This design comes from an exercise in tuning for small area, a short achievable clock period and few clock cycles on the open sky130 flow, not from production work. Where RTL was checked, it was by simulation tests only, not by an equivalence proof against the original. Some runs may be left out. An edit can pass the tests and still lose a function that they never use. Only the layout flow was run in runs 2 to 11; the RTL was not checked for function there. No activity file was given, so power comes from the tool's default toggle rates.

## run.sh

```bash
#!/bin/bash
# synth_recipe.tcl (not shown) runs the flow's synth.tcl, then flattens the netlist and writes it again
# the make line also repeats each setting of config.mk as NAME=value (left out here)
make -C /OpenROAD-flow-scripts/flow DESIGN_CONFIG=/design/flow/config.mk WORK_HOME=/design/flow/orfs CLKGATE_MAP_FILE= SYNTH_SCRIPT=/design/flow/synth_recipe.tcl finish
```

## config.mk

```make
export PLATFORM = sky130hd
export DESIGN_NAME = SimpleCPU
export DESIGN_NICKNAME = SimpleCPU
export VERILOG_FILES = /design/flow/design.v
export SDC_FILE = /design/flow/constraint.sdc
export NUM_CORES = 4
export LEC_CHECK = 0
export CAP_MARGIN = 20
export CORE_MARGIN = 2
export CORE_UTILIZATION = 40
export SLEW_MARGIN = 20
```

## constraint.sdc

```tcl
create_clock -name core_clock -period 10.0 [get_ports {clk}]
set_input_delay 2.0000 -clock core_clock [delete_from_list [all_inputs] [get_ports {clk}]]
set_output_delay 2.0000 -clock core_clock [all_outputs]
set_load 0.01 [all_outputs]
```

## design.v

```verilog
`timescale 1ns / 1ps
module SimpleCPU(clk, rst, data_fromRAM, wrEn, addr_toRAM, data_toRAM);
parameter SIZE = 10;
parameter ADD 	= 0;
parameter NAND	= 1;
parameter SRL 	= 2;
parameter LT 	= 3;
parameter CP 	= 4;
parameter CPI 	= 5;
parameter BZJ 	= 6;
parameter MUL 	= 7;
parameter FETCH			= 0;  
parameter DECODE 		= 1;  
parameter GET_DATA_1 	= 2;  
parameter GET_DATA_2 	= 3;  
parameter EXECUTE 		= 4;  
parameter WRITE 		= 5;  
input clk, rst;
input wire [31:0] data_fromRAM;
output reg wrEn;
output reg [SIZE-1:0] addr_toRAM;
output reg [31:0] data_toRAM;
reg [2:0] state, stateNext;
reg [SIZE-1:0] PC, PCNext;
reg [31:0] R1, R1Next;
reg [31:0] R2, R2Next;
reg [31:0] IW, IWNext;
reg CPIdata, CPIdataNext;
wire [2:0] opcode;
wire immediate;
wire [SIZE-1:0] addrA;
wire [SIZE-1:0] addrB;
assign opcode 		= IW[31:29];
assign immediate 	= IW[28];
assign addrA 		= IW[27:14];
assign addrB 		= IW[13:0];
always@(posedge clk) begin
	state 	<= stateNext;
	PC 		<= PCNext;
	R1 		<= R1Next;
	R2 		<= R2Next;
	IW 		<= IWNext;
	CPIdata <= CPIdataNext;
end
always@(*) begin
	stateNext	= state;
	PCNext 		= PC;
	R1Next 		= R1;
	R2Next 		= R2;
	IWNext 		= IW;
	wrEn 		= 0;
	addr_toRAM 	= 0;
	data_toRAM 	= 0;
	CPIdataNext = CPIdata;
	if(rst) begin
		wrEn 		= 0;
		PCNext 		= 0;
		R1Next 		= 0;
		R2Next 		= 0;
		IWNext 		= 0;
		stateNext 	= 0;
		addr_toRAM 	= 0;
		data_toRAM 	= 0;
		CPIdataNext = 0;
	end
	else begin
		case(state)
			FETCH : begin
				wrEn 		= 0;
				addr_toRAM	= PC;
				stateNext 	= DECODE;
			end
			DECODE : begin
				IWNext		= data_fromRAM;
				addr_toRAM 	= data_fromRAM[27:14];
				if(data_fromRAM[28]) R2Next = data_fromRAM[13:0];
				stateNext = GET_DATA_1;
				case(data_fromRAM[31:29])
					CP : begin
						if(data_fromRAM[28]) stateNext = EXECUTE;
						else begin
							addr_toRAM = data_fromRAM[13:0];
							stateNext 	= GET_DATA_2;
						end
					end
					CPI : begin
						if(!data_fromRAM[28]) begin
							addr_toRAM 	= data_fromRAM[13:0];
							stateNext 	= GET_DATA_2;
						end
					end
				endcase
			end
			GET_DATA_1 : begin
				R1Next = data_fromRAM;
				if(immediate && ~(opcode == CPI)) stateNext = EXECUTE;
				else begin
					addr_toRAM = addrB;
					stateNext  = GET_DATA_2;
				end
				case(opcode)
						CPI : IWNext = {IW[31:28], 4'b0000, data_fromRAM[SIZE-1:0], IW[13:0]};
				endcase
			end
			GET_DATA_2 : begin
				R2Next 		= data_fromRAM;
				stateNext 	= EXECUTE;
				case(opcode)
					CPI : begin
						if(~immediate && ~CPIdata) begin
							 IWNext 			= {IW[31:14], 4'b0000, data_fromRAM[SIZE-1:0]};
							 addr_toRAM 	= data_fromRAM[SIZE-1:0];
							 stateNext 		= GET_DATA_2;
							 CPIdataNext 	= 1;
						end
					end
				endcase
			end
			EXECUTE : begin
				stateNext = WRITE;
				case(opcode)
					ADD 	: 	R1Next = R1 + R2;
					NAND 	: 	R1Next = ~(R1 & R2);
					SRL 	: 	R1Next = (R2<32)?(R1 >> R2):(R1 << (R2 - 32));   
					LT 		: 	R1Next = (R1 < R2)?1:0;  
					CP 		: 	R1Next = R2;
					CPI 	: 	begin
									CPIdataNext = 0;
									R1Next = R2;
								end
					BZJ 	: 	begin 
									PCNext = (immediate) ? (R1 + addrB) : (R2==0) ? R1 : (PC + 1);	
									stateNext = FETCH;
								end
					MUL 	: R1Next = R1 * R2;                    
				endcase
			end
			WRITE : begin
				PCNext 		= PC + 1;
				wrEn 		= 1;
				data_toRAM	= R1;
				addr_toRAM	= addrA;
				stateNext 	= FETCH;
			end
		endcase
	end
end
endmodule
```

==> results.py, run 1 <==
metrics = {
    "drt": {
        "wl_met1_um": 47810,
        "viasPerCell": 6.086,
        "drc": 0,
        "drt_iter0_drc": 3135,
        "routed.top_layer": "met5",
        "num_vias": 26680,
    },
    "final_layout": {
        "final_core_util_pct": 43.47,
        "fillCellCount": 7096,
        "num-nonclk-inverters": 464,
        "n_clock_buffer": 10,
        "buffers": 181,
        "areaGrowthSynthToFinish_pct": 7.478,
        "seq_cell_count": 102,
        "seq_share_pct": 6.904,
        "multi_input_area_um2": 23050,
        "regArea_um2": 2062,
        "multi_input_cells": 2689,
    },
    "synthesis": {
        "synth_top_area_share_pct": 29.53,
        "yosysMostFrequentCell": "inv_1",
        "syn_area_um2": 27790,
        "synth_cell_types": 86,
        "synth-main-ff-cell": "dfxtp_1",
        "syn_nets": 4147,
        "synth_edf_count": 0,
        "ys_seq_area_share_pct": 7.348,
        "netlist_instances": 3505,
    },
    "critical_path": {
        "path_buf_inv": 6,
        "cpPeakStageDelay_ps": 960,
        "critPathLaunchType": "register",
        "ff2ff_setup_slack_ps": 1260,
        "worst-path-stages": 25,
        "crit_slowest_cell": "dfxtp_1",
        "reg2reg_to": "R1[31]$_SDFFE_PP0P_",
        "crit_family": "adder cells",
        "critPathLaunch": "R1[12]$_SDFFE_PP0P_",
    },
    "flow_run": {
        "max-cap-violations": 0,
    },
    "status": {
        "outcome": "timing/DRC/antenna clean",
    },
    "pwr": {
        "seqPwrFrac_pct": 19.4,
        "power.density_nw_per_um2": 108.6,
        "power_leakage_uw": 0.01311,
        "p_total_uw": 3243,
        "ir_worst_vdd_v": 0.00009055,
    },
    "clocking": {
        "postCtsSetupBuffers": 0,
        "clkLatencyLatePin_ps": 380,
        "numClockSinks": 102,
        "clk_pin_slew_ps": 100,
        "cts_buffers": 9,
    },
    "min_path": {
        "hold_path_end": "IW[9]$_SDFFE_PP0P_",
        "holdCritPathClass": "register to register",
        "worstHoldStart": "IW[9]$_SDFFE_PP0P_",
    },
    "die": {
        "chipWidth_um": 267.6,
        "initial_utilization_pct": 40.45,
        "fp-row-count": 96,
        "coreArea_um2": 68710,
    },
    "global_routing": {
        "grt_util_met3_pct": 7.788,
        "antenna_found_initial": 1,
        "grt_pass1_wl_um": 179000,
        "grtUsageMet2_pct": 52.78,
        "met1_usage_pct": 45.36,
        "grtUsageTotal_pct": 34.16,
        "grt_pass1_vias": 26530,
    },
    "timing": {
        "fin_worst_skew_ps": 18.00,
        "hold_viol": 0,
        "worstMarginPinSlew_ps": 1211,
    },
    "place": {
        "dp.cells": 4367,
        "gp_congestion": 1.066,
        "pre_cts_ws_ps": 1474,
    },
}
Testbench counts for the RTL of run 1, summed over its fixed seeds: cycles 240,137.
## run 1: cell families after synthesis
group / synth area share (%)
AO/OA/AOI/OAI: 15.91
XOR/XNOR: 3.656
adder cells (fa/ha/maj): 38.45
buffers and inverters: 9.747
flip-flops: 7.348
multiplexers: 5.092
AND/OR/NAND/NOR: 19.80
## run 1: cell usage in the layout (no fill, tap or decap), drive strengths merged, types with 47 or more instances in the layout
master         instances
fa                   410
nor2                 310
o21ai                141
and2                 216
xnor2                 93
ha                   198
a21oi                225
nand2                384
inv                  459
mux2i                 66
buf                  106
nor3                  62
dfxtp                102
clkdlybuf4s50         75
a211oi                47
## run 1: power by group through the flow
| stage | clock, uW | sequential, uW | combinational, uW |
|---|---|---|---|
| 6_report | 391 | 628 | 2220 |
| 5_1_grt | 397 | 633 | 2340 |
| 4_1_cts | 385 | 622 | 2130 |
| 3_5_place_dp | 0 | 631 | 2120 |
| 3_3_place_gp | 0 | 632 | 2130 |
| 2_1_floorplan | 0 | 520 | 1380 |
## run 1: sequential cells by signal, indices dropped and copies added (netlist names)
name,count
R2,32
CPIdata,1
R1,32
state,3
IW,24
PC,10
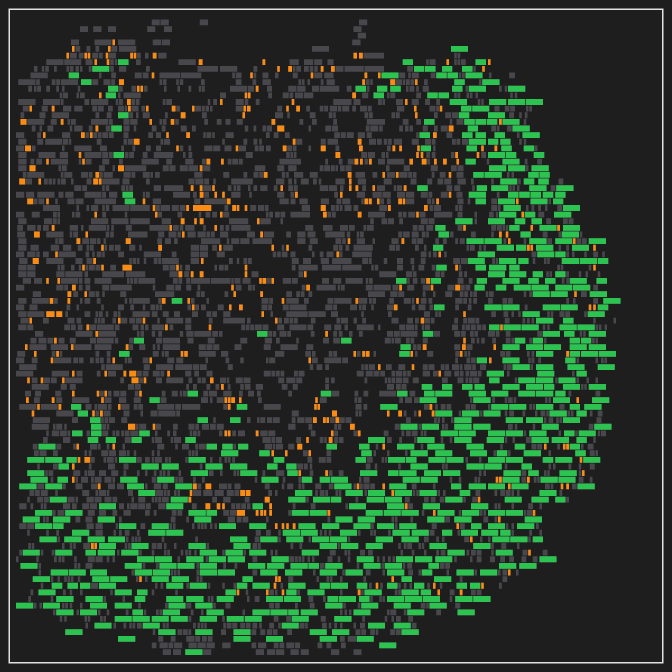
*Logic cells by family, run 1*
legend:
  green:
    family: fa/ha/maj cells
    cells: 608
    where: all over the die
  orange:
    family: nor cells
    cells: 407
    where: all over the die
commonest non-fill, non-tap cell in the layout: inv_1
multi-input combinational area share: 77.19%
Non-Filler Instances: 4384

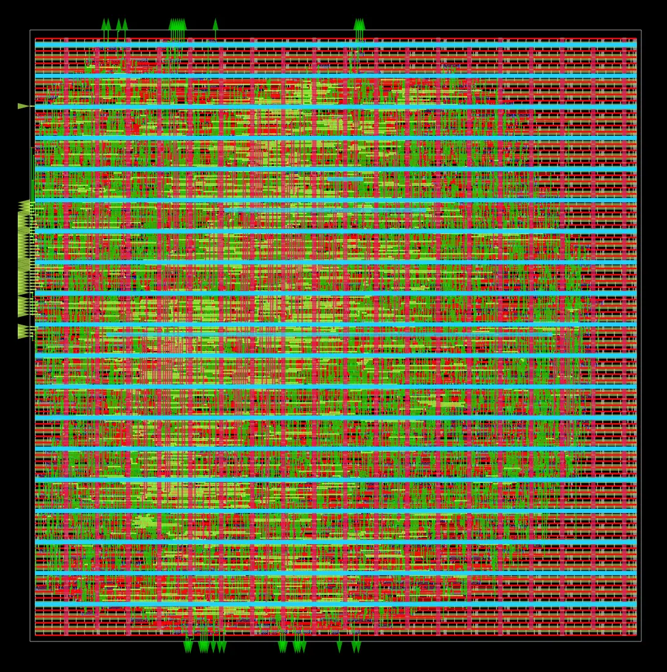
*Finished layout with every layer on, run 1*
die height: 267.6 um
die area: 71600 um^2
IO Count: 77

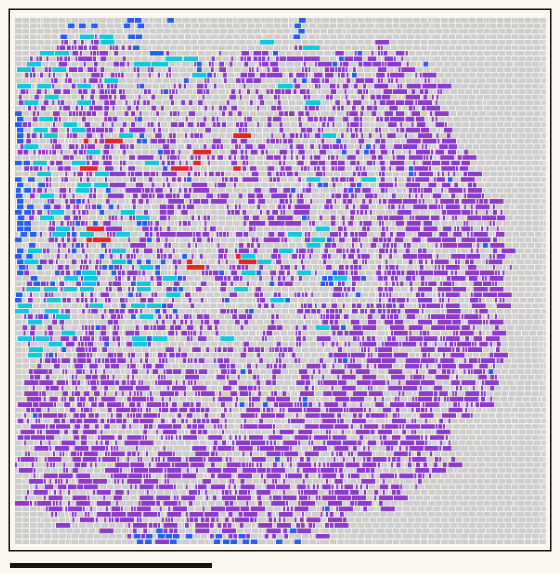
*Cells coloured by class, run 1*
Scale bar: 100 um. Fill, decap, tap and diode cells in grey.
legend:
  red:
    class: clock drivers and dummy loads
    cells: 16
    share_of_their_area: 0.99%
  purple:
    class: combinational and other logic
    cells: 3153
    share_of_their_area: 86%
  blue:
    class: remaining buffers and delay cells
    cells: 181
    share_of_their_area: 5.4%
  cyan:
    class: sequential cells
    cells: 102
    share_of_their_area: 7.2%

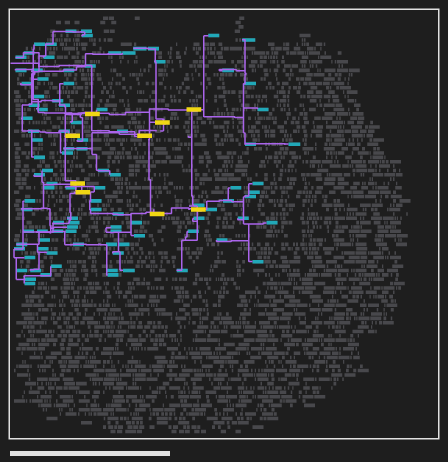
*Clock wires, drivers and flops, run 1*
Scale bar: 100 um.
legend:
  yellow:
    item: clock drivers
    count: 9
  purple:
    item: clock wires
    length: 2040 um
  cyan:
    item: flip-flops
    count: 102
routed clock nets: 10

### Sequential cells coloured by netlist name, run 1

Scale bar: 100 um.
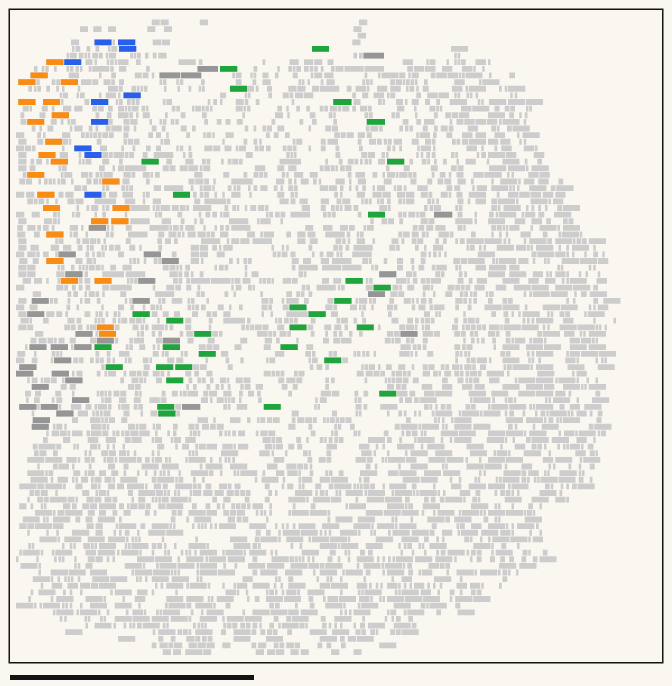

## Run 2: files that changed since run 1, shown whole
==> design.v <==
`timescale 1ns / 1ps
module SimpleCPU(clk, rst, data_fromRAM, wrEn, addr_toRAM, data_toRAM);
input clk, rst;
input wire [31:0] data_fromRAM;
output wire wrEn;
output wire [9:0] addr_toRAM;
output wire [31:0] data_toRAM;
localparam ADD = 3'd0, NAND = 3'd1, SRL = 3'd2, LT = 3'd3,
           CP  = 3'd4, CPI  = 3'd5, BZJ = 3'd6, MUL = 3'd7;
localparam S_FW  = 3'd0,   
           S_DEC = 3'd1,   
           S_G1  = 3'd2,
           S_G2  = 3'd3,
           S_G3  = 3'd4,
           S_EX  = 3'd5,   
           S_M   = 3'd6,   
           S_BT  = 3'd7;   
reg [2:0]  state;
reg [9:0]  pc;
reg [9:0]  addr;
reg        wr;
reg [2:0]  op;
reg        im;
reg [9:0]  fa;
reg [31:0] r1, r2;
reg [4:0]  cnt;
reg        sdir;
reg        bt2;
wire [31:0] d = data_fromRAM;
assign wrEn       = wr & ~rst;
assign addr_toRAM = addr;
assign data_toRAM = r2;
reg  [31:0] ax, ay;
reg         acin;
wire [32:0] asum = {1'b0, ax} + {1'b0, ay} + {32'd0, acin};
wire [9:0] pc1 = pc + 10'd1;
wire [2:0]  dop = d[31:29];
wire        dim = d[28];
reg        n_big;
reg [4:0]  n_k;
reg        n_left;
reg [2:0]  state_n;
reg [9:0]  pc_n, addr_n, fa_n;
reg        wr_n, im_n, sdir_n, bt2_n;
reg [2:0]  op_n;
reg [31:0] r1_n, r2_n;
reg [4:0]  cnt_n;
always @(*) begin
	state_n = state;
	pc_n    = pc;
	addr_n  = addr;
	wr_n    = 1'b0;
	op_n    = op;
	im_n    = im;
	fa_n    = fa;
	r1_n    = r1;
	r2_n    = r2;
	cnt_n   = cnt;
	sdir_n  = sdir;
	bt2_n   = bt2;
	ax      = d;
	ay      = 32'd0;
	acin    = 1'b0;
	n_big   = 1'b0;
	n_k     = 5'd0;
	n_left  = 1'b0;
	case (state)
	S_FW: begin
		state_n = S_DEC;
	end
	S_DEC: begin
		op_n = dop;
		im_n = dim;
		fa_n = d[23:14];
		ax   = {18'd0, d[13:0]};
		if (wr && addr == pc) begin
			addr_n  = pc;
			state_n = S_FW;
		end else begin
			state_n = S_G1;
			addr_n  = d[9:0];
			if (dim) begin
				case (dop)
				ADD, NAND, LT, BZJ: begin
					r2_n   = asum[31:0];
					addr_n = d[23:14];
				end
				MUL: begin
					r1_n   = {d[13:0], 18'd0};
					r2_n   = 32'd0;
					cnt_n  = 5'd13;
					sdir_n = 1'b0;
					addr_n = d[23:14];
				end
				SRL: begin
					n_big  = |d[13:6];
					n_k    = d[4:0];
					n_left = d[5];
					r1_n   = n_big ? 32'd0 : 32'h8000_0000;
					r2_n   = 32'd0;
					cnt_n  = n_big ? 5'd0 : n_k;
					sdir_n = ~n_left;
					addr_n = d[23:14];
				end
				CP: begin
					r2_n    = asum[31:0];
					addr_n  = pc1;
					pc_n    = pc1;
					state_n = S_EX;
				end
				default: ;  
				endcase
			end
		end
	end
	S_G1: begin
		state_n = S_G2;
		addr_n  = fa;
		case (op)
		ADD, NAND, LT: if (im) begin
			addr_n  = pc1;
			pc_n    = pc1;
			state_n = S_EX;
		end
		MUL, SRL: if (im) begin
			if (cnt == 5'd0) begin
				addr_n = pc1;
				pc_n   = pc1;
			end
			state_n = S_M;
		end
		CP: begin
			addr_n  = pc1;
			pc_n    = pc1;
			state_n = S_EX;
		end
		BZJ: if (!im) begin
			addr_n = pc1;
			pc_n   = pc1;
		end
		default: ;
		endcase
	end
	S_G2: begin
		state_n = S_EX;
		addr_n  = pc1;
		pc_n    = pc1;
		case (op)
		ADD, NAND, LT: r2_n = asum[31:0];
		MUL: begin
			r1_n    = d;
			r2_n    = 32'd0;
			cnt_n   = 5'd31;
			sdir_n  = 1'b0;
			addr_n  = fa;
			pc_n    = pc;
			state_n = S_M;
		end
		SRL: begin
			n_big  = |d[31:6];
			n_k    = d[4:0];
			n_left = d[5];
			r1_n   = n_big ? 32'd0 : 32'h8000_0000;
			r2_n   = 32'd0;
			cnt_n  = n_big ? 5'd0 : n_k;
			sdir_n = ~n_left;
			if (n_big || n_k == 5'd0) begin
				addr_n = pc1;
				pc_n   = pc1;
			end else begin
				addr_n = fa;
				pc_n   = pc;
			end
			state_n = S_M;
		end
		CPI: if (im) begin
			r2_n = asum[31:0];
		end else begin
			addr_n  = d[9:0];
			pc_n    = pc;
			state_n = S_G3;
		end
		BZJ: if (im) begin
			ay      = r2;
			pc_n    = asum[9:0];
			addr_n  = asum[9:0];
			state_n = S_FW;
		end else if (d != 32'd0) begin
			addr_n  = fa;
			pc_n    = pc;
			state_n = S_DEC;
		end else begin
			addr_n  = fa;
			pc_n    = pc;
			bt2_n   = 1'b0;
			state_n = S_BT;
		end
		default: ;
		endcase
	end
	S_G3: begin
		addr_n  = pc1;
		pc_n    = pc1;
		state_n = S_EX;
	end
	S_EX: begin
		wr_n    = 1'b1;
		addr_n  = fa;
		state_n = S_DEC;
		case (op)
		ADD: begin
			ay   = r2;
			r2_n = asum[31:0];
		end
		LT: begin
			ay   = ~r2;
			acin = 1'b1;
			r2_n = {31'd0, ~asum[32]};
		end
		NAND: r2_n = ~(d & r2);
		CP:   if (!im) r2_n = asum[31:0];
		CPI:  if (im) addr_n = d[9:0]; else r2_n = asum[31:0];
		default: ;
		endcase
	end
	S_M: begin
		ax    = d & {32{r1[31]}};
		ay    = {r2[30:0], 1'b0};
		r1_n  = {r1[30:0], 1'b0};
		r2_n  = (sdir && !r1[31]) ? {1'b0, r2[31:1]} : asum[31:0];
		cnt_n = cnt - 5'd1;
		if (cnt == 5'd1) begin
			addr_n = pc1;
			pc_n   = pc1;
		end
		if (cnt == 5'd0) begin
			wr_n    = 1'b1;
			addr_n  = fa;
			state_n = S_DEC;
		end
	end
	S_BT: begin
		bt2_n = 1'b1;
		if (bt2) begin
			pc_n    = d[9:0];
			addr_n  = d[9:0];
			state_n = S_FW;
		end
	end
	endcase
	if (rst) begin
		state_n = S_FW;
		pc_n    = 10'd0;
		addr_n  = 10'd0;
		wr_n    = 1'b0;
	end
end
always @(posedge clk) begin
	state <= state_n;
	pc    <= pc_n;
	addr  <= addr_n;
	wr    <= wr_n;
	op    <= op_n;
	im    <= im_n;
	fa    <= fa_n;
	r1    <= r1_n;
	r2    <= r2_n;
	cnt   <= cnt_n;
	sdir  <= sdir_n;
	bt2   <= bt2_n;
end
endmodule
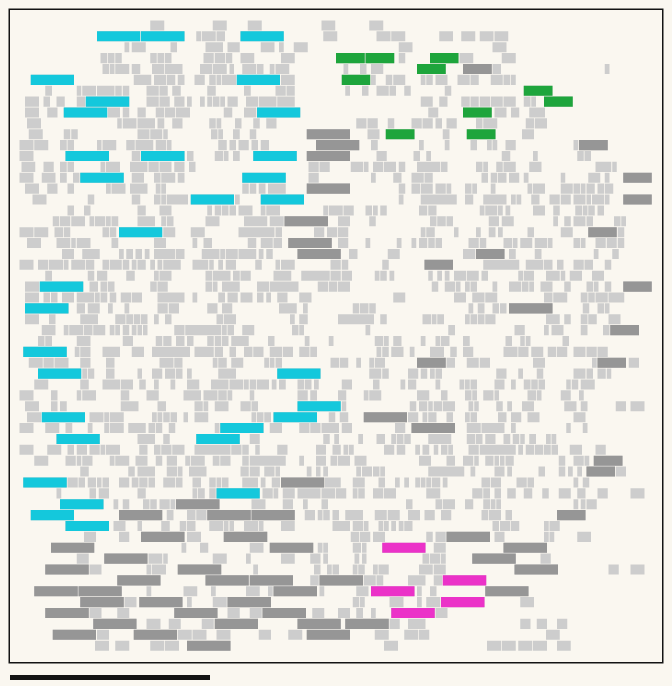
*Sequential cells coloured by netlist name, run 2*
Scale bar: 50 um.
legend:
  magenta:
    netlist_name: cnt
    flops: 5
  green:
    netlist_name: addr
    flops: 10
  cyan:
    netlist_name: r2
    flops: 32
Seq. pwr: 782 uW
fraction of area in registers: 26.33%
post-route core utilization: 46.15%
register area: 3033 um^2

==> run 2 against run 1 <==
Effect of this change: worst hold slack gained 17 ps; critical path depth shrank 12; sequential power rose by 25%; die area shrank 63%; via count fell by 59%; core utilization grew 2.7 points; fmax grew 57%; count of clock-buffer cells in the layout shrank 1; critical endpoint is now r2[0]$_DFFE_PP_; largest power group unchanged.
==> results.py, run 2 <==
metrics = {
    "timing": {
        "hold_viol": 0,
        "worstMarginPinSlew_ps": 1196,
    },
    "drt": {
        "wl_met1_um": 17570,
        "num_vias": 11010,
        "drt_iter0_drc": 1424,
        "routed.top_layer": "met4",
    },
    "clocking": {
        "clk_pin_slew_ps": 90,
        "numClockSinks": 109,
        "postCtsSetupBuffers": 0,
        "clkLatencyLatePin_ps": 390,
    },
    "pwr": {
        "ir_worst_vdd_v": 0.00009536,
        "largestPowerGroup": "combinational logic",
        "power.density_nw_per_um2": 197.6,
        "seqPwrFrac_pct": 34.4,
        "p_total_uw": 2276,
        "comb_cell_power_uw": 1080,
    },
    "min_path": {
        "holdCritPathClass": "register to register",
        "hold_path_end": "addr[0]$_SDFFE_PP0P_",
    },
    "flow_run": {
        "max-cap-violations": 0,
    },
    "global_routing": {
        "grt_pass1_wl_um": 64060,
        "grtUsageTotal_pct": 32.01,
        "met1_usage_pct": 42.14,
        "grt_util_met3_pct": 5.780,
    },
    "critical_path": {
        "crit_slowest_cell": "clkdlybuf4s50_1",
        "path_buf_inv": 1,
        "worst-path-stages": 13,
        "critPathLaunch": "data_fromRAM[0]",
        "cpPeakStageDelay_ps": 670,
    },
    "synthesis": {
        "synth_top_area_share_pct": 25.25,
        "synth_edf_count": 85,
        "synth-main-ff-cell": "edfxtp_1",
        "yosysMostFrequentCell": "a21oi_1",
        "syn_nets": 1346,
    },
    "die": {
        "coreArea_um2": 24960,
        "io_pins": 77,
        "die-area_um2": 26560,
        "chipWidth_um": 163.0,
        "die_h_um": 163.0,
        "initial_utilization_pct": 40.50,
    },
    "final_layout": {
        "final_common_cell": "a21oi_1",
        "fin_cells": 1635,
        "areaGrowthSynthToFinish_pct": 13.96,
        "layout_common_cells": "135 x a21oi_1, 131 x nor2_1, 113 x nand2_1, 97 x o21ai_0, 85 x edfxtp_1",
        "largest_registers": "r1 x32, r2 x32",
        "fillCellCount": 2555,
    },
    "status": {
        "outcome": "timing/DRC/antenna clean",
    },
}
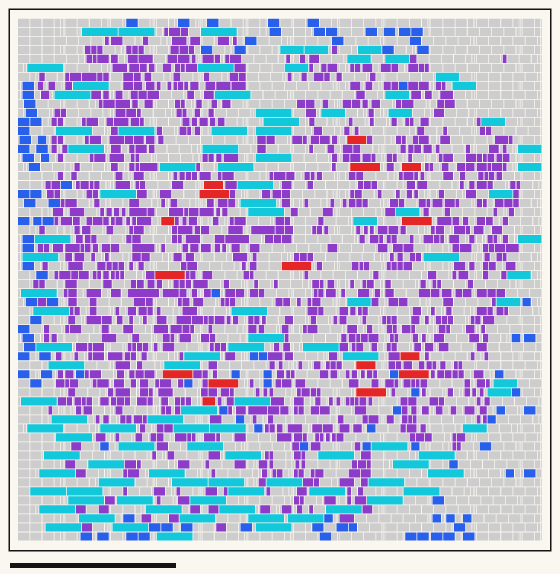
*Cells coloured by class, run 2*
Scale bar: 50 um. Fill, decap, tap and diode cells in grey.
legend:
  cyan:
    class: sequential cells
    cells: 109
    share_of_their_area: 27%
  blue:
    class: remaining buffers and delay cells
    cells: 112
    share_of_their_area: 9.3%
  red:
    class: clock drivers and dummy loads
    cells: 16
    share_of_their_area: 3.0%
  purple:
    class: combinational and other logic
    cells: 1068
    share_of_their_area: 60%

==> run 2: worst min-delay path: stages (launching register included) <==
cell	delay (ps)
dfxtp_1	350
nand2_1	60
a21oi_1	50
==> run 2: cell type report <==
cell class | instances | area, um^2 | area share (%)
clock buffers | 9 | 225.2 | 1.955
clock inverters | 7 | 103.9 | 0.9014
inverters | 36 | 135.1 | 1.173
multi-input cells | 1032 | 6580 | 57.11
flip-flops and latches | 109 | 3033 | 26.33
well taps | 330 | 412.9 | 3.584
repair buffers | 112 | 1031 | 8.949
==> run 2: logic make-up (layout without fill, tap and decap cells) <==
logic type      after synthesis  in the layout  share of synthesized area [%]
flops                       109            109                          30.00
compound gates              525            525                          35.62
mux                           5              5                         0.4951
xor+xnor                     54             54                          4.678
simple gates                412            412                          19.43
fa+ha+maj                    36             36                          4.604
buf+inv                     135            164                          5.173
==> run 2: through the flow <==
| stage | hold WS [ps] | setup WS (ps) |
|---|---|---|
| 2_1_floorplan | 493.8 | 4564 |
| 3_3_place_gp | 497.3 | 4148 |
| 3_5_place_dp | 496.2 | 4022 |
| 4_1_cts | 509.1 | 4415 |
| 5_1_grt | 539.9 | 4132 |
| 6_report | 504.0 | 4416 |
### Finished layout with every layer on, run 2

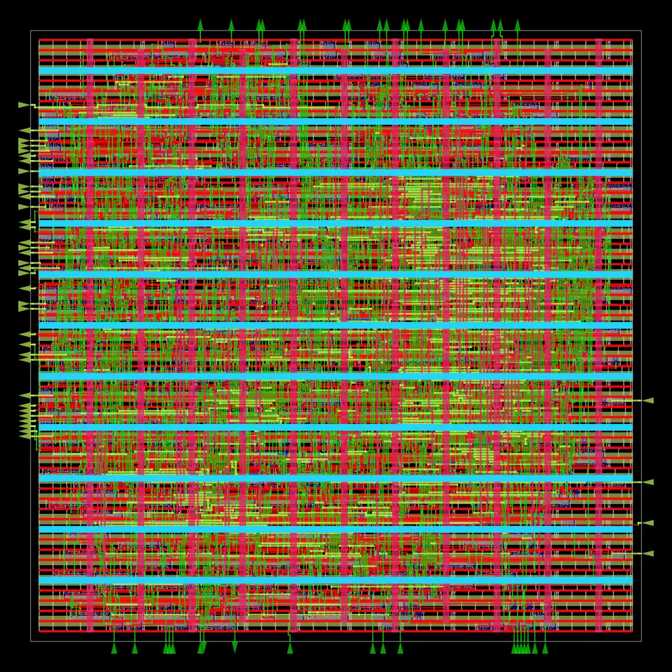

--- run 3 (diff from run 2) ---
--- a/config.mk
+++ b/config.mk
@@ -10,2 +10,3 @@
 export CORE_UTILIZATION = 40
+export SETUP_SLACK_MARGIN = 5
 export SLEW_MARGIN = 20
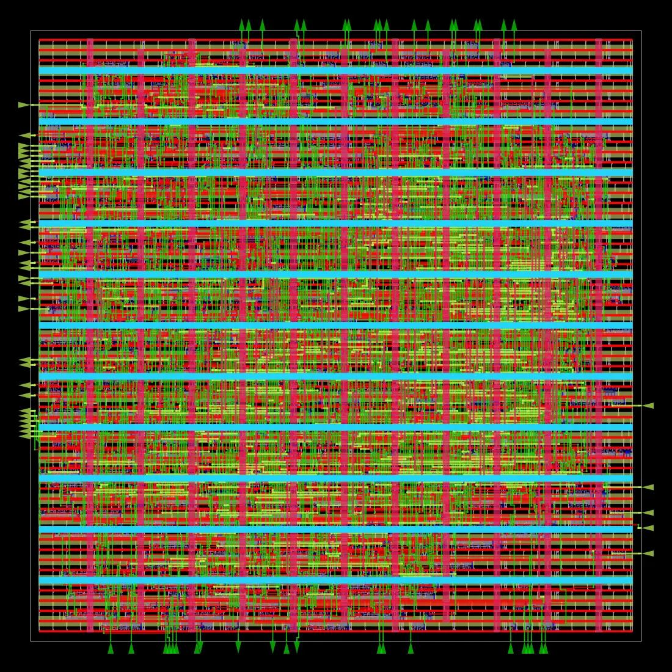
*Finished layout with every layer on, run 3*
die height: 163.0 um
fin area: 11640 um^2

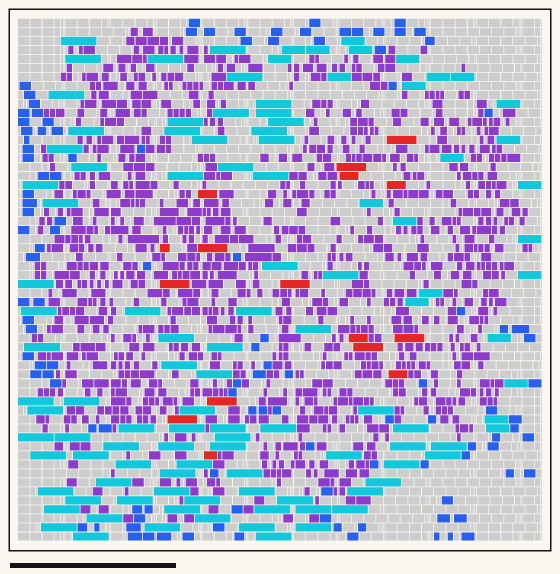
*Cells coloured by class, run 3*
Scale bar: 50 um. Fill, decap, tap and diode cells in grey.
legend:
  red:
    class: clock drivers and dummy loads
    cells: 16
    share_of_their_area: 2.9%
  blue:
    class: remaining buffers and delay cells
    cells: 115
    share_of_their_area: 9.5%
  purple:
    class: combinational and other logic
    cells: 1069
    share_of_their_area: 61%
  cyan:
    class: sequential cells
    cells: 109
    share_of_their_area: 27%

==> run 3 against run 2 <==
Effect of this change: via count hardly changed; final cell count is 0.31% higher; highest routed layer unchanged; synthesized cell count stayed put; clock power hardly changed.
==> results.py, run 3 <==
metrics = {
    "final_layout": {
        "multi_input_area_um2": 6661,
        "seq_cell_count": 109,
        "largest_registers": "r1 x32, r2 x32",
        "areaGrowthSynthToFinish_pct": 15.14,
        "largest_class": "multi-input combinational cells",
        "n_clock_buffer": 9,
        "multi_input_area_share_pct": 57.23,
        "final_common_cell": "a21oi_1",
        "seq_share_pct": 26.06,
        "fillCellCount": 2520,
        "buffers": 115,
        "layout_common_cells": "134 x a21oi_1, 129 x nor2_1, 112 x nand2_1, 97 x o21ai_0, 85 x edfxtp_1",
        "buf_share_pct": 9.148,
        "multi_input_cells": 1033,
        "regArea_um2": 3033,
        "clock_tree_area_fraction_pct": 2.806,
        "num-nonclk-inverters": 36,
    },
    "global_routing": {
        "grtUsageTotal_pct": 32.23,
        "met1_usage_pct": 42.26,
        "grt_max_degree": 57,
        "grt_pass1_wl_um": 64870,
        "gr-max-usage-layer": "met2",
        "grt_util_met3_pct": 6.443,
    },
    "synthesis": {
        "yosys_warnings": 1,
        "synthAdderAreaFrac_pct": 4.604,
        "synth_top_family_by_area": "compound AO/OA/AOI/OAI gates",
        "synth_top_area_share_pct": 25.25,
        "synth_mux_area_share_pct": 0.4950,
        "syn_nets": 1346,
        "synth_edf_count": 85,
        "yosysMostFrequentCell": "a21oi_1",
        "synthSimpleGateAreaFrac_pct": 19.43,
        "synthXorXnorAreaFrac_pct": 4.678,
        "synth-compound-area-share_pct": 35.62,
        "synth-main-ff-cell": "edfxtp_1",
    },
    "critical_path": {
        "path_buf_inv": 1,
        "cpPeakStageDelay_ps": 870,
        "worst-path-stages": 9,
        "crit_slowest_cell": "clkdlybuf4s50_1",
        "critPathLaunchType": "input port",
        "critPathLaunch": "data_fromRAM[30]",
    },
    "die": {
        "io_pins": 77,
        "coreArea_um2": 24960,
        "chipWidth_um": 163.0,
        "taps": 330,
        "die-area_um2": 26560,
        "initial_utilization_pct": 40.50,
    },
    "drt": {
        "num_vias": 11020,
        "drc": 0,
        "wl_met1_um": 17410,
        "routed.top_layer": "met4",
        "drt_iter0_drc": 1584,
        "wl_per_cell_um": 26.51,
    },
    "timing": {
        "layout_min_cycle_time_ps": 4971,
        "fin_worst_skew_ps": 24.80,
        "setup_viol": 0,
        "worstMarginPinSlew_ps": 1113,
        "hold_viol": 0,
    },
    "clocking": {
        "numClockSinks": 109,
        "postCtsSetupBuffers": 4,
        "clkLatencyLatePin_ps": 390,
        "clk_pin_slew_ps": 90,
    },
    "place": {
        "placed_area_um2": 11180,
    },
    "flow_run": {
        "max-cap-violations": 0,
    },
    "min_path": {
        "holdCritPathClass": "register to register",
    },
    "pwr": {
        "power.density_nw_per_um2": 196.2,
        "sw_frac_of_total_pct": 46.01,
        "p_total_uw": 2284,
        "ir_worst_vdd_v": 0.0001314,
        "seqPwrFrac_pct": 34.4,
    },
    "status": {
        "outcome": "timing/DRC/antenna clean",
    },
}
run 3: cell counts after synthesis:
No cell type changed its count.
run 3: stage by stage:
stage                     std cells  hold WS [ps]  setup slack [ps]  util [%]
after global placement         1616         521.1              4116     44.77
after floorplan                1276         493.8              5037         -
after detailed placement       1616         527.6              4049     44.77
after CTS                      1636         540.4              4946     46.25
after global routing           1639         563.6              4974     46.62
final                          1640         533.2              5029     46.63
run 3: power groups by stage:
stage,logic (uW),registers (uW),clock network (uW)
detailed placement,1040,794,0
global placement,1040,794,0
finish,1090,786,409
floorplan,649,759,0
CTS,1050,783,413
global route,1170,799,426
run 3: kinds of logic (layout without fill, tap and decap cells):
logic type / count (synthesis) / in the layout
muxes: 5 / 5
xor gates and xnor gates: 54 / 54
AOI/OAI and AO/OA: 525 / 525
DFF: 109 / 109
other: 0 / 1
and+or+nand+nor: 412 / 413
adders and majority gates: 36 / 36
buffers and inverters: 135 / 167
run 3: final timing paths:
path,to
worst max-delay path,r2[0]$_DFFE_PP_
worst min-delay path,addr[0]$_SDFFE_PP0P_
worst max register to register,r2[29]$_DFFE_PP_
worst min register to register,addr[0]$_SDFFE_PP0P_
### Logic cells by family, run 3

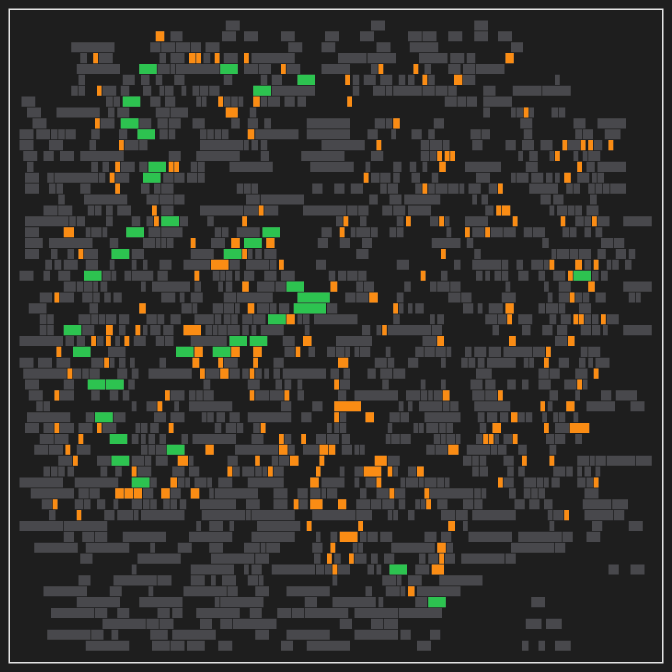

--- run 4 (diff from run 3) ---
--- a/config.mk
+++ b/config.mk
@@ -7,5 +7,6 @@
 export LEC_CHECK = 0
+export ABC_CLOCK_PERIOD_IN_PS = 2500
 export CAP_MARGIN = 20
 export CORE_MARGIN = 2
-export CORE_UTILIZATION = 40
+export CORE_UTILIZATION = 60
 export SETUP_SLACK_MARGIN = 5
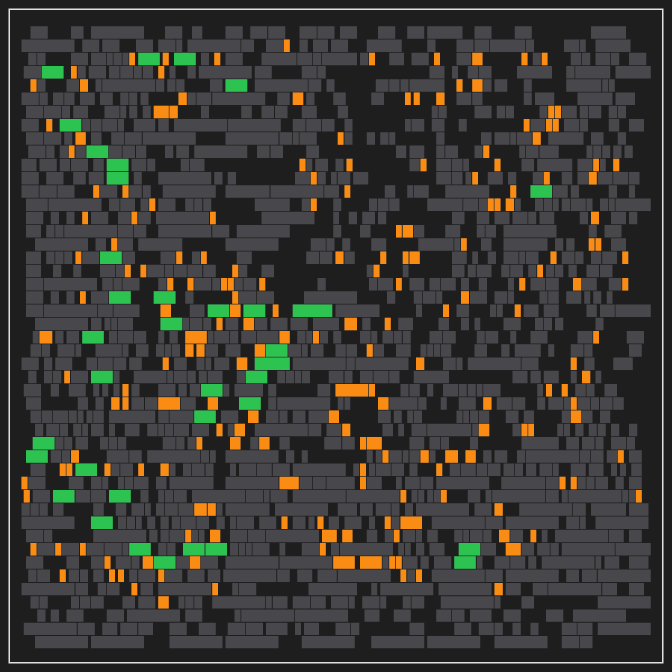
*Logic cells by family, run 4*
legend:
  orange:
    family: nor cells
    cells: 196
    where: all over the die
  green:
    family: fa/ha/maj cells
    cells: 36
Non-Filler Instances: 1524
commonest non-fill, non-tap cell in the layout: a21oi_1

==> run 4 against run 3 <==
Effect of this change: sequential cell count stayed put; register-to-register slack hardly changed; worst hold slack worse by 32 ps; largest cell class unchanged; core utilization is 23 points higher; synthesized area stayed put; combinational power hardly changed; global-route usage is 12 points higher; first-iteration DRC count is 36% higher; count of clock-buffer cells in the layout is 1 higher; critical endpoint is now r2[29]$_DFFE_PP_.
==> results.py, run 4 <==
metrics = {
    "global_routing": {
        "gr-max-usage-layer": "met2",
        "grt_pass1_wl_um": 60840,
        "met1_usage_pct": 57.38,
        "grt_max_degree": 68,
        "grtUsageTotal_pct": 44.38,
        "grt_util_met3_pct": 12.21,
    },
    "clocking": {
        "numClockSinks": 109,
        "clk_pin_slew_ps": 90,
        "clkLatencyLatePin_ps": 380,
    },
    "synthesis": {
        "synth-main-ff-cell": "edfxtp_1",
        "yosysMostFrequentCell": "a21oi_1",
        "yosys.area.top_type": "edfxtp_1",
        "synth_edf_count": 85,
        "synth_top_family_by_area": "compound AO/OA/AOI/OAI gates",
        "synthXorXnorAreaFrac_pct": 4.678,
        "synth_mux_area_share_pct": 0.4950,
        "synthSimpleGateAreaFrac_pct": 19.43,
        "yosys_warnings": 1,
        "synth-compound-area-share_pct": 35.62,
        "synthAdderAreaFrac_pct": 4.604,
        "syn_nets": 1346,
        "avgSynthCellArea_um2": 7.923,
    },
    "final_layout": {
        "areaGrowthSynthToFinish_pct": 13.19,
        "fin_area_um2": 11440,
        "layout_common_cells": "134 x a21oi_1, 129 x nor2_1, 112 x nand2_1, 97 x o21ai_0, 85 x edfxtp_1",
        "largest_registers": "r1 x32, r2 x32",
    },
    "pwr": {
        "power.density_nw_per_um2": 198.7,
        "largestPowerGroup": "combinational logic",
        "pg_clk_uw": 383,
        "ir_worst_vdd_v": 0.0001343,
        "p_clk_share_pct": 16.8,
        "sw_frac_of_total_pct": 45.16,
        "seqPwrFrac_pct": 34.8,
        "p_total_uw": 2274,
    },
    "die": {
        "io_pins": 77,
        "initial_utilization_pct": 61.18,
        "die_h_um": 133.8,
        "die-area_um2": 17900,
        "coreArea_um2": 16520,
        "chipWidth_um": 133.8,
    },
    "drt": {
        "drt_iter0_drc": 2156,
        "first_pass_iters": 8,
        "drc": 0,
        "routed.top_layer": "met4",
        "wl_met1_um": 14440,
        "num_vias": 11500,
        "wl_per_cell_um": 26.87,
        "ant_nets": 0,
    },
    "place": {
        "placed_area_um2": 10990,
        "gp_congestion": 1.023,
        "dp.cells": 1500,
    },
    "critical_path": {
        "cpPeakStageDelay_ps": 610,
        "ff2ff_setup_slack_ps": 5190,
        "critPathLaunchType": "input port",
        "cp.arrival_ps": 5130,
        "crit_slowest_cell": "dlygate4sd2_1",
    },
    "status": {
        "outcome": "timing/DRC/antenna clean",
    },
    "timing": {
        "setup_ws_ps": 4993,
        "worstMarginPinSlew_ps": 1018,
        "hold_slack_ps": 500.7,
        "setup_viol": 0,
        "hold_viol": 0,
        "fin_worst_skew_ps": 14.30,
    },
    "min_path": {
        "holdCritPathClass": "register to register",
    },
    "flow_run": {
        "max-cap-violations": 0,
    },
}
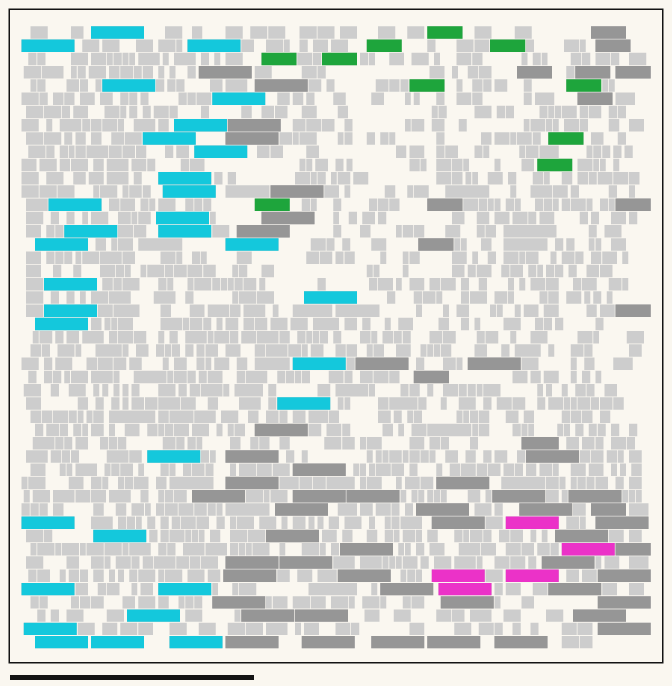
*Sequential cells coloured by netlist name, run 4*
Scale bar: 50 um.
legend:
  cyan:
    netlist_name: r2
    flops: 32
  green:
    netlist_name: addr
    flops: 10
  magenta:
    netlist_name: cnt
    flops: 5
    where: bottom right
not coloured: 62
post-route core utilization: 69.25%
Seq. pwr: 792 uW
register area: 3034 um^2
fraction of area in registers: 26.51%

-- run 4: critical path: cells and delay by family --
| kind | cells | cell delay (ps) |
|---|---|---|
| adder cells (fa/ha/maj) | 1 | 310 |
| AND/OR/NAND/NOR | 3 | 640 |
| AO/OA/AOI/OAI | 6 | 1430 |
| buffers and inverters | 1 | 610 |
| XOR/XNOR | 1 | 150 |
-- run 4: timing repair --
action	4_1_cts	5_1_grt
endpoints found under the setup margin	32	21
pin swaps	1	3
gates resized for setup	26	31
buffers inserted	2	6
-- run 4: worst paths after layout --
check,end,start
setup / recovery,r2[29]$_DFFE_PP_,data_fromRAM[8]
hold / removal,addr[0]$_SDFFE_PP0P_,addr[0]$_SDFFE_PP0P_
setup reg to reg,r2[29]$_DFFE_PP_,state[1]$_SDFFE_PP0P_
hold reg to reg,addr[0]$_SDFFE_PP0P_,addr[0]$_SDFFE_PP0P_
-- run 4: layout make-up --
type	count	area [um^2]
Clock inverter	5	60.06
Clock buffer	10	229.0
Tap cell	220	275.3
Multi-Input combinational cell	1032	6663
Timing Repair Buffer	112	1044
Inverter	36	138.9
Fill cell	1386	5081
Sequential cell	109	3034
### Finished layout with every layer on, run 4

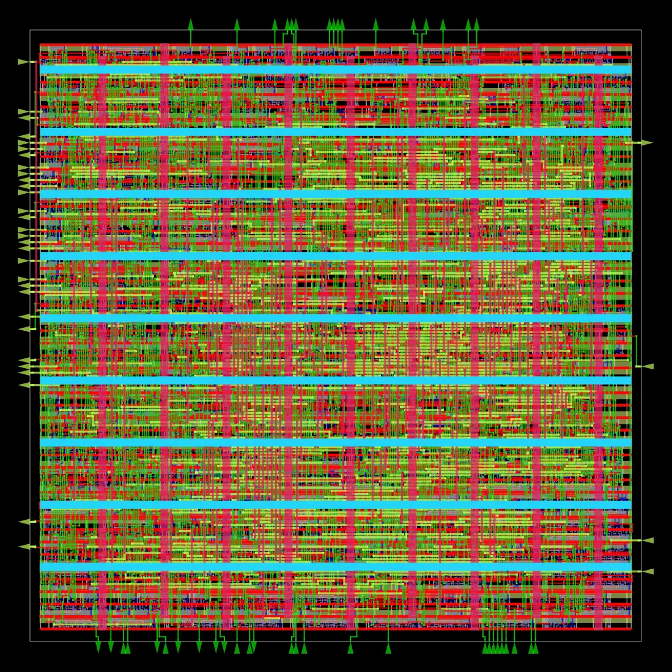

--- run 5 (changed files replaced; the others as in run 4) ---
removed: run.sh
==> design.v <==
`timescale 1ns / 1ps
module SimpleCPU(clk, rst, data_fromRAM, wrEn, addr_toRAM, data_toRAM);
input clk, rst;
input wire [31:0] data_fromRAM;
output wire wrEn;
output wire [9:0] addr_toRAM;
output wire [31:0] data_toRAM;
localparam ADD = 3'd0, NAND = 3'd1, SRL = 3'd2, LT = 3'd3,
           CP  = 3'd4, CPI  = 3'd5, BZJ = 3'd6, MUL = 3'd7;
localparam S_FW  = 3'd0,   
           S_DEC = 3'd1,   
           S_G1  = 3'd2,
           S_G2  = 3'd3,
           S_G3  = 3'd4,
           S_EX  = 3'd5,   
           S_M   = 3'd6,   
           S_BT  = 3'd7;   
reg [2:0]  state;
reg [9:0]  pc;
reg [9:0]  addr;
reg        wr;
reg [2:0]  op;
reg        im;
reg [9:0]  fa;
reg [31:0] r1, r2;
reg [4:0]  cnt;
reg        first, sleft, sodd, sbig, bt2;
wire [31:0] d = data_fromRAM;
assign wrEn       = wr & ~rst;
assign addr_toRAM = addr;
assign data_toRAM = r2;
wire [9:0] pc1 = pc + 10'd1;
reg  [1:0]  xsel;    
reg         xand;    
reg         xneg;
reg  [2:0]  ysel;    
reg         cin;
reg  [31:0] ax, ay;
always @(*) begin
	case (xsel)
	2'd0: ax = 32'd0;
	2'd1: ax = d;
	2'd2: ax = {d[30:0], 1'b0};
	default: ax = {18'd0, d[13:0]};
	endcase
	if (xand) ax = ax & r2;
	if (xneg) ax = ~ax;
	case (ysel)
	3'd1: ay = r2;
	3'd2: ay = {r2[29:0], 2'b00};
	3'd3: ay = {1'b0, r2[31:1]};
	3'd4: ay = {2'b00, r2[31:2]};
	default: ay = 32'd0;
	endcase
end
wire [33:0] asum0 = {1'b0, ax, 1'b1} + {1'b0, ay, cin};
wire [32:0] asum = asum0[33:1];
wire [2:0] bd = r1[31:29];
wire booth_zero = (bd == 3'b000) || (bd == 3'b111);
wire booth_two  = (bd == 3'b011) || (bd == 3'b100);
wire booth_neg  = bd[2] && !booth_zero;
function [4:0] srl_cnt(input [5:0] n);
	srl_cnt = {1'b0, n[4:1]} + {4'd0, n[0] & ~n[5]};
endfunction
localparam R_HOLD = 2'd0, R_SUM = 2'd1, R_LT = 2'd2;
reg [1:0]  r2sel;
reg [2:0]  state_n;
reg [9:0]  pc_n, addr_n;
reg        wr_n;
reg        r1_ld_d, r1_ld_imm, r1_shift;
reg [4:0]  cnt_n;
reg        first_n, sleft_n, sodd_n, sbig_n, bt2_n;
wire dec_big = |d[13:6];
wire dop_is_mul = (d[31:29] == MUL);
wire g2_big  = |d[31:6];
always @(*) begin
	state_n   = state;
	pc_n      = pc;
	addr_n    = addr;
	wr_n      = 1'b0;
	r1_ld_d   = 1'b0;
	r1_ld_imm = 1'b0;
	r1_shift  = 1'b0;
	cnt_n     = cnt;
	first_n   = first;
	sleft_n   = sleft;
	sodd_n    = sodd;
	sbig_n    = sbig;
	bt2_n     = bt2;
	xsel      = 2'd1;
	xneg      = 1'b0;
	xand      = 1'b0;
	ysel      = 3'd0;
	cin       = 1'b0;
	r2sel     = R_HOLD;
	case (state)
	S_FW: begin
		state_n = S_DEC;
	end
	S_DEC: begin
		xsel      = 2'd3;
		r2sel     = R_SUM;
		r1_ld_imm = 1'b1;
		first_n   = 1'b1;
		sleft_n   = d[5];
		sodd_n    = d[0];
		sbig_n    = dec_big;
		cnt_n     = (dop_is_mul) ? 5'd7 : (dec_big ? 5'd0 : srl_cnt(d[5:0]));
		if (wr && addr == pc) begin
			addr_n  = pc;
			state_n = S_FW;
		end else begin
			state_n = S_G1;
			addr_n  = d[9:0];
			if (d[28]) begin
				case (d[31:29])
				ADD, NAND, LT, BZJ, MUL, SRL: addr_n = d[23:14];
				CP: begin
					addr_n  = pc1;
					pc_n    = pc1;
					state_n = S_EX;
				end
				default: ;  
				endcase
			end
		end
	end
	S_G1: begin
		state_n = S_G2;
		addr_n  = fa;
		case (op)
		ADD, NAND, LT: if (im) begin
			addr_n  = pc1;
			pc_n    = pc1;
			state_n = S_EX;
		end
		MUL, SRL: if (im) begin
			if (cnt == 5'd0) begin
				addr_n = pc1;
				pc_n   = pc1;
			end
			state_n = S_M;
		end
		CP: begin
			addr_n  = pc1;
			pc_n    = pc1;
			state_n = S_EX;
		end
		BZJ: if (!im) begin
			addr_n = pc1;
			pc_n   = pc1;
		end
		default: ;
		endcase
	end
	S_G2: begin
		state_n = S_EX;
		addr_n  = pc1;
		pc_n    = pc1;
		case (op)
		ADD, NAND, LT: begin
			r2sel = R_SUM;
		end
		MUL: begin
			r1_ld_d = 1'b1;
			cnt_n   = 5'd15;
			addr_n  = fa;
			pc_n    = pc;
			state_n = S_M;
		end
		SRL: begin
			sleft_n = d[5];
			sodd_n  = d[0];
			cnt_n   = g2_big ? 5'd0 : srl_cnt(d[5:0]);
			if (g2_big || srl_cnt(d[5:0]) == 5'd0) begin
				addr_n = pc1;
				pc_n   = pc1;
			end else begin
				addr_n = fa;
				pc_n   = pc;
			end
			sbig_n  = g2_big;
			state_n = S_M;
		end
		CPI: if (im) begin
			r2sel = R_SUM;
		end else begin
			addr_n  = d[9:0];
			pc_n    = pc;
			state_n = S_G3;
		end
		BZJ: if (im) begin
			ysel    = 3'd1;
			pc_n    = asum[9:0];
			addr_n  = asum[9:0];
			state_n = S_FW;
		end else if (d != 32'd0) begin
			addr_n  = fa;
			pc_n    = pc;
			state_n = S_DEC;
		end else begin
			addr_n  = fa;
			pc_n    = pc;
			bt2_n   = 1'b0;
			state_n = S_BT;
		end
		default: ;
		endcase
	end
	S_G3: begin
		addr_n  = pc1;
		pc_n    = pc1;
		state_n = S_EX;
	end
	S_EX: begin
		wr_n    = 1'b1;
		addr_n  = fa;
		state_n = S_DEC;
		case (op)
		ADD: begin
			ysel  = 3'd1;
			r2sel = R_SUM;
		end
		LT: begin
			xneg  = 1'b1;
			ysel  = 3'd1;
			r2sel = R_LT;
		end
		NAND: begin
			xand  = 1'b1;
			xneg  = 1'b1;
			r2sel = R_SUM;
		end
		CP:   if (!im) r2sel = R_SUM;
		CPI:  if (im) addr_n = d[9:0]; else r2sel = R_SUM;
		default: ;
		endcase
	end
	S_M: begin
		first_n = 1'b0;
		if (op == MUL) begin
			xsel     = booth_zero ? 2'd0 : (booth_two ? 2'd2 : 2'd1);
			xneg     = booth_neg;
			cin      = booth_neg;
			ysel     = first ? 3'd0 : 3'd2;
			r1_shift = 1'b1;
			r2sel    = R_SUM;
		end else if (sbig) begin
			xsel  = 2'd0;
			r2sel = R_SUM;
		end else if (first) begin
			xsel  = (sleft && sodd) ? 2'd2 : 2'd1;
			r2sel = R_SUM;
		end else begin
			xsel   = 2'd0;
			ysel   = sleft ? 3'd2 : (sodd ? 3'd3 : 3'd4);
			r2sel  = R_SUM;
			sodd_n = 1'b0;
		end
		cnt_n = cnt - 5'd1;
		if (cnt == 5'd1) begin
			addr_n = pc1;
			pc_n   = pc1;
		end
		if (cnt == 5'd0) begin
			wr_n    = 1'b1;
			addr_n  = fa;
			state_n = S_DEC;
		end
	end
	S_BT: begin
		bt2_n = 1'b1;
		if (bt2) begin
			pc_n    = d[9:0];
			addr_n  = d[9:0];
			state_n = S_FW;
		end
	end
	endcase
	if (rst) begin
		state_n = S_FW;
		pc_n    = 10'd0;
		addr_n  = 10'd0;
		wr_n    = 1'b0;
	end
end
always @(posedge clk) begin
	state <= state_n;
	pc    <= pc_n;
	addr  <= addr_n;
	wr    <= wr_n;
	cnt   <= cnt_n;
	first <= first_n;
	sleft <= sleft_n;
	sodd  <= sodd_n;
	sbig  <= sbig_n;
	bt2   <= bt2_n;
	if (state == S_DEC) begin
		op <= d[31:29];
		im <= d[28];
		fa <= d[23:14];
	end
	if (r1_ld_imm)     r1 <= {2'b00, d[13:0], 16'd0};
	else if (r1_ld_d)  r1 <= d;
	else if (r1_shift) r1 <= {r1[29:0], 2'b00};
	case (r2sel)
	R_SUM:  r2 <= asum[31:0];
	R_LT:   r2 <= {31'd0, asum[32]};
	default: ;
	endcase
end
endmodule
==> flow/run.sh <==
#!/bin/bash
# Standard ORFS layout, with repair_timing aiming past the clock period the
# SDC states so that the achieved period gets as short as the design allows.
set -euo pipefail
export SETUP_SLACK_MARGIN=5.6
bash standard.sh > standard.log 2>&1
==> standard.sh <==
#!/bin/bash
# synth_recipe.tcl (not shown) runs the flow's synth.tcl, then flattens the netlist and writes it again
# the make line also repeats each setting of config.mk as NAME=value (left out here)
make -C /OpenROAD-flow-scripts/flow DESIGN_CONFIG=/design/flow/config.mk WORK_HOME=/design/flow/orfs CLKGATE_MAP_FILE= SYNTH_SCRIPT=/design/flow/synth_recipe.tcl "${@:-finish}"
==> config.mk <==
export PLATFORM = sky130hd
export DESIGN_NAME = SimpleCPU
export DESIGN_NICKNAME = SimpleCPU
export VERILOG_FILES = /design/flow/design.v
export SDC_FILE = /design/flow/constraint.sdc
export NUM_CORES = 4
export LEC_CHECK = 0
export CAP_MARGIN = 20
export CORE_MARGIN = 2
export CORE_UTILIZATION = 40
export SLEW_MARGIN = 20
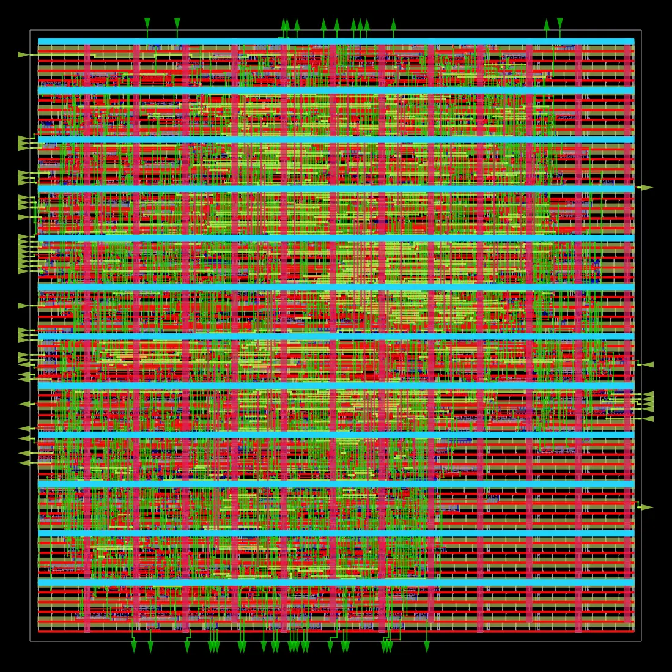
*Finished layout with every layer on, run 5*
Non-Filler Instances: 1802
die area: 28570 um^2
die height: 169.0 um
post-route core utilization: 49.72%

==> run 5 against run 4 <==
Effect of this change: final cell count increased by 18%; global-route usage decreased by 14 points; sequential share of layout area fell by 4.5 points; final area is 17% higher; synthesized cell count rose by 7.4%; register-to-register slack improved by 340 ps; non-clock buffer count rose by 63; synthesized area is 7.8% higher; clock power rose by 8.9%; largest cell class unchanged.
==> results.py, run 5 <==
metrics = {
    "global_routing": {
        "grtUsageTotal_pct": 29.97,
        "grt_pass1_wl_um": 65730,
        "grt_pass1_vias": 10800,
        "grt_util_met3_pct": 7.225,
        "grt_max_degree": 50,
        "gr-max-usage-layer": "met2",
        "met1_usage_pct": 41.09,
    },
    "synthesis": {
        "synth-compound-area-share_pct": 30.81,
        "syn_nets": 1446,
        "yosys_warnings": 1,
        "synthXorXnorAreaFrac_pct": 6.753,
        "synth_top_family_by_area": "compound AO/OA/AOI/OAI gates",
        "ys_async_sr_fraction_pct": 0,
        "yosys_register_bits": 112,
        "avgSynthCellArea_um2": 7.946,
        "yosysMostFrequentCell": "nor2_1",
        "ys_seq_area_share_pct": 27.01,
        "yosys.area.top_type": "edfxtp_1",
        "synthAdderAreaFrac_pct": 4.916,
        "synth-main-ff-cell": "edfxtp_1",
        "synth_mux_area_share_pct": 7.247,
        "synthSimpleGateAreaFrac_pct": 18.25,
        "synth_edf_count": 70,
        "synth_area_leaders": "edfxtp_1 19%, dfxtp_1 7.7%, mux2i_1 6.5%, o21ai_0 6.3%, xnor2_1 5.3%",
    },
    "pwr": {
        "p_int_uw": 1610,
        "p_total_uw": 3056,
        "seqPwrFrac_pct": 29.1,
        "comb_power_share_pct": 57.3,
        "power_leakage_uw": 0.004927,
        "ir_worst_vdd_v": 0.0001107,
        "p_clk_share_pct": 13.6,
        "sw_frac_of_total_pct": 47.33,
        "power.density_nw_per_um2": 228.7,
    },
    "drt": {
        "ant_nets": 0,
        "wl_met1_um": 18720,
        "wl_per_cell_um": 24.91,
        "routed-wl-met2_um": 19180,
        "routed.top_layer": "met4",
        "viasPerCell": 6.571,
        "num_vias": 11840,
        "drc": 0,
        "drt_iter0_drc": 1582,
        "first_pass_iters": 6,
    },
    "flow_run": {
        "max-cap-violations": 0,
    },
    "timing": {
        "setup_viol": 0,
        "hold_viol": 0,
        "final.period_utilization_pct": 45.67,
        "layout_min_cycle_time_ps": 4567,
        "worstMarginPinSlew_ps": 921.6,
        "fin_worst_skew_ps": 31.99,
    },
    "critical_path": {
        "ff2ff_setup_slack_ps": 5530,
        "cpPeakStageDelay_ps": 340,
        "path_buf_inv": 3,
        "critPathLaunchType": "input port",
        "worst-path-stages": 15,
        "r2r_start": "op[1]$_DFFE_PP_",
        "reg2reg_to": "r2[21]$_SDFFCE_PN0P_",
        "critPathLaunch": "data_fromRAM[7]",
        "crit_family": "compound AO/OA/AOI/OAI gates",
        "crit_slowest_cell": "mux2_2",
        "crit_end": "r2[21]$_SDFFCE_PN0P_",
        "cp.arrival_ps": 4710,
    },
    "min_path": {
        "hold_path_end": "r1[4]$_SDFFE_PP0P_",
        "holdCritPathClass": "register to register",
        "worstHoldStart": "r1[4]$_SDFFE_PP0P_",
    },
    "die": {
        "coreArea_um2": 26880,
        "chipWidth_um": 169.0,
        "io_pins": 77,
        "initial_utilization_pct": 40.54,
    },
    "clocking": {
        "cts_resized": 206,
        "numClockSinks": 112,
        "cts_root_buf": "clkbuf_16",
        "clk_pin_slew_ps": 100,
        "cts_buffer_depth": 2,
        "htreeDepth": 3,
        "postCtsSetupBuffers": 53,
    },
    "status": {
        "outcome": "timing/DRC/antenna clean",
    },
    "final_layout": {
        "multi_input_area_um2": 7925,
        "final_common_cell": "nor2_1",
        "fillCellCount": 2595,
        "layout_common_cells": "146 x nor2_1, 124 x o21ai_0, 118 x nand2_1, 87 x buf_4, 80 x a21oi_1",
        "areaGrowthSynthToFinish_pct": 22.65,
        "largest_registers": "r1 x32, r2 x32",
        "regArea_um2": 2943,
    },
    "place": {
        "dp.cells": 1706,
        "io_buffers": 76,
        "gp_congestion": 1.003,
    },
}
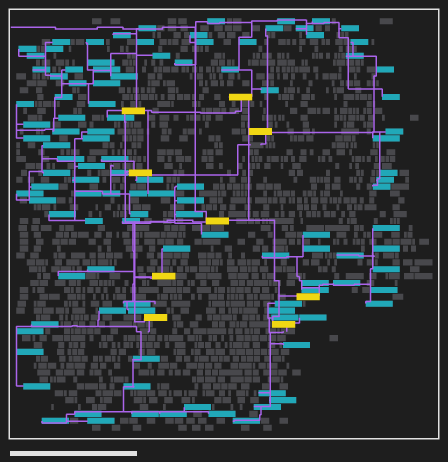
*Clock wires, drivers and flops, run 5*
Scale bar: 50 um.
legend:
  yellow:
    item: clock drivers
    count: 9
  cyan:
    item: flip-flops
    count: 112
  purple:
    item: clock wires
    length: 1950 um
flops lie: all over the die
routed clock nets: 10
P_clk: 417 uW
Skew-Pair Late Insertion Delay: 400 ps

run 5: cell types whose count changed in the layout (fill, tap and decap cells not counted), sizes merged, moves of 22 or more:
cell   delta
mux2i    +66
a21oi    -42
xnor2    +29
buf      +80
o21ai    +46
a22o     +22
run 5: power groups by stage:
stage          combinational (uW)  clock (uW)  sequential (uW)
5_1_grt                      1860         436              904
3_3_place_gp                 1480           0              892
3_5_place_dp                 1490           0              892
6_report                     1750         417              890
4_1_cts                      1630         422              878
2_1_floorplan                 980           0              839
run 5: through the flow:
step	hold WS [ps]	area, um^2	setup slack, ps
6_report	469.7	13360	5433
3_3_place_gp	436.6	11890	4097
2_1_floorplan	424.4	11010	5299
5_1_grt	501.0	13360	5334
3_5_place_dp	448.8	11900	3936
4_1_cts	472.7	12820	5507
run 5: layout make-up:
cell class              count  share of cell area [%]
flip-flops and latches    112                   22.02
clock inverters             7                  0.7210
inverters                  33                  0.9739
clock buffers               9                   1.686
diodes                      2                 0.03746
multi-input cells        1123                   59.31
well taps                 341                   3.193
repair buffers            175                   12.05
run 5: cell families after synthesis:
family,Yosys count
AOI/OAI and AO/OA,495
and+or+nand+nor,424
buffers and inverters,137
DFF,112
xor gates and xnor gates,84
muxes,78
adders and majority gates,41
### Logic cells by family, run 5

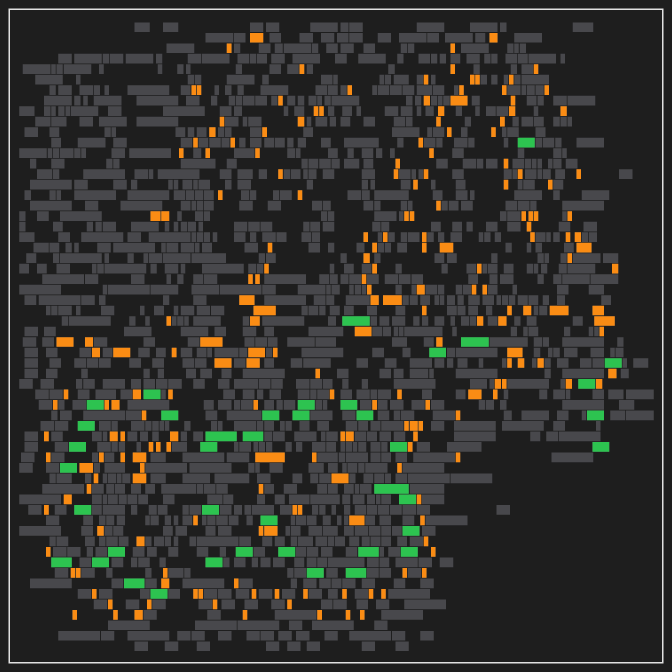

--- run 6 (diff from run 5) ---
--- a/flow/run.sh
+++ b/flow/run.sh
@@ -4,3 +4,3 @@
 set -euo pipefail
-export SETUP_SLACK_MARGIN=5.6
+export SETUP_SLACK_MARGIN=5.3
 bash standard.sh > standard.log 2>&1
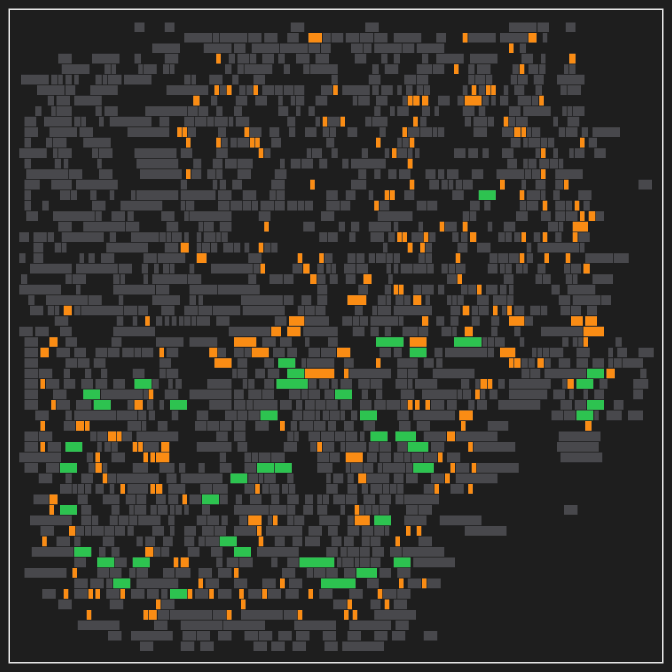
*Logic cells by family, run 6*
legend:
  orange:
    family: nor cells
    cells: 210
    where: all over the die
  green:
    family: fa/ha/maj cells
    cells: 41

==> run 6 against run 5 <==
Effect of this change: clock skew is 10 ps lower; combinational power shrank 5%; core utilization is 1.1 points lower; sequential power shrank 0.4%; final cell count fell by 0.67%.
==> results.py, run 6 <==
metrics = {
    "status": {
        "outcome": "timing/DRC/antenna clean",
    },
    "pwr": {
        "seqPwrFrac_pct": 29.8,
        "power.density_nw_per_um2": 227.9,
        "sw_frac_of_total_pct": 47.64,
        "p_total_uw": 2976,
        "p_int_uw": 1558,
        "power_leakage_uw": 0.004808,
        "ir_worst_vdd_v": 0.00009547,
    },
    "global_routing": {
        "gr-max-usage-layer": "met2",
        "grt_pass1_vias": 10740,
        "grtUsageTotal_pct": 29.75,
        "grt_max_degree": 50,
    },
    "drt": {
        "ant_nets": 0,
        "drt_iter0_drc": 1476,
        "first_pass_iters": 5,
        "num_vias": 11680,
        "wl_per_cell_um": 24.60,
        "drc": 0,
    },
    "final_layout": {
        "fin_cells": 1790,
        "multi_input_area_share_pct": 59.76,
        "seq_share_pct": 22.54,
        "clock_tree_area_fraction_pct": 2.463,
        "diodes": 0,
        "areaGrowthSynthToFinish_pct": 19.85,
        "regArea_um2": 2943,
        "largest_class": "multi-input combinational cells",
        "layout_common_cells": "146 x nor2_1, 128 x o21ai_0, 119 x nand2_1, 85 x a21oi_1, 85 x buf_4",
        "n_clock_buffer": 9,
        "buf_share_pct": 10.97,
        "final_common_cell": "nor2_1",
        "final_core_util_pct": 48.58,
        "fin_area_um2": 13060,
        "seq_cell_count": 112,
        "multi_input_cells": 1123,
    },
    "die": {
        "io_pins": 77,
        "initial_utilization_pct": 40.54,
        "taps": 341,
        "coreArea_um2": 26880,
    },
    "timing": {
        "setup_viol": 0,
        "final.period_utilization_pct": 46.86,
        "worstMarginPinSlew_ps": 1098,
        "fin_worst_skew_ps": 21.78,
        "layout_min_cycle_time_ps": 4686,
        "setup_ws_ps": 5314,
        "hold_viol": 0,
    },
    "clocking": {
        "cts_buffer_depth": 2,
        "postCtsSetupBuffers": 37,
        "numClockSinks": 112,
    },
    "place": {
        "pre_cts_ws_ps": 3917,
        "placed_area_um2": 11920,
        "gp_congestion": 0.9943,
    },
    "synthesis": {
        "yosysMostFrequentCell": "nor2_1",
        "avgSynthCellArea_um2": 7.946,
        "yosys_warnings": 1,
        "yosys.area.top_type": "edfxtp_1",
        "synthAdderAreaFrac_pct": 4.916,
        "synthSimpleGateAreaFrac_pct": 18.25,
        "synth_mux_area_share_pct": 7.247,
        "synth_area_leaders": "edfxtp_1 19%, dfxtp_1 7.7%, mux2i_1 6.5%, o21ai_0 6.3%, xnor2_1 5.3%",
    },
    "critical_path": {
        "cp.arrival_ps": 4970,
        "critPathLaunchType": "input port",
        "cpPeakStageDelay_ps": 630,
    },
    "min_path": {
        "holdCritPathClass": "register to register",
    },
}
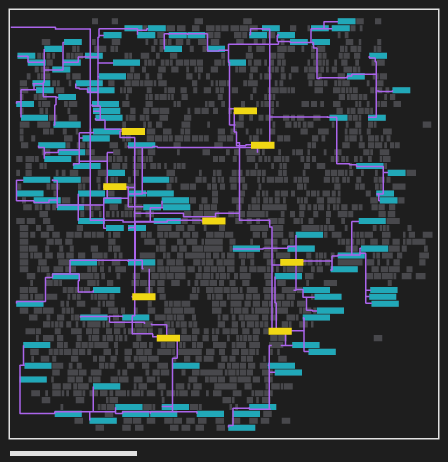
*Clock wires, drivers and flops, run 6*
Scale bar: 50 um.
legend:
  yellow:
    item: clock drivers
    count: 9
  cyan:
    item: flip-flops
    count: 112
  purple:
    item: clock wires
    length: 1880 um
routed clock nets: 10
flops lie: all over the die
Clock power frac: 13.9%
P_clk: 415 uW

[run 6: cell counts after synthesis]
Identical to the previous run, type by type.
[run 6: layer usage]
layer / part of all wire, % / vias up / routed length [um]
met5: 0 / - / 0
met4: 3.8 / 0 / 1654
met3: 9.9 / 105 / 4375
met2: 43 / 631 / 18820
met1: 44 / 5654 / 19180
li1: - / 5290 / -
[run 6: power by group through the flow]
stage	Clock, uW	Sequential (uW)	Combinational (uW)
final	415	886	1670
after global routing	432	902	1790
after CTS	421	880	1580
after detailed placement	0	902	1480
after global placement	0	902	1470
after floorplan	0	839	978
[run 6: worst paths after layout]
kind	slack [ps]	depth (start not counted)	startpoint	to
worst max-delay path	5310	9	data_fromRAM[29]	addr[5]$_SDFFE_PP0P_
worst min-delay path	470	2	r1[8]$_SDFFE_PP0P_	r1[8]$_SDFFE_PP0P_
worst max register to register	5440	18	op[0]$_DFFE_PP_	r2[31]$_SDFFCE_PN0P_
worst min register to register	470	2	r1[8]$_SDFFE_PP0P_	r1[8]$_SDFFE_PP0P_
[run 6: critical path, delay by kind of cell]
| family | cells | cell delay (ps) |
|---|---|---|
| compound gates | 5 | 1510 |
| simple gates | 3 | 830 |
| buf+inv | 1 | 630 |
### Sequential cells coloured by netlist name, run 6

Scale bar: 50 um.
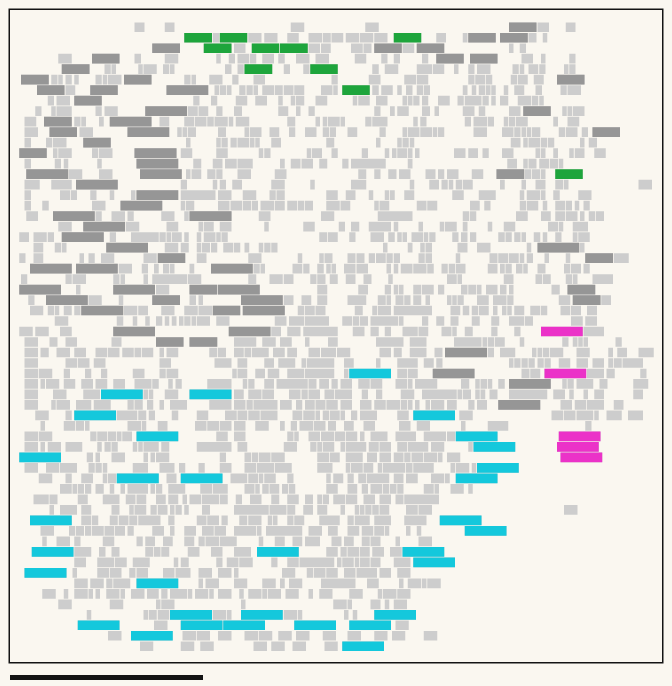

--- run 7 (diff from run 6) ---
--- a/flow/run.sh
+++ b/flow/run.sh
@@ -4,3 +4,3 @@
 set -euo pipefail
-export SETUP_SLACK_MARGIN=5.3
+export SETUP_SLACK_MARGIN=5.0
 bash standard.sh > standard.log 2>&1
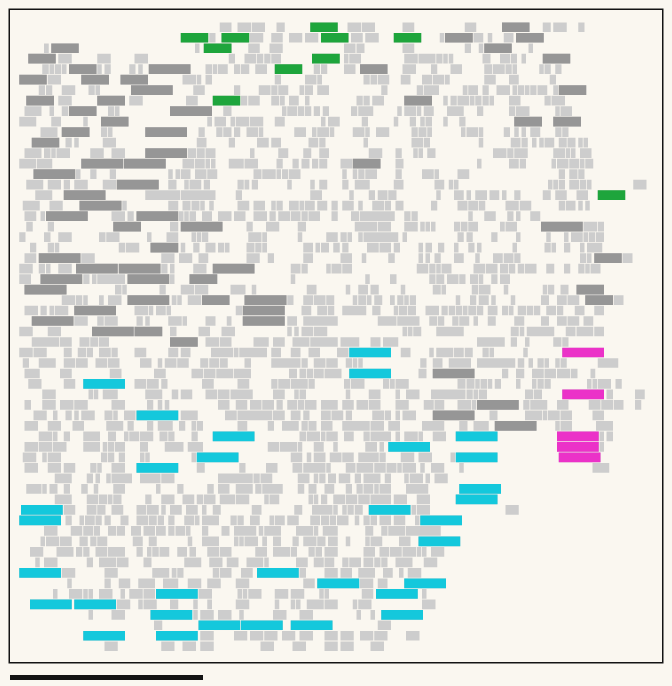
*Sequential cells coloured by netlist name, run 7*
Scale bar: 50 um.
legend:
  cyan:
    netlist_name: r2
    flops: 32
  magenta:
    netlist_name: cnt
    flops: 5
  green:
    netlist_name: addr
    flops: 10
    where: top middle
not coloured: 65
register area: 2943 um^2
Seq. pwr: 888 uW
fraction of area in registers: 23.19%

==> run 7 against run 6 <==
Effect of this change: highest routed layer unchanged; critical path depth fell by 6; worst setup slack worse by 230 ps; global-route usage about the same; synthesized cell count unchanged; die area stayed put; register-to-register slack worse by 270 ps; count of clock-buffer cells in the layout did not move; fmax decreased by 4.7%.
==> results.py, run 7 <==
metrics = {
    "status": {
        "outcome": "timing/DRC/antenna clean",
    },
    "drt": {
        "num_vias": 11550,
        "drc": 0,
        "first_pass_iters": 6,
        "ant_nets": 0,
        "drt_iter0_drc": 1418,
        "wl_per_cell_um": 24.78,
    },
    "timing": {
        "hold_viol": 0,
        "final.period_utilization_pct": 49.16,
        "fin_worst_skew_ps": 21.87,
        "layout_min_cycle_time_ps": 4916,
    },
    "pwr": {
        "ir_worst_vdd_v": 0.0001218,
        "power_leakage_uw": 0.004716,
        "power.density_nw_per_um2": 230.3,
        "p_total_uw": 2923,
    },
    "synthesis": {
        "yosysMostFrequentCell": "nor2_1",
        "synthAdderAreaFrac_pct": 4.916,
        "synth_area_leaders": "edfxtp_1 19%, dfxtp_1 7.7%, mux2i_1 6.5%, o21ai_0 6.3%, xnor2_1 5.3%",
        "synth_mux_area_share_pct": 7.247,
        "avgSynthCellArea_um2": 7.946,
        "yosys_warnings": 1,
        "synthSimpleGateAreaFrac_pct": 18.25,
        "yosys.area.top_type": "edfxtp_1",
    },
    "final_layout": {
        "fin_cells": 1760,
        "final_core_util_pct": 47.21,
        "areaGrowthSynthToFinish_pct": 16.47,
        "diodes": 0,
        "final_common_cell": "nor2_1",
        "layout_common_cells": "146 x nor2_1, 134 x o21ai_0, 120 x nand2_1, 90 x a21oi_1, 71 x mux2i_1",
    },
    "clocking": {
        "postCtsSetupBuffers": 14,
        "numClockSinks": 112,
        "cts_tree": "yes",
        "cts_resized": 58,
        "cts_buffer_depth": 2,
    },
    "critical_path": {
        "critPathLaunchType": "input port",
        "cpPeakStageDelay_ps": 540,
        "reg2reg_to": "r2[21]$_SDFFCE_PN0P_",
        "critPathLaunch": "rst",
        "rr_worst_depth": 16,
        "crit_end": "wrEn",
        "ff2ff_setup_slack_ps": 5170,
        "r2r_start": "state[2]$_SDFFE_PP0P_",
        "crit_slowest_cell": "clkdlybuf4s50_1",
        "cp.arrival_ps": 2920,
    },
    "place": {
        "placed_area_um2": 11880,
        "gp_congestion": 0.9848,
        "pre_cts_ws_ps": 3929,
    },
    "global_routing": {
        "grtUsageTotal_pct": 29.76,
        "grt_max_degree": 50,
        "grt_pass1_vias": 10410,
    },
    "min_path": {
        "hold_depth": 2,
        "hold_path_end": "r1[9]$_SDFFE_PP0P_",
        "worstHoldStart": "r1[9]$_SDFFE_PP0P_",
        "holdCritPathClass": "register to register",
    },
    "die": {
        "io_pins": 77,
        "initial_utilization_pct": 40.54,
    },
}
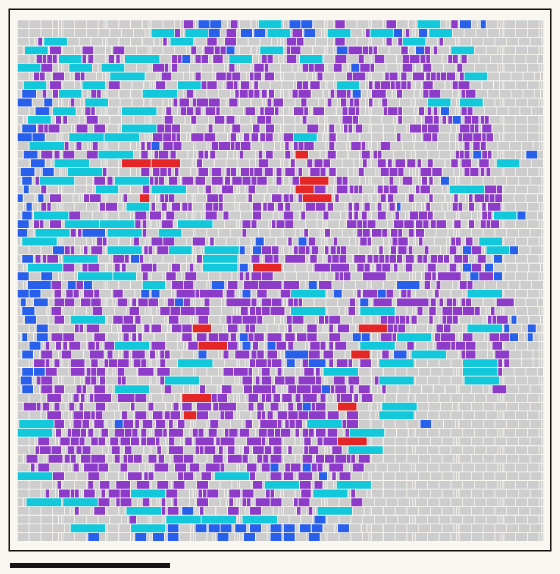
*Cells coloured by class, run 7*
Scale bar: 50 um. Fill, decap, tap and diode cells in grey.
legend:
  blue:
    class: remaining buffers and delay cells
    cells: 135
    share_of_their_area: 10%
  purple:
    class: combinational and other logic
    cells: 1156
    share_of_their_area: 63%
  cyan:
    class: sequential cells
    cells: 112
    share_of_their_area: 24%
  red:
    class: clock drivers and dummy loads
    cells: 16
    share_of_their_area: 2.6%
fin area: 12690 um^2
core area: 26880 um^2

-- run 7: power breakdown --
part           switching (uW)  total, uW  leakage, uW  internal (uW)
clock network             226        412     0.000156            186
registers                 199        888      0.00100            689
logic                     970       1620      0.00356            653
-- run 7: cell type report --
cell class | instances | share of cell area (%)
Multi-Input combinational cell | 1123 | 60.20
Tap cell | 341 | 3.363
Timing Repair Buffer | 135 | 9.703
Clock buffer | 9 | 1.775
Sequential cell | 112 | 23.19
Inverter | 33 | 1.006
Clock inverter | 7 | 0.7593
-- run 7: worst max-delay path, delay by kind of cell --
family        cells  cell delay, ps
buf+inv           2             770
simple gates      1             150
-- run 7: metal layers --
layer  part of all wire [%]  up-vias  track usage [%]  wire length [um]
met4                    3.4        0            9.848              1481
met2                     43      659            44.30             18790
li1                       -     5231                -                 -
met3                     10       98            6.453              4461
met5                      0        -                0                 0
met1                     43     5566            42.68             18870
-- run 7: cells by family after synthesis --
| logic type | after synthesis |
|---|---|
| AOI/OAI and AO/OA | 495 |
| muxes | 78 |
| xor gates and xnor gates | 84 |
| and+or+nand+nor | 424 |
| buffers and inverters | 137 |
| adders and majority gates | 41 |
| DFF | 112 |
### Finished layout with every layer on, run 7

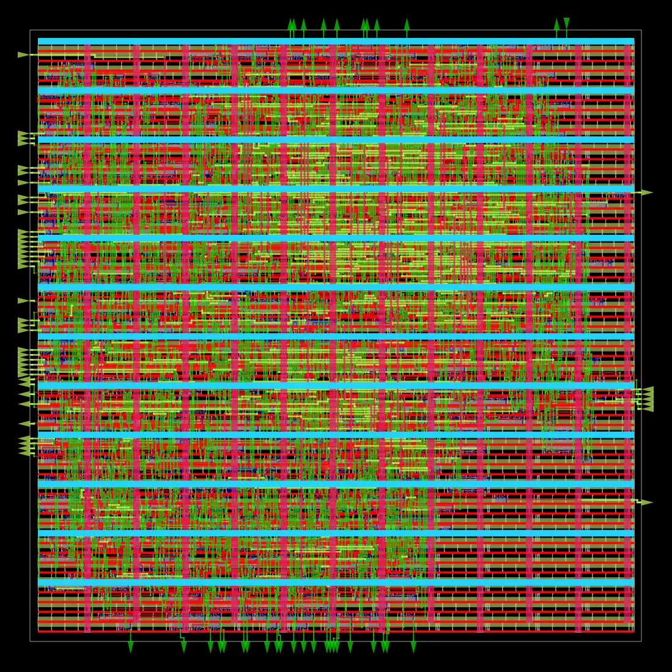

## Run 8: files that changed since run 7, shown whole
==> design.v <==
`timescale 1ns / 1ps
module SimpleCPU(clk, rst, data_fromRAM, wrEn, addr_toRAM, data_toRAM);
input clk, rst;
input wire [31:0] data_fromRAM;
output wire wrEn;
output wire [9:0] addr_toRAM;
output wire [31:0] data_toRAM;
localparam ADD = 3'd0, NAND = 3'd1, SRL = 3'd2, LT = 3'd3,
           CP  = 3'd4, CPI  = 3'd5, BZJ = 3'd6, MUL = 3'd7;
localparam S_FW  = 3'd0,   
           S_DEC = 3'd1,   
           S_G1  = 3'd2,
           S_G2  = 3'd3,
           S_G3  = 3'd4,
           S_EX  = 3'd5,   
           S_M   = 3'd6,   
           S_BT  = 3'd7;   
reg [2:0]  state;
reg [9:0]  pc;
reg [9:0]  addr;
reg        wr;
reg [2:0]  op;
reg        im;
reg [9:0]  fa;
reg [31:0] r1, r2;
reg [4:0]  cnt;
reg        first, sleft, sodd, sbig, bt2;
wire [31:0] d = data_fromRAM;
assign wrEn       = wr & ~rst;
assign addr_toRAM = addr;
assign data_toRAM = r2;
wire [9:0] pc1 = pc + 10'd1;
reg  [1:0]  xsel;    
reg         xand;    
reg         xneg;
reg  [2:0]  ysel;    
reg         cin;
reg  [31:0] ax, ay;
always @(*) begin
	case (xsel)
	2'd0: ax = 32'd0;
	2'd1: ax = d;
	2'd2: ax = {d[30:0], 1'b0};
	default: ax = {18'd0, d[13:0]};
	endcase
	if (xand) ax = ax & r2;
	if (xneg) ax = ~ax;
	case (ysel)
	3'd1: ay = r2;
	3'd2: ay = {r2[29:0], 2'b00};
	3'd3: ay = {1'b0, r2[31:1]};
	3'd4: ay = {2'b00, r2[31:2]};
	default: ay = 32'd0;
	endcase
end
wire [33:0] asum0 = {1'b0, ax, 1'b1} + {1'b0, ay, cin};
wire [32:0] asum = asum0[33:1];
wire [2:0] bd = r1[31:29];
wire booth_zero = (bd == 3'b000) || (bd == 3'b111);
wire booth_two  = (bd == 3'b011) || (bd == 3'b100);
wire booth_neg  = bd[2] && !booth_zero;
function [4:0] srl_cnt(input [5:0] n);
	srl_cnt = {1'b0, n[4:1]} + {4'd0, n[0] & ~n[5]};
endfunction
localparam R_HOLD = 2'd0, R_SUM = 2'd1, R_LT = 2'd2;
reg [1:0]  r2sel;
reg [2:0]  state_n;
reg        wr_n;
reg        r1_ld_d, r1_ld_imm, r1_b14, r1_shift;
reg [4:0]  cnt_n;
reg        first_n, sleft_n, sodd_n, sbig_n, bt2_n;
reg        a_A, a_B, a_pc1, a_pc, a_sum;
reg [9:0]  addr_n;
wire dec_big = |d[13:6];
wire g2_big  = |d[31:6];
wire g2_short = ~|d[31:15];
wire dop_is_mul = (d[31:29] == MUL);
wire [4:0] g2_cnt = g2_big ? 5'd0 : srl_cnt(d[5:0]);
wire is_alu = (op == ADD) || (op == NAND) || (op == LT);
always @(*) begin
	state_n   = state;
	wr_n      = 1'b0;
	r1_ld_d   = 1'b0;
	r1_ld_imm = 1'b0;
	r1_b14    = 1'b0;
	r1_shift  = 1'b0;
	cnt_n     = cnt;
	first_n   = first;
	sleft_n   = sleft;
	sodd_n    = sodd;
	sbig_n    = sbig;
	bt2_n     = bt2;
	a_A       = 1'b0;
	a_B       = 1'b0;
	a_pc1     = 1'b0;
	a_pc      = 1'b0;
	a_sum     = 1'b0;
	xsel      = 2'd1;
	xneg      = 1'b0;
	xand      = 1'b0;
	ysel      = 3'd0;
	cin       = 1'b0;
	r2sel     = R_HOLD;
	case (state)
	S_FW: state_n = S_DEC;
	S_DEC: begin
		xsel      = 2'd3;
		r2sel     = R_SUM;
		r1_ld_imm = 1'b1;
		first_n   = 1'b1;
		sleft_n   = d[5];
		sodd_n    = d[0];
		sbig_n    = dec_big;
		cnt_n     = dop_is_mul ? 5'd7 : (dec_big ? 5'd0 : srl_cnt(d[5:0]));
		if (wr && addr == pc) begin
			a_pc    = 1'b1;
			state_n = S_FW;
		end else if (d[28] && d[31:29] == CP) begin
			a_pc1   = 1'b1;
			state_n = S_EX;
		end else begin
			a_A     = d[28] && d[31:29] != CPI;
			a_B     = !(d[28] && d[31:29] != CPI);
			state_n = S_G1;
		end
	end
	S_G1: begin
		state_n = S_G2;
		if (im && is_alu) begin
			a_pc1   = 1'b1;
			state_n = S_EX;
		end else if (im && (op == MUL || op == SRL)) begin
			a_pc1   = (cnt == 5'd0);
			state_n = S_M;
		end else if (op == CP) begin
			a_pc1   = 1'b1;
			state_n = S_EX;
		end else if (op == BZJ && !im) begin
			a_pc1   = 1'b1;
		end
	end
	S_G2: begin
		state_n = S_EX;
		case (op)
		ADD, NAND, LT: begin
			r2sel = R_SUM;
			a_pc1 = 1'b1;
		end
		MUL: begin
			r1_ld_d   = !g2_short;
			r1_ld_imm = g2_short;
			r1_b14    = 1'b1;
			cnt_n     = g2_short ? 5'd7 : 5'd15;
			state_n   = S_M;
		end
		SRL: begin
			sleft_n = d[5];
			sodd_n  = d[0];
			sbig_n  = g2_big;
			cnt_n   = g2_cnt;
			a_pc1   = (g2_cnt == 5'd0);
			state_n = S_M;
		end
		CPI: if (im) begin
			r2sel = R_SUM;
			a_pc1 = 1'b1;
		end else begin
			a_B     = 1'b1;
			state_n = S_G3;
		end
		BZJ: if (im) begin
			ysel    = 3'd1;
			a_sum   = 1'b1;
			state_n = S_FW;
		end else if (d != 32'd0) begin
			state_n = S_DEC;
		end else begin
			bt2_n   = 1'b0;
			state_n = S_BT;
		end
		default: ;
		endcase
	end
	S_G3: begin
		a_pc1   = 1'b1;
		state_n = S_EX;
	end
	S_EX: begin
		wr_n    = 1'b1;
		state_n = S_DEC;
		case (op)
		ADD: begin
			ysel  = 3'd1;
			r2sel = R_SUM;
		end
		LT: begin
			xneg  = 1'b1;
			ysel  = 3'd1;
			r2sel = R_LT;
		end
		NAND: begin
			xand  = 1'b1;
			xneg  = 1'b1;
			r2sel = R_SUM;
		end
		CP:   if (!im) r2sel = R_SUM;
		CPI:  if (im) a_B = 1'b1; else r2sel = R_SUM;
		default: ;
		endcase
	end
	S_M: begin
		first_n = 1'b0;
		if (op == MUL) begin
			xsel     = booth_zero ? 2'd0 : (booth_two ? 2'd2 : 2'd1);
			xneg     = booth_neg;
			cin      = booth_neg;
			ysel     = first ? 3'd0 : 3'd2;
			r1_shift = 1'b1;
			r2sel    = R_SUM;
		end else if (sbig) begin
			xsel  = 2'd0;
			r2sel = R_SUM;
		end else if (first) begin
			xsel  = (sleft && sodd) ? 2'd2 : 2'd1;
			r2sel = R_SUM;
		end else begin
			xsel   = 2'd0;
			ysel   = sleft ? 3'd2 : (sodd ? 3'd3 : 3'd4);
			r2sel  = R_SUM;
			sodd_n = 1'b0;
		end
		cnt_n = cnt - 5'd1;
		a_pc1 = (cnt == 5'd1);
		if (cnt == 5'd0) begin
			wr_n    = 1'b1;
			state_n = S_DEC;
		end
	end
	S_BT: begin
		bt2_n = 1'b1;
		if (bt2) begin
			a_B     = 1'b1;
			state_n = S_FW;
		end
	end
	endcase
	if (rst) begin
		state_n = S_FW;
		wr_n    = 1'b0;
	end
	addr_n = ({10{a_A}}   & d[23:14])
	       | ({10{a_B}}   & d[9:0])
	       | ({10{a_pc1}} & pc1)
	       | ({10{a_pc}}  & pc)
	       | ({10{a_sum}} & asum[9:0])
	       | ({10{!(a_A || a_B || a_pc1 || a_pc || a_sum)}} & fa);
	if (rst) addr_n = 10'd0;
end
always @(posedge clk) begin
	state <= state_n;
	addr  <= addr_n;
	if (rst || a_pc1 || a_sum || (state == S_BT && bt2)) pc <= addr_n;
	wr    <= wr_n;
	cnt   <= cnt_n;
	first <= first_n;
	sleft <= sleft_n;
	sodd  <= sodd_n;
	sbig  <= sbig_n;
	bt2   <= bt2_n;
	if (state == S_DEC) begin
		op <= d[31:29];
		im <= d[28];
		fa <= d[23:14];
	end
	if (r1_ld_imm)     r1 <= {1'b0, d[14] & r1_b14, d[13:0], 16'd0};
	else if (r1_ld_d)  r1 <= d;
	else if (r1_shift) r1 <= {r1[29:0], 2'b00};
	case (r2sel)
	R_SUM:  r2 <= asum[31:0];
	R_LT:   r2 <= {31'd0, asum[32]};
	default: ;
	endcase
end
endmodule
==> flow/run.sh <==
#!/bin/bash
# Standard ORFS layout, with repair_timing aiming past the clock period the
# SDC states so that the achieved period gets as short as the design allows.
set -euo pipefail
export SETUP_SLACK_MARGIN=5.6
bash standard.sh > standard.log 2>&1
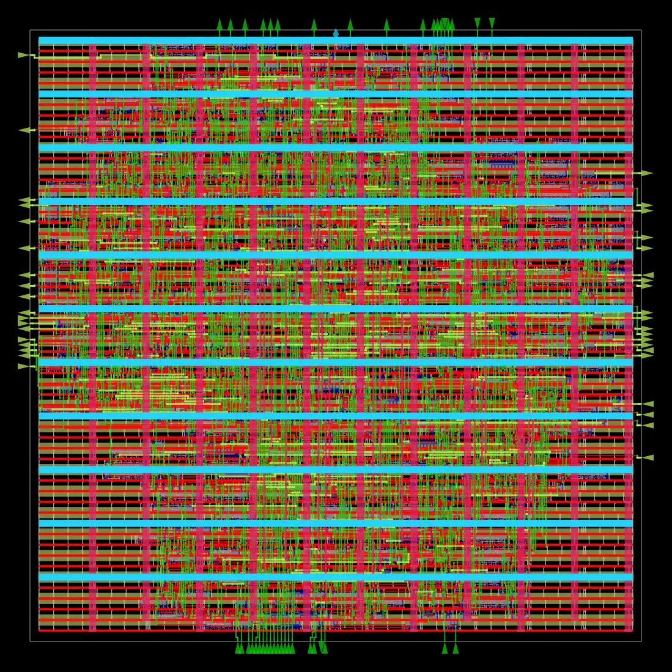
*Finished layout with every layer on, run 8*
fin area: 11180 um^2
final wirelength: 30900 um
die area: 24000 um^2

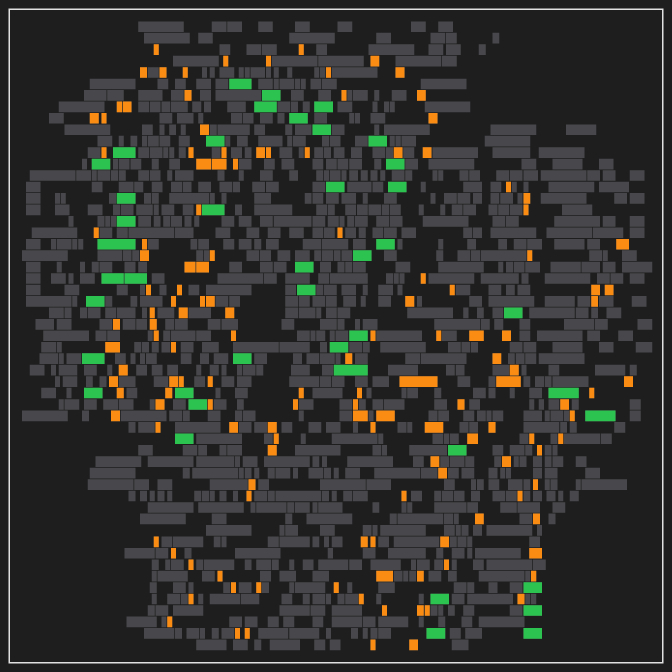
*Logic cells by family, run 8*
legend:
  orange:
    family: nor cells
    cells: 141
  green:
    family: fa/ha/maj cells
    cells: 42
    where: all over the die

==> run 8 against run 7 <==
Effect of this change: critical path type is now input port to register; largest cell class unchanged; register-to-register slack improved by 500 ps; largest power group unchanged; sequential power about the same; final area down 12%; combinational power down 28%; still clean; wire length is 29% lower; sequential share of layout area is 4.2 points higher; highest routed layer unchanged; power fell by 16%; synthesized cell count down 23%; first-iteration DRC count down 35%; die area fell by 16%.
==> results.py, run 8 <==
metrics = {
    "status": {
        "outcome": "timing/DRC/antenna clean",
    },
    "drt": {
        "wl_met1_um": 13490,
        "wl_per_cell_um": 21.50,
        "route.met3.wl_um": 2277,
        "ant_nets": 0,
        "routed-wl-met2_um": 14030,
        "drt_iter0_drc": 915,
        "routed.top_layer": "met4",
        "drc": 0,
        "first_pass_iters": 10,
        "num_vias": 9011,
    },
    "pwr": {
        "p_int_uw": 1437,
        "comb_power_share_pct": 47.7,
        "switchingPower_uw": 1008,
        "power.density_nw_per_um2": 218.7,
        "pg_clk_uw": 389,
        "p_clk_share_pct": 15.9,
        "ir_worst_vdd_v": 0.00009050,
        "seqPwrFrac_pct": 36.4,
        "largestPowerGroup": "combinational logic",
        "sw_frac_of_total_pct": 41.21,
        "p_total_uw": 2445,
    },
    "final_layout": {
        "buffers": 154,
        "multi_input_cells": 851,
        "largest_class": "multi-input combinational cells",
        "final_common_cell": "nand2_1",
        "diodes": 0,
        "fin_cells": 1437,
        "buf_share_pct": 12.45,
        "n_clock_buffer": 9,
        "regArea_um2": 3064,
    },
    "global_routing": {
        "grt_pass1_vias": 8524,
        "met1_usage_pct": 35.27,
        "grt_util_met3_pct": 3.398,
        "grtUsageMet2_pct": 40.42,
        "grt_max_degree": 49,
        "grtUsageTotal_pct": 25.43,
        "gr-max-usage-layer": "met2",
    },
    "clocking": {
        "postCtsSetupBuffers": 43,
        "cts_buffer_depth": 2,
        "cts_tree": "yes",
    },
    "synthesis": {
        "yosysMostFrequentCell": "nand2_1",
        "synth_mux_area_share_pct": 2.623,
        "synthSimpleGateAreaFrac_pct": 20.35,
        "synth_area_leaders": "edfxtp_1 27%, dfxtp_1 6.8%, nand2_1 6.5%, ha_1 5.4%, o21ai_0 4.7%",
        "synthAdderAreaFrac_pct": 6.014,
    },
    "critical_path": {
        "r2r_start": "state[0]$_SDFFE_PP0P_",
        "path_buf_inv": 1,
        "crit_family": "compound AO/OA/AOI/OAI gates",
        "ff2ff_setup_slack_ps": 5670,
        "cp.arrival_ps": 4530,
        "rr_worst_depth": 18,
    },
    "min_path": {
        "worstHoldStart": "r1[10]$_SDFFE_PP0P_",
        "holdCritPathClass": "register to register",
        "hold_depth": 2,
    },
    "die": {
        "coreArea_um2": 22500,
        "taps": 285,
        "io_pins": 77,
    },
    "place": {
        "placed_area_um2": 10070,
        "gp_congestion": 0.8873,
    },
    "timing": {
        "hold_viol": 0,
        "layout_min_cycle_time_ps": 4410,
        "final.period_utilization_pct": 44.10,
    },
}
[run 8: how the worst max path moves through the flow]
stage | from | slack [ps] | cells past startpoint | to
floorplan | data_fromRAM[9] | 5410 | 11 | r2[20]$_SDFFCE_PN0P_
finish | data_fromRAM[7] | 5590 | 12 | r2[20]$_SDFFCE_PN0P_
detailed placement | state[1]$_SDFFE_PP0P_ | 4230 | 15 | r2[31]$_SDFFCE_PN0P_
global placement | state[1]$_SDFFE_PP0P_ | 4320 | 15 | r2[31]$_SDFFCE_PN0P_
global route | data_fromRAM[9] | 5480 | 12 | r2[20]$_SDFFCE_PN0P_
CTS | data_fromRAM[24] | 5430 | 12 | r2[31]$_SDFFCE_PN0P_
[run 8: metrics by stage]
stage | hold WS, ps | worst slack [ps]
after CTS | 479.1 | 5431
final | 478.9 | 5590
after global placement | 462.3 | 4323
after floorplan | 442.3 | 5406
after global routing | 493.1 | 5477
after detailed placement | 465.5 | 4228
[run 8: worst register-to-register path: cells and delay by family (launching register included)]
kind | cells | cell delay [ps]
fa+ha+maj | 1 | 340
flops | 1 | 390
mux | 1 | 360
buf+inv | 3 | 690
compound gates | 6 | 1350
simple gates | 7 | 980
### Sequential cells coloured by netlist name, run 8

Scale bar: 50 um.
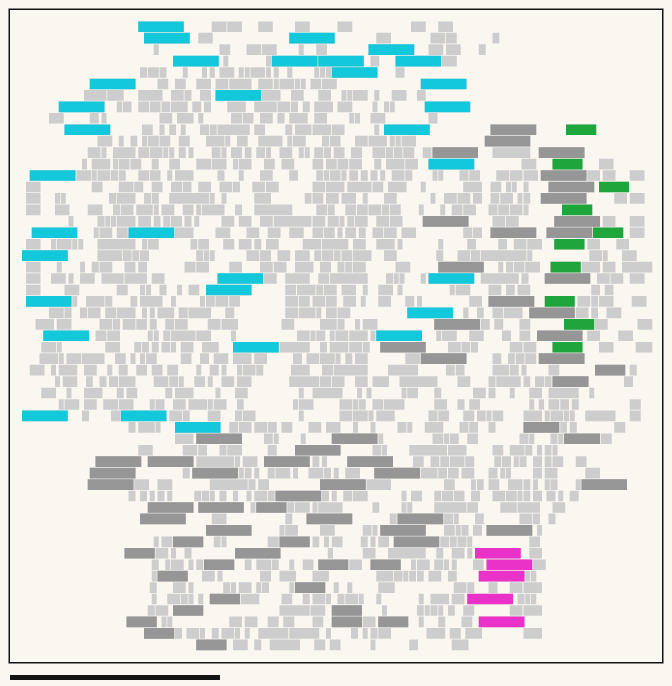

--- run 9 (diff from run 8) ---
--- a/flow/run.sh
+++ b/flow/run.sh
@@ -4,3 +4,3 @@
 set -euo pipefail
-export SETUP_SLACK_MARGIN=5.6
+export SETUP_SLACK_MARGIN=5.8
 bash standard.sh > standard.log 2>&1
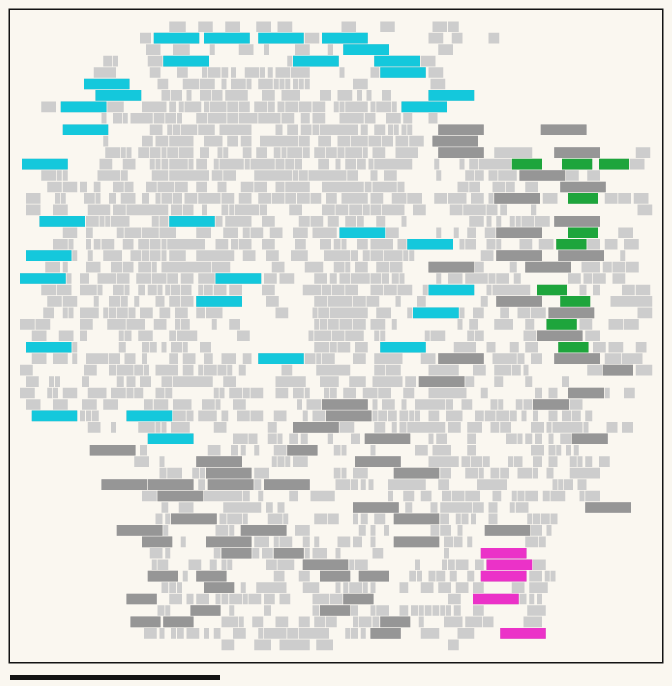
*Sequential cells coloured by netlist name, run 9*
Scale bar: 50 um.
legend:
  cyan:
    netlist_name: r2
    flops: 32
  magenta:
    netlist_name: cnt
    flops: 5
    where: bottom right
  green:
    netlist_name: addr
    flops: 10
not coloured: 65

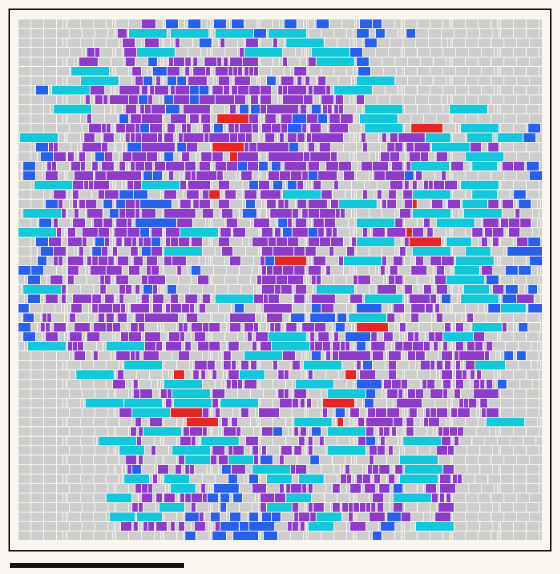
*Cells coloured by class, run 9*
Scale bar: 50 um. Fill, decap, tap and diode cells in grey.
legend:
  purple:
    class: combinational and other logic
    cells: 869
    share_of_their_area: 57%
  blue:
    class: remaining buffers and delay cells
    cells: 160
    share_of_their_area: 14%
  cyan:
    class: sequential cells
    cells: 112
    share_of_their_area: 27%
  red:
    class: clock drivers and dummy loads
    cells: 16
    share_of_their_area: 2.4%

==> run 9 against run 8 <==
Effect of this change: power increased by 1.4%; critical endpoint is now r2[24]$_SDFFCE_PN0P_; via count increased by 0.20%; fmax decreased by 0.57%; wire length increased by 3.8%; worst setup slack got worse by 25 ps; count of clock-buffer cells in the layout increased by 1; global-route usage increased by 0.90 points; clock skew increased by 1.2 ps; non-clock buffer count increased by 6; sequential power increased by 0.7%; highest routed layer unchanged.
==> results.py, run 9 <==
metrics = {
    "critical_path": {
        "worst-path-stages": 13,
        "rr_worst_depth": 18,
        "critPathLaunch": "data_fromRAM[16]",
        "path_buf_inv": 3,
        "critPathKind": "input port to register",
        "r2r_start": "state[0]$_SDFFE_PP0P_",
        "ff2ff_setup_slack_ps": 5720,
        "cp.arrival_ps": 4570,
        "reg2reg_to": "r2[24]$_SDFFCE_PN0P_",
        "crit_end": "r2[24]$_SDFFCE_PN0P_",
        "crit_family": "compound AO/OA/AOI/OAI gates",
    },
    "timing": {
        "hold_slack_ps": 479.4,
        "final.period_utilization_pct": 44.36,
        "hold_viol": 0,
        "layout_min_cycle_time_ps": 4436,
    },
    "status": {
        "outcome": "timing/DRC/antenna clean",
    },
    "min_path": {
        "holdCritPathClass": "register to register",
        "hold_depth": 2,
        "worstHoldStart": "r1[13]$_SDFFE_PP0P_",
    },
    "final_layout": {
        "fin_area_um2": 11560,
        "layout_common_cells": "153 x nand2_1, 81 x edfxtp_1, 77 x buf_4, 69 x nor2_1, 67 x o21ai_0",
        "diodes": 0,
        "final_common_cell": "nand2_1",
        "final_core_util_pct": 51.36,
    },
    "global_routing": {
        "grt_max_degree": 49,
        "grtUsageTotal_pct": 26.33,
        "grt_pass1_vias": 8724,
    },
    "clocking": {
        "numClockSinks": 112,
        "cts_tree": "yes",
        "cts_buffer_depth": 2,
    },
    "place": {
        "pre_cts_ws_ps": 4331,
        "placed_area_um2": 10090,
        "gp_congestion": 0.8731,
    },
    "pwr": {
        "p_int_uw": 1439,
        "comb_power_share_pct": 49.3,
        "pg_clk_uw": 360,
        "p_clk_share_pct": 14.5,
        "ir_worst_vdd_v": 0.00009284,
        "p_total_uw": 2479,
        "switchingPower_uw": 1040,
        "sw_frac_of_total_pct": 41.94,
    },
    "synthesis": {
        "synth_area_leaders": "edfxtp_1 27%, dfxtp_1 6.8%, nand2_1 6.5%, ha_1 5.4%, o21ai_0 4.7%",
        "yosysMostFrequentCell": "nand2_1",
    },
    "die": {
        "io_pins": 77,
        "coreArea_um2": 22500,
        "die-area_um2": 24000,
    },
    "drt": {
        "wl_per_cell_um": 22.23,
        "ant_nets": 0,
        "drt_iter0_drc": 939,
        "first_pass_iters": 9,
        "wirelength_um": 32060,
        "drc": 0,
    },
}
[run 9: routing by layer]
metal / vias up / global-route usage [%] / wire (um)
met5: - / 0 / 0
met4: 0 / 8.907 / 1061
met3: 62 / 3.955 / 2468
met2: 421 / 42.29 / 14760
met1: 4353 / 36.39 / 13770
li1: 4193 / - / -
[run 9: cells by family (layout without fill, tap and decap cells)]
group / Yosys count / after routing / share of synthesized area (%)
xor+xnor: 74 / 74 / 7.112
mux: 23 / 23 / 2.623
compound gates: 330 / 330 / 26.06
fa+ha+maj: 42 / 42 / 6.014
flops: 112 / 112 / 33.50
buf+inv: 89 / 195 / 4.339
simple gates: 381 / 381 / 20.35
[run 9: timing repair]
item | 4_1_cts | 5_1_grt
setup buffers | 41 | 27
hold buffers | 0 | 0
resized for setup | 230 | 107
endpoints found under the setup margin | 73 | 42
cloned | 1 | 1
hold endpoints to repair | 0 | 0
pin swaps | 52 | 61
[run 9: cell type report]
type,count,area [um^2]
clock inverter,6,42.54
fill,2061,10950
sequential,112,3064
clock buffer,10,229.0
tap,285,356.6
timing repair buffer,160,1530
multi-input combinational,850,6264
inverter,19,71.32
### Logic cells by family, run 9

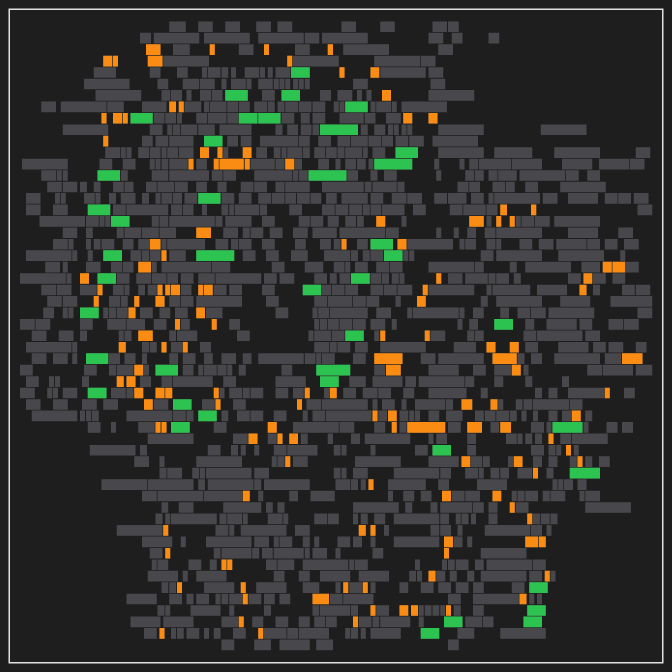

--- run 10 (diff from run 9) ---
==> flow/run.sh (replaced) <==
#!/bin/bash
# Standard ORFS layout, with repair_timing aiming past the clock period the
# SDC states so that the achieved period gets as short as the design allows,
# and plain buffers on the ports.
set -euo pipefail
export SETUP_SLACK_MARGIN=5.6
export BUFFER_PORTS_ARGS="-buffer_cell sky130_fd_sc_hd__buf_2"
bash standard.sh > standard.log 2>&1
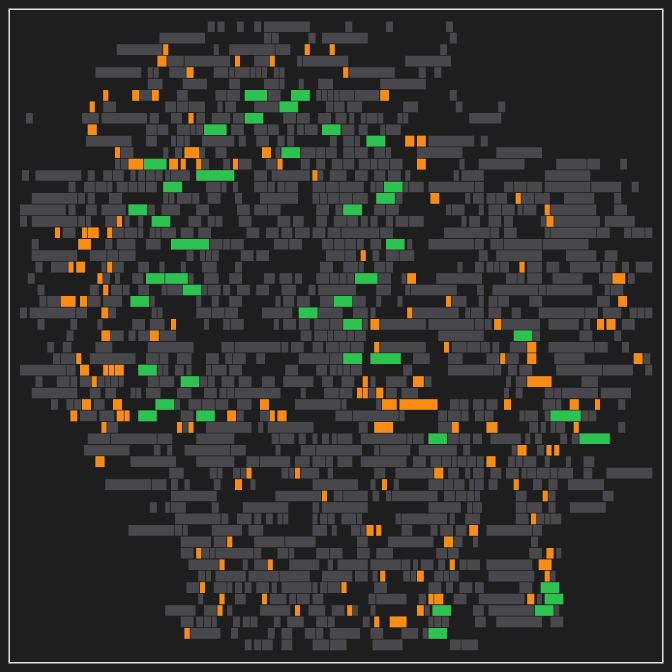
*Logic cells by family, run 10*
legend:
  orange:
    family: nor cells
    cells: 141
    where: all over the die
  green:
    family: fa/ha/maj cells
    cells: 42

==> run 10 against run 9 <==
Effect of this change: final cell count down 1.4%; fmax down 1.0%; die area unchanged; clock power up 6.4%; global-route usage down 1.2 points; worst hold slack worse by 5.8 ps; count of clock-buffer cells in the layout up 1; core utilization down 3.6 points; critical endpoint is now r2[28]$_SDFFCE_PN0P_; largest cell class unchanged.
==> results.py, run 10 <==
metrics = {
    "global_routing": {
        "grtUsageTotal_pct": 25.09,
        "grt_util_met3_pct": 3.259,
        "grt_max_degree": 49,
        "met1_usage_pct": 34.86,
        "grtUsageMet2_pct": 39.70,
        "grt_pass1_vias": 8290,
        "gr-max-usage-layer": "met2",
    },
    "min_path": {
        "holdCritPathClass": "register to register",
        "worstHoldStart": "r1[13]$_SDFFE_PP0P_",
        "hold_depth": 2,
    },
    "clocking": {
        "cts_resized": 48,
        "cts_hold_buffers": 0,
        "cts_tree": "yes",
        "postCtsSetupBuffers": 37,
        "cts_buffer_depth": 2,
        "numClockSinks": 112,
    },
    "synthesis": {
        "synth_area_leaders": "edfxtp_1 27%, dfxtp_1 6.8%, nand2_1 6.5%, ha_1 5.4%, o21ai_0 4.7%",
        "yosys_warnings": 1,
        "yosysMostFrequentCell": "nand2_1",
        "yosys_register_bits": 112,
    },
    "drt": {
        "drc": 0,
        "route.met3.wl_um": 2026,
        "routed-wl-met2_um": 13950,
        "drt_iter0_drc": 990,
        "routed.top_layer": "met4",
        "first_pass_iters": 8,
        "wirelength_um": 30660,
        "wl_met1_um": 13570,
        "ant_nets": 0,
        "wl_per_cell_um": 21.56,
    },
    "die": {
        "die-area_um2": 24000,
        "io_pins": 77,
    },
    "place": {
        "pre_cts_ws_ps": 3842,
        "placed_area_um2": 9668,
        "gp_congestion": 0.8967,
    },
    "pwr": {
        "p_int_uw": 1353,
        "ir_worst_vdd_v": 0.0001136,
        "comb_power_share_pct": 45.4,
    },
    "critical_path": {
        "crit_family": "compound AO/OA/AOI/OAI gates",
        "rr_worst_depth": 16,
        "critPathKind": "input port to register",
        "worst-path-stages": 12,
        "reg2reg_to": "r2[28]$_SDFFCE_PN0P_",
        "r2r_start": "op[0]$_DFFE_PN_",
        "cp.arrival_ps": 4600,
        "crit_end": "r2[28]$_SDFFCE_PN0P_",
    },
    "final_layout": {
        "final_common_cell": "nand2_1",
        "diodes": 0,
        "final_core_util_pct": 47.79,
        "largest_registers": "r1 x32, r2 x32",
        "fin_area_um2": 10750,
    },
    "status": {
        "outcome": "timing/DRC/antenna clean",
    },
    "timing": {
        "layout_min_cycle_time_ps": 4482,
        "hold_viol": 0,
    },
}
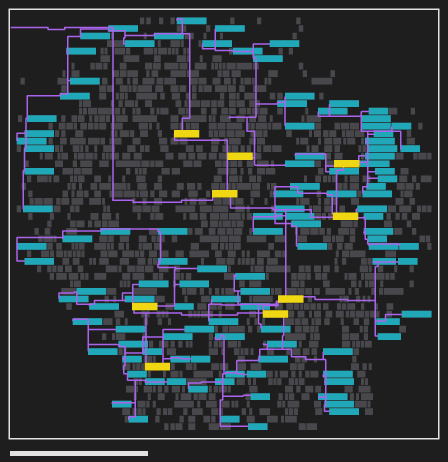
*Clock wires, drivers and flops, run 10*
Scale bar: 50 um.
legend:
  purple:
    item: clock wires
    length: 1580 um
  cyan:
    item: flip-flops
    count: 112
  yellow:
    item: clock drivers
    count: 9
routed clock nets: 10
clock skew: 9.947 ps
Clock power frac: 16.3%
Skew-Pair Late Insertion Delay: 360 ps
P_clk: 383 uW

-- run 10: cell type report --
class | instances | area [um^2]
well taps | 285 | 356.6
multi-input cells | 853 | 5977
inverters | 19 | 71.32
flip-flops and latches | 112 | 3064
clock buffers | 11 | 275.3
clock inverters | 5 | 33.78
repair buffers | 137 | 975.9
fillers | 2137 | 11750
-- run 10: power by group through the flow --
stage	Clock [uW]	Combinational (uW)	Sequential, uW
6_report	383	1060	898
5_1_grt	406	1170	920
4_1_cts	388	1000	894
3_5_place_dp	0	941	907
3_3_place_gp	0	938	906
2_1_floorplan	0	681	855
-- run 10: logic make-up after synthesis --
group	count (synthesis)	synth area share, %
compound gates	330	26.06
xor+xnor	74	7.112
fa+ha+maj	42	6.014
buf+inv	89	4.339
flops	112	33.50
mux	23	2.623
simple gates	381	20.35
-- run 10: worst reg2reg max path, delay by kind of cell, from the launching register on --
kind | cells | cell delay, ps
adder cells (fa/ha/maj) | 1 | 360
AO/OA/AOI/OAI | 10 | 2260
multiplexers | 1 | 260
flip-flops | 1 | 410
buffers and inverters | 2 | 330
AND/OR/NAND/NOR | 1 | 310
XOR/XNOR | 1 | 180
### Cells coloured by class, run 10

Scale bar: 50 um. Fill, decap, tap and diode cells in grey.
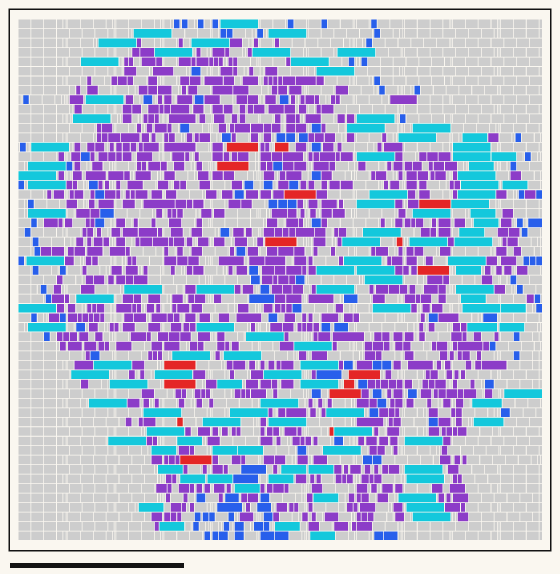

--- run 11 (diff from run 10) ---
--- a/flow/run.sh
+++ b/flow/run.sh
@@ -6,3 +6,3 @@
 export SETUP_SLACK_MARGIN=5.6
-export BUFFER_PORTS_ARGS="-buffer_cell sky130_fd_sc_hd__buf_2"
+export BUFFER_PORTS_ARGS="-buffer_cell sky130_fd_sc_hd__buf_1"
 bash standard.sh > standard.log 2>&1
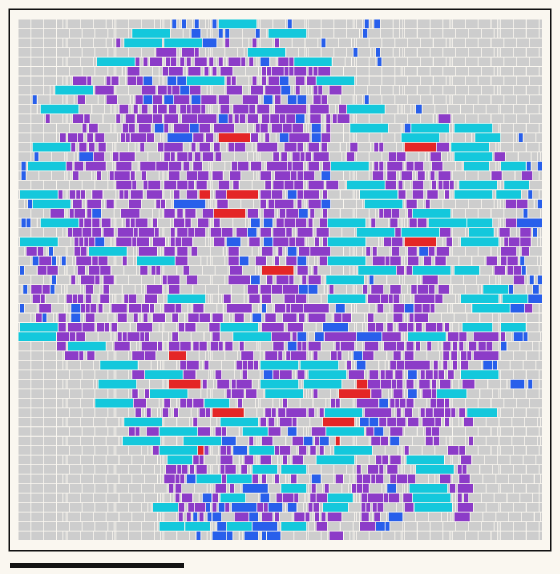
*Cells coloured by class, run 11*
Scale bar: 50 um. Fill, decap, tap and diode cells in grey.
legend:
  red:
    class: clock drivers and dummy loads
    cells: 15
    share_of_their_area: 2.8%
  purple:
    class: combinational and other logic
    cells: 871
    share_of_their_area: 58%
  cyan:
    class: sequential cells
    cells: 112
    share_of_their_area: 29%
  blue:
    class: remaining buffers and delay cells
    cells: 154
    share_of_their_area: 10%

==> run 11 against run 10 <==
Effect of this change: worst setup slack worse by 46 ps; largest power group unchanged; largest cell class unchanged; critical endpoint is now r2[20]$_SDFFCE_PN0P_; synthesized area stayed put; final area is 1.2% higher; highest routed layer unchanged; final cell count is 1.1% higher.
==> results.py, run 11 <==
metrics = {
    "global_routing": {
        "antenna_found_initial": 0,
        "gr-max-usage-layer": "met2",
        "grtUsageMet2_pct": 40.06,
        "met1_usage_pct": 34.74,
        "grtUsageTotal_pct": 25.26,
        "grt_pass1_vias": 8251,
        "grt_pass1_wl_um": 47380,
        "grt_util_met3_pct": 4.011,
        "grt_overflow_total": 0,
        "grt_max_degree": 49,
    },
    "final_layout": {
        "fin_cells": 1437,
        "largest_registers": "r1 x32, r2 x32",
        "layout_common_cells": "153 x nand2_1, 81 x edfxtp_1, 74 x nor2_1, 72 x o21ai_0, 70 x buf_4",
        "fin_area_um2": 10890,
        "areaGrowthSynthToFinish_pct": 19.47,
        "drive_above_1_share_pct": 18.14,
        "final_nets": 1224,
        "fillCellCount": 2147,
        "final_common_cell": "nand2_1",
        "diodes": 0,
        "multi_input_area_um2": 6017,
    },
    "die": {
        "chipWidth_um": 154.9,
        "io_pins": 77,
        "die-area_um2": 24000,
        "fp-row-count": 55,
        "initial_utilization_pct": 40.49,
        "coreArea_um2": 22500,
    },
    "clocking": {
        "clk_pin_slew_ps": 80,
        "cts_hold_buffers": 0,
        "numClockSinks": 112,
        "cts_tree": "yes",
        "cts_buffer_depth": 2,
        "clkLatencyLatePin_ps": 370,
        "htreeDepth": 3,
        "cts_root_buf": "clkbuf_16",
    },
    "flow_run": {
        "max-cap-violations": 0,
    },
    "place": {
        "dp_hpwl_um": 20620,
        "io_buffers": 76,
        "dp.cells": 1358,
        "placed_area_um2": 9618,
        "gp_congestion": 0.9004,
        "pre_cts_ws_ps": 4198,
    },
    "synthesis": {
        "yosys.area.top_type": "edfxtp_1",
        "synth_top_family_by_area": "compound AO/OA/AOI/OAI gates",
        "yosys_register_bits": 112,
        "ys_async_sr_fraction_pct": 0,
        "ys_seq_area_share_pct": 33.50,
        "synth_cell_types": 82,
        "synth-compound-area-share_pct": 26.06,
        "synth_area_leaders": "edfxtp_1 27%, dfxtp_1 6.8%, nand2_1 6.5%, ha_1 5.4%, o21ai_0 4.7%",
        "synthAdderAreaFrac_pct": 6.014,
        "syn_nets": 1127,
        "yosys_warnings": 1,
        "yosysMostFrequentCell": "nand2_1",
        "synthTopCellsByCount": "158 x nand2_1, 85 x o21ai_0, 81 x edfxtp_1",
        "synth_mux_area_share_pct": 2.623,
        "netlist_instances": 1051,
        "synthSimpleGateAreaFrac_pct": 20.35,
        "syn_area_um2": 9112,
        "synth_edf_count": 81,
        "synthXorXnorAreaFrac_pct": 7.112,
        "avgSynthCellArea_um2": 8.670,
        "synth-main-ff-cell": "edfxtp_1",
    },
    "min_path": {
        "hold_path_end": "r1[15]$_SDFFE_PP0P_",
        "holdCritPathClass": "register to register",
        "hold_depth": 2,
        "worstHoldStart": "r1[13]$_SDFFE_PP0P_",
    },
    "timing": {
        "setup_viol": 0,
        "setup_ws_ps": 5473,
        "rsz0062_at_grt": "yes",
        "fin_worst_skew_ps": 12.56,
        "final.period_utilization_pct": 45.27,
        "hold_viol": 0,
        "fmax_mhz": 220.9,
        "hold_slack_ps": 475.1,
        "worstMarginPinSlew_ps": 1054,
        "layout_min_cycle_time_ps": 4527,
    },
    "critical_path": {
        "critPathKind": "input port to register",
        "path_buf_inv": 1,
        "crit_family": "compound AO/OA/AOI/OAI gates",
        "r2r_start": "op[1]$_DFFE_PN_",
        "worst-path-stages": 12,
        "crit_path_frequent_cell": "a21o_1",
        "cpPeakStageDelay_ps": 400,
        "critPathLaunchType": "input port",
        "rr_worst_depth": 16,
        "path_cells": "buf_6 > a22o_1 > o21ai_0 > xnor2_1 > ha_2 > a21o_1 > a21o_1 > a221o_1 > a31oi_2 > a21boi_2 > o41ai_2 > mux2_2",
        "endpoint_kind": "register",
        "cp.arrival_ps": 4650,
        "crit_fanout": 6,
        "ff2ff_setup_slack_ps": 5570,
        "reg2reg_to": "r2[20]$_SDFFCE_PN0P_",
        "required_ps": 10120,
    },
    "drt": {
        "routed.top_layer": "met4",
        "routed-wl-met2_um": 14480,
        "drt_iter0_drc": 920,
        "wl_met1_um": 13270,
        "num_vias": 8985,
        "route.met3.wl_um": 2387,
        "wirelength_um": 31020,
        "ant_nets": 0,
        "first_pass_iters": 8,
        "wl_per_cell_um": 21.59,
        "drc": 0,
    },
    "pwr": {
        "power.density_nw_per_um2": 215.6,
        "p_total_uw": 2348,
        "power_leakage_uw": 0.004324,
        "ir_worst_vdd_v": 0.00009813,
    },
    "status": {
        "outcome": "timing/DRC/antenna clean",
    },
}
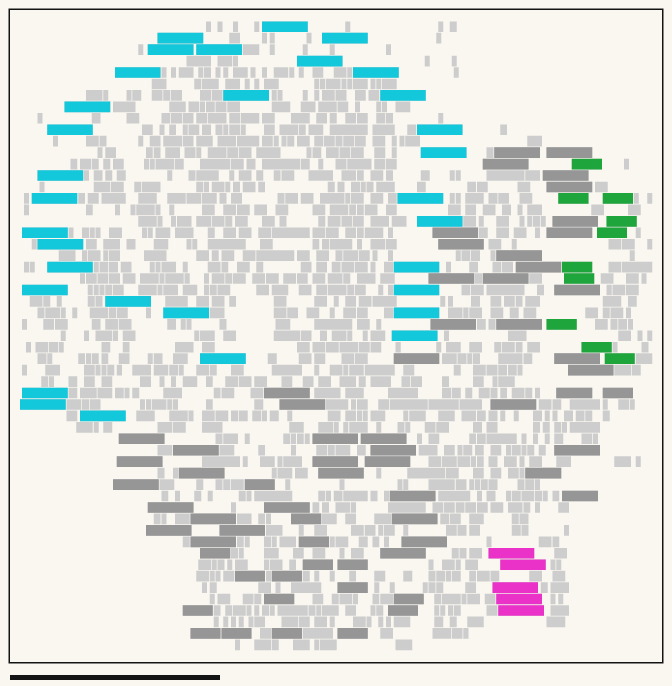
*Sequential cells coloured by netlist name, run 11*
Scale bar: 50 um.
legend:
  green:
    netlist_name: addr
    flops: 10
  cyan:
    netlist_name: r2
    flops: 32
  magenta:
    netlist_name: cnt
    flops: 5
    where: bottom right
not coloured: 65
fraction of area in registers: 28.15%
register area: 3064 um^2
post-route core utilization: 48.38%
Seq. pwr: 907 uW

==> run 11: cell counts after synthesis <==
Identical to the previous run, type by type.
==> run 11: power by group <==
part / total (uW) / internal [uW] / switching (uW)
registers: 907 / 709 / 198
clock network: 372 / 191 / 182
logic: 1070 / 441 / 628
total: 2350 / 1340 / 1010
==> run 11: what timing repair did <==
action	in CTS	in global routing
buffers inserted	34	27
endpoints found under the setup margin	62	27
cloned	2	1
pin swaps	29	58
gates resized for setup	75	71
==> run 11: final cells by class <==
class	instances	share of cell area (%)
multi-input combinational	852	55.27
sequential	112	28.15
timing repair buffer	154	9.987
tap	285	3.275
clock buffer	11	2.425
inverter	19	0.6551
clock inverter	4	0.2414
==> run 11: how the worst max path moves through the flow <==
stage,end,slack [ps]
after floorplan,r2[20]$_SDFFCE_PN0P_,5410
after global placement,r2[31]$_SDFFCE_PN0P_,4300
after detailed placement,r2[31]$_SDFFCE_PN0P_,4200
after CTS,r2[28]$_SDFFCE_PN0P_,5540
after global routing,r2[20]$_SDFFCE_PN0P_,5450
final,r2[20]$_SDFFCE_PN0P_,5470
==> run 11: tightest hold or removal path, stage by stage (launching register included) <==
cell,delay [ps]
dfxtp_1,310
nand2_1,50
a311oi_1,70

==> screenshots <==
Sequential cells coloured by netlist name.
Scale bar: 50 um.
(a)
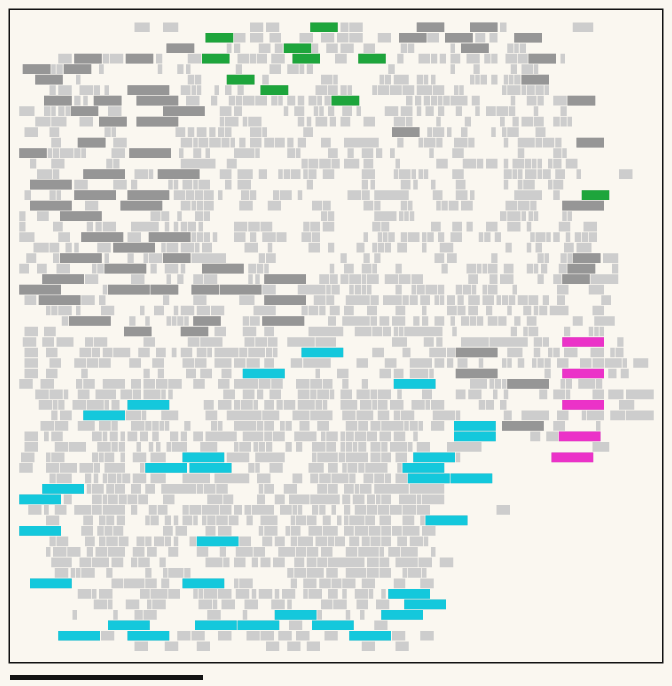
(b)
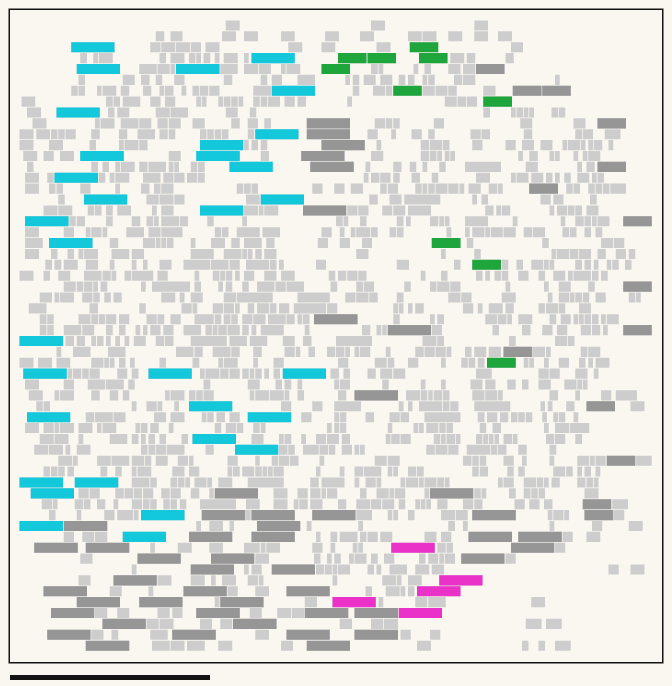
(c)
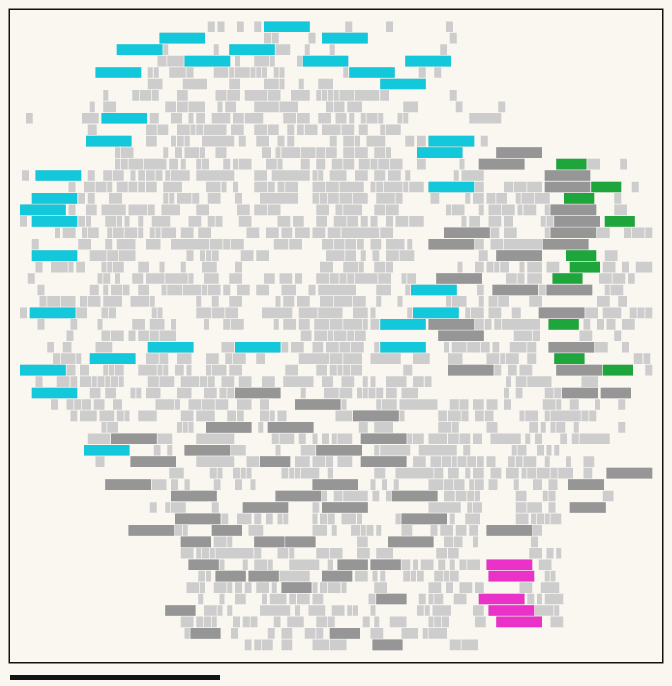
| picture | from |
|---|---|
| (b) | run 3 |
| (a) | run 5 |
| (c) | run 10 |
Of these, fewest cells: (c)

Key to (a):
legend:
  magenta:
    netlist_name: cnt
    flops: 5
    where: right middle
  cyan:
    netlist_name: r2
    flops: 32
  green:
    netlist_name: addr
    flops: 10
    where: top middle


==> gallery <==
Clock wires, drivers and flops.
Scale bar: 50 um.
image #1
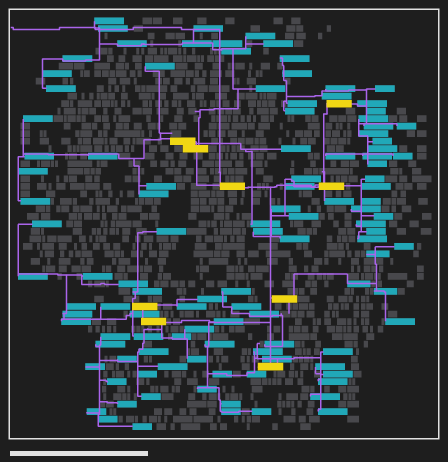
image #2
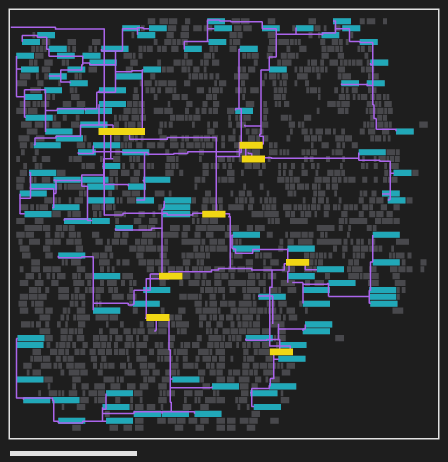
image #3
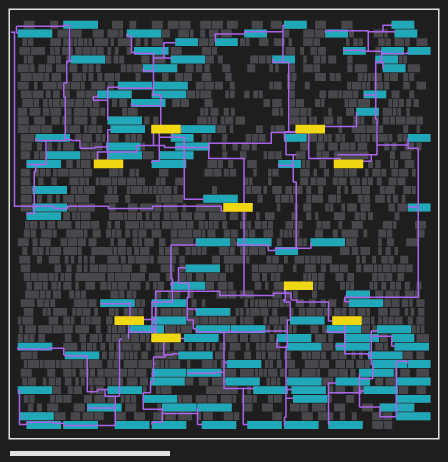
image #4
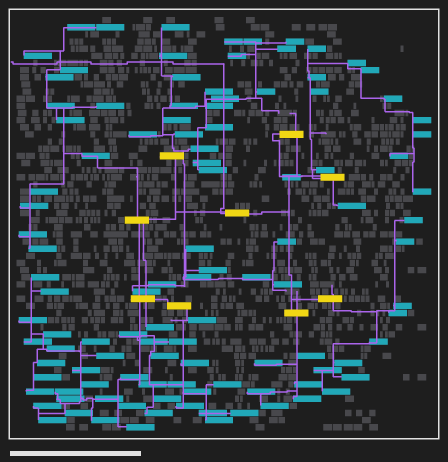
| from | picture |
|---|---|
| run 7 | image #2 |
| run 4 | image #3 |
| run 2 | image #4 |
| run 8 | image #1 |
The one with the smallest die is image #3.

## separate check: timing with driven ports
No port has a modelled driver above. Below, the same layouts with a new extraction and two added sets of constraints.
Step 1: set_driving_cell puts a clkbuf_16 on clk and a buf_2 on each other input, an assumption about the parent block.
Step 2 adds t to the input delays and takes it off the output delays; t is the mean of the earliest and latest rising clock arrival at the registers after step 1. Input paths then give back, and output paths get back, about the clock's delay inside the block.
a / b / c = ideal ports / drivers / drivers and shift; a / b = the first two.
| run | t, ns | setup slack, ns | clock arrival spread, ns | worst slew at a driven data input, ns | cell pins on the clock port's net |
|---|---|---|---|---|---|
| run 1 | 0.422 | 1.260 / 1.260 / 1.260 | 0.018 / 0.018 | 0.05 | 1 |
| run 2 | 0.424 | 4.416 / 4.445 / 4.020 | 0.019 / 0.019 | 0.03 | 1 |
| run 3 | 0.428 | 5.029 / 5.041 / 4.618 | 0.025 / 0.025 | 0.04 | 1 |
| run 4 | 0.415 | 4.993 / 5.013 / 4.598 | 0.014 / 0.014 | 0.04 | 1 |
| run 5 | 0.428 | 5.433 / 5.441 / 5.013 | 0.032 / 0.032 | 0.06 | 1 |
| run 6 | 0.429 | 5.314 / 5.343 / 4.914 | 0.022 / 0.022 | 0.04 | 1 |
| run 7 | 0.421 | 5.084 / 5.065 / 4.685 | 0.022 / 0.022 | 0.03 | 1 |
| run 8 | 0.406 | 5.590 / 5.589 / 5.188 | 0.016 / 0.015 | 0.06 | 1 |
| run 9 | 0.413 | 5.564 / 5.575 / 5.161 | 0.017 / 0.017 | 0.08 | 1 |
| run 10 | 0.406 | 5.518 / 5.533 / 5.126 | 0.011 / 0.011 | 0.07 | 1 |
| run 11 | 0.406 | 5.473 / 5.463 / 5.057 | 0.013 / 0.013 | 0.07 | 1 |
After both steps every run listed still meets setup and hold. The setup slack of run 5, which loses most, moves by +0.008 ns with the drivers and by -0.420 ns with both steps.
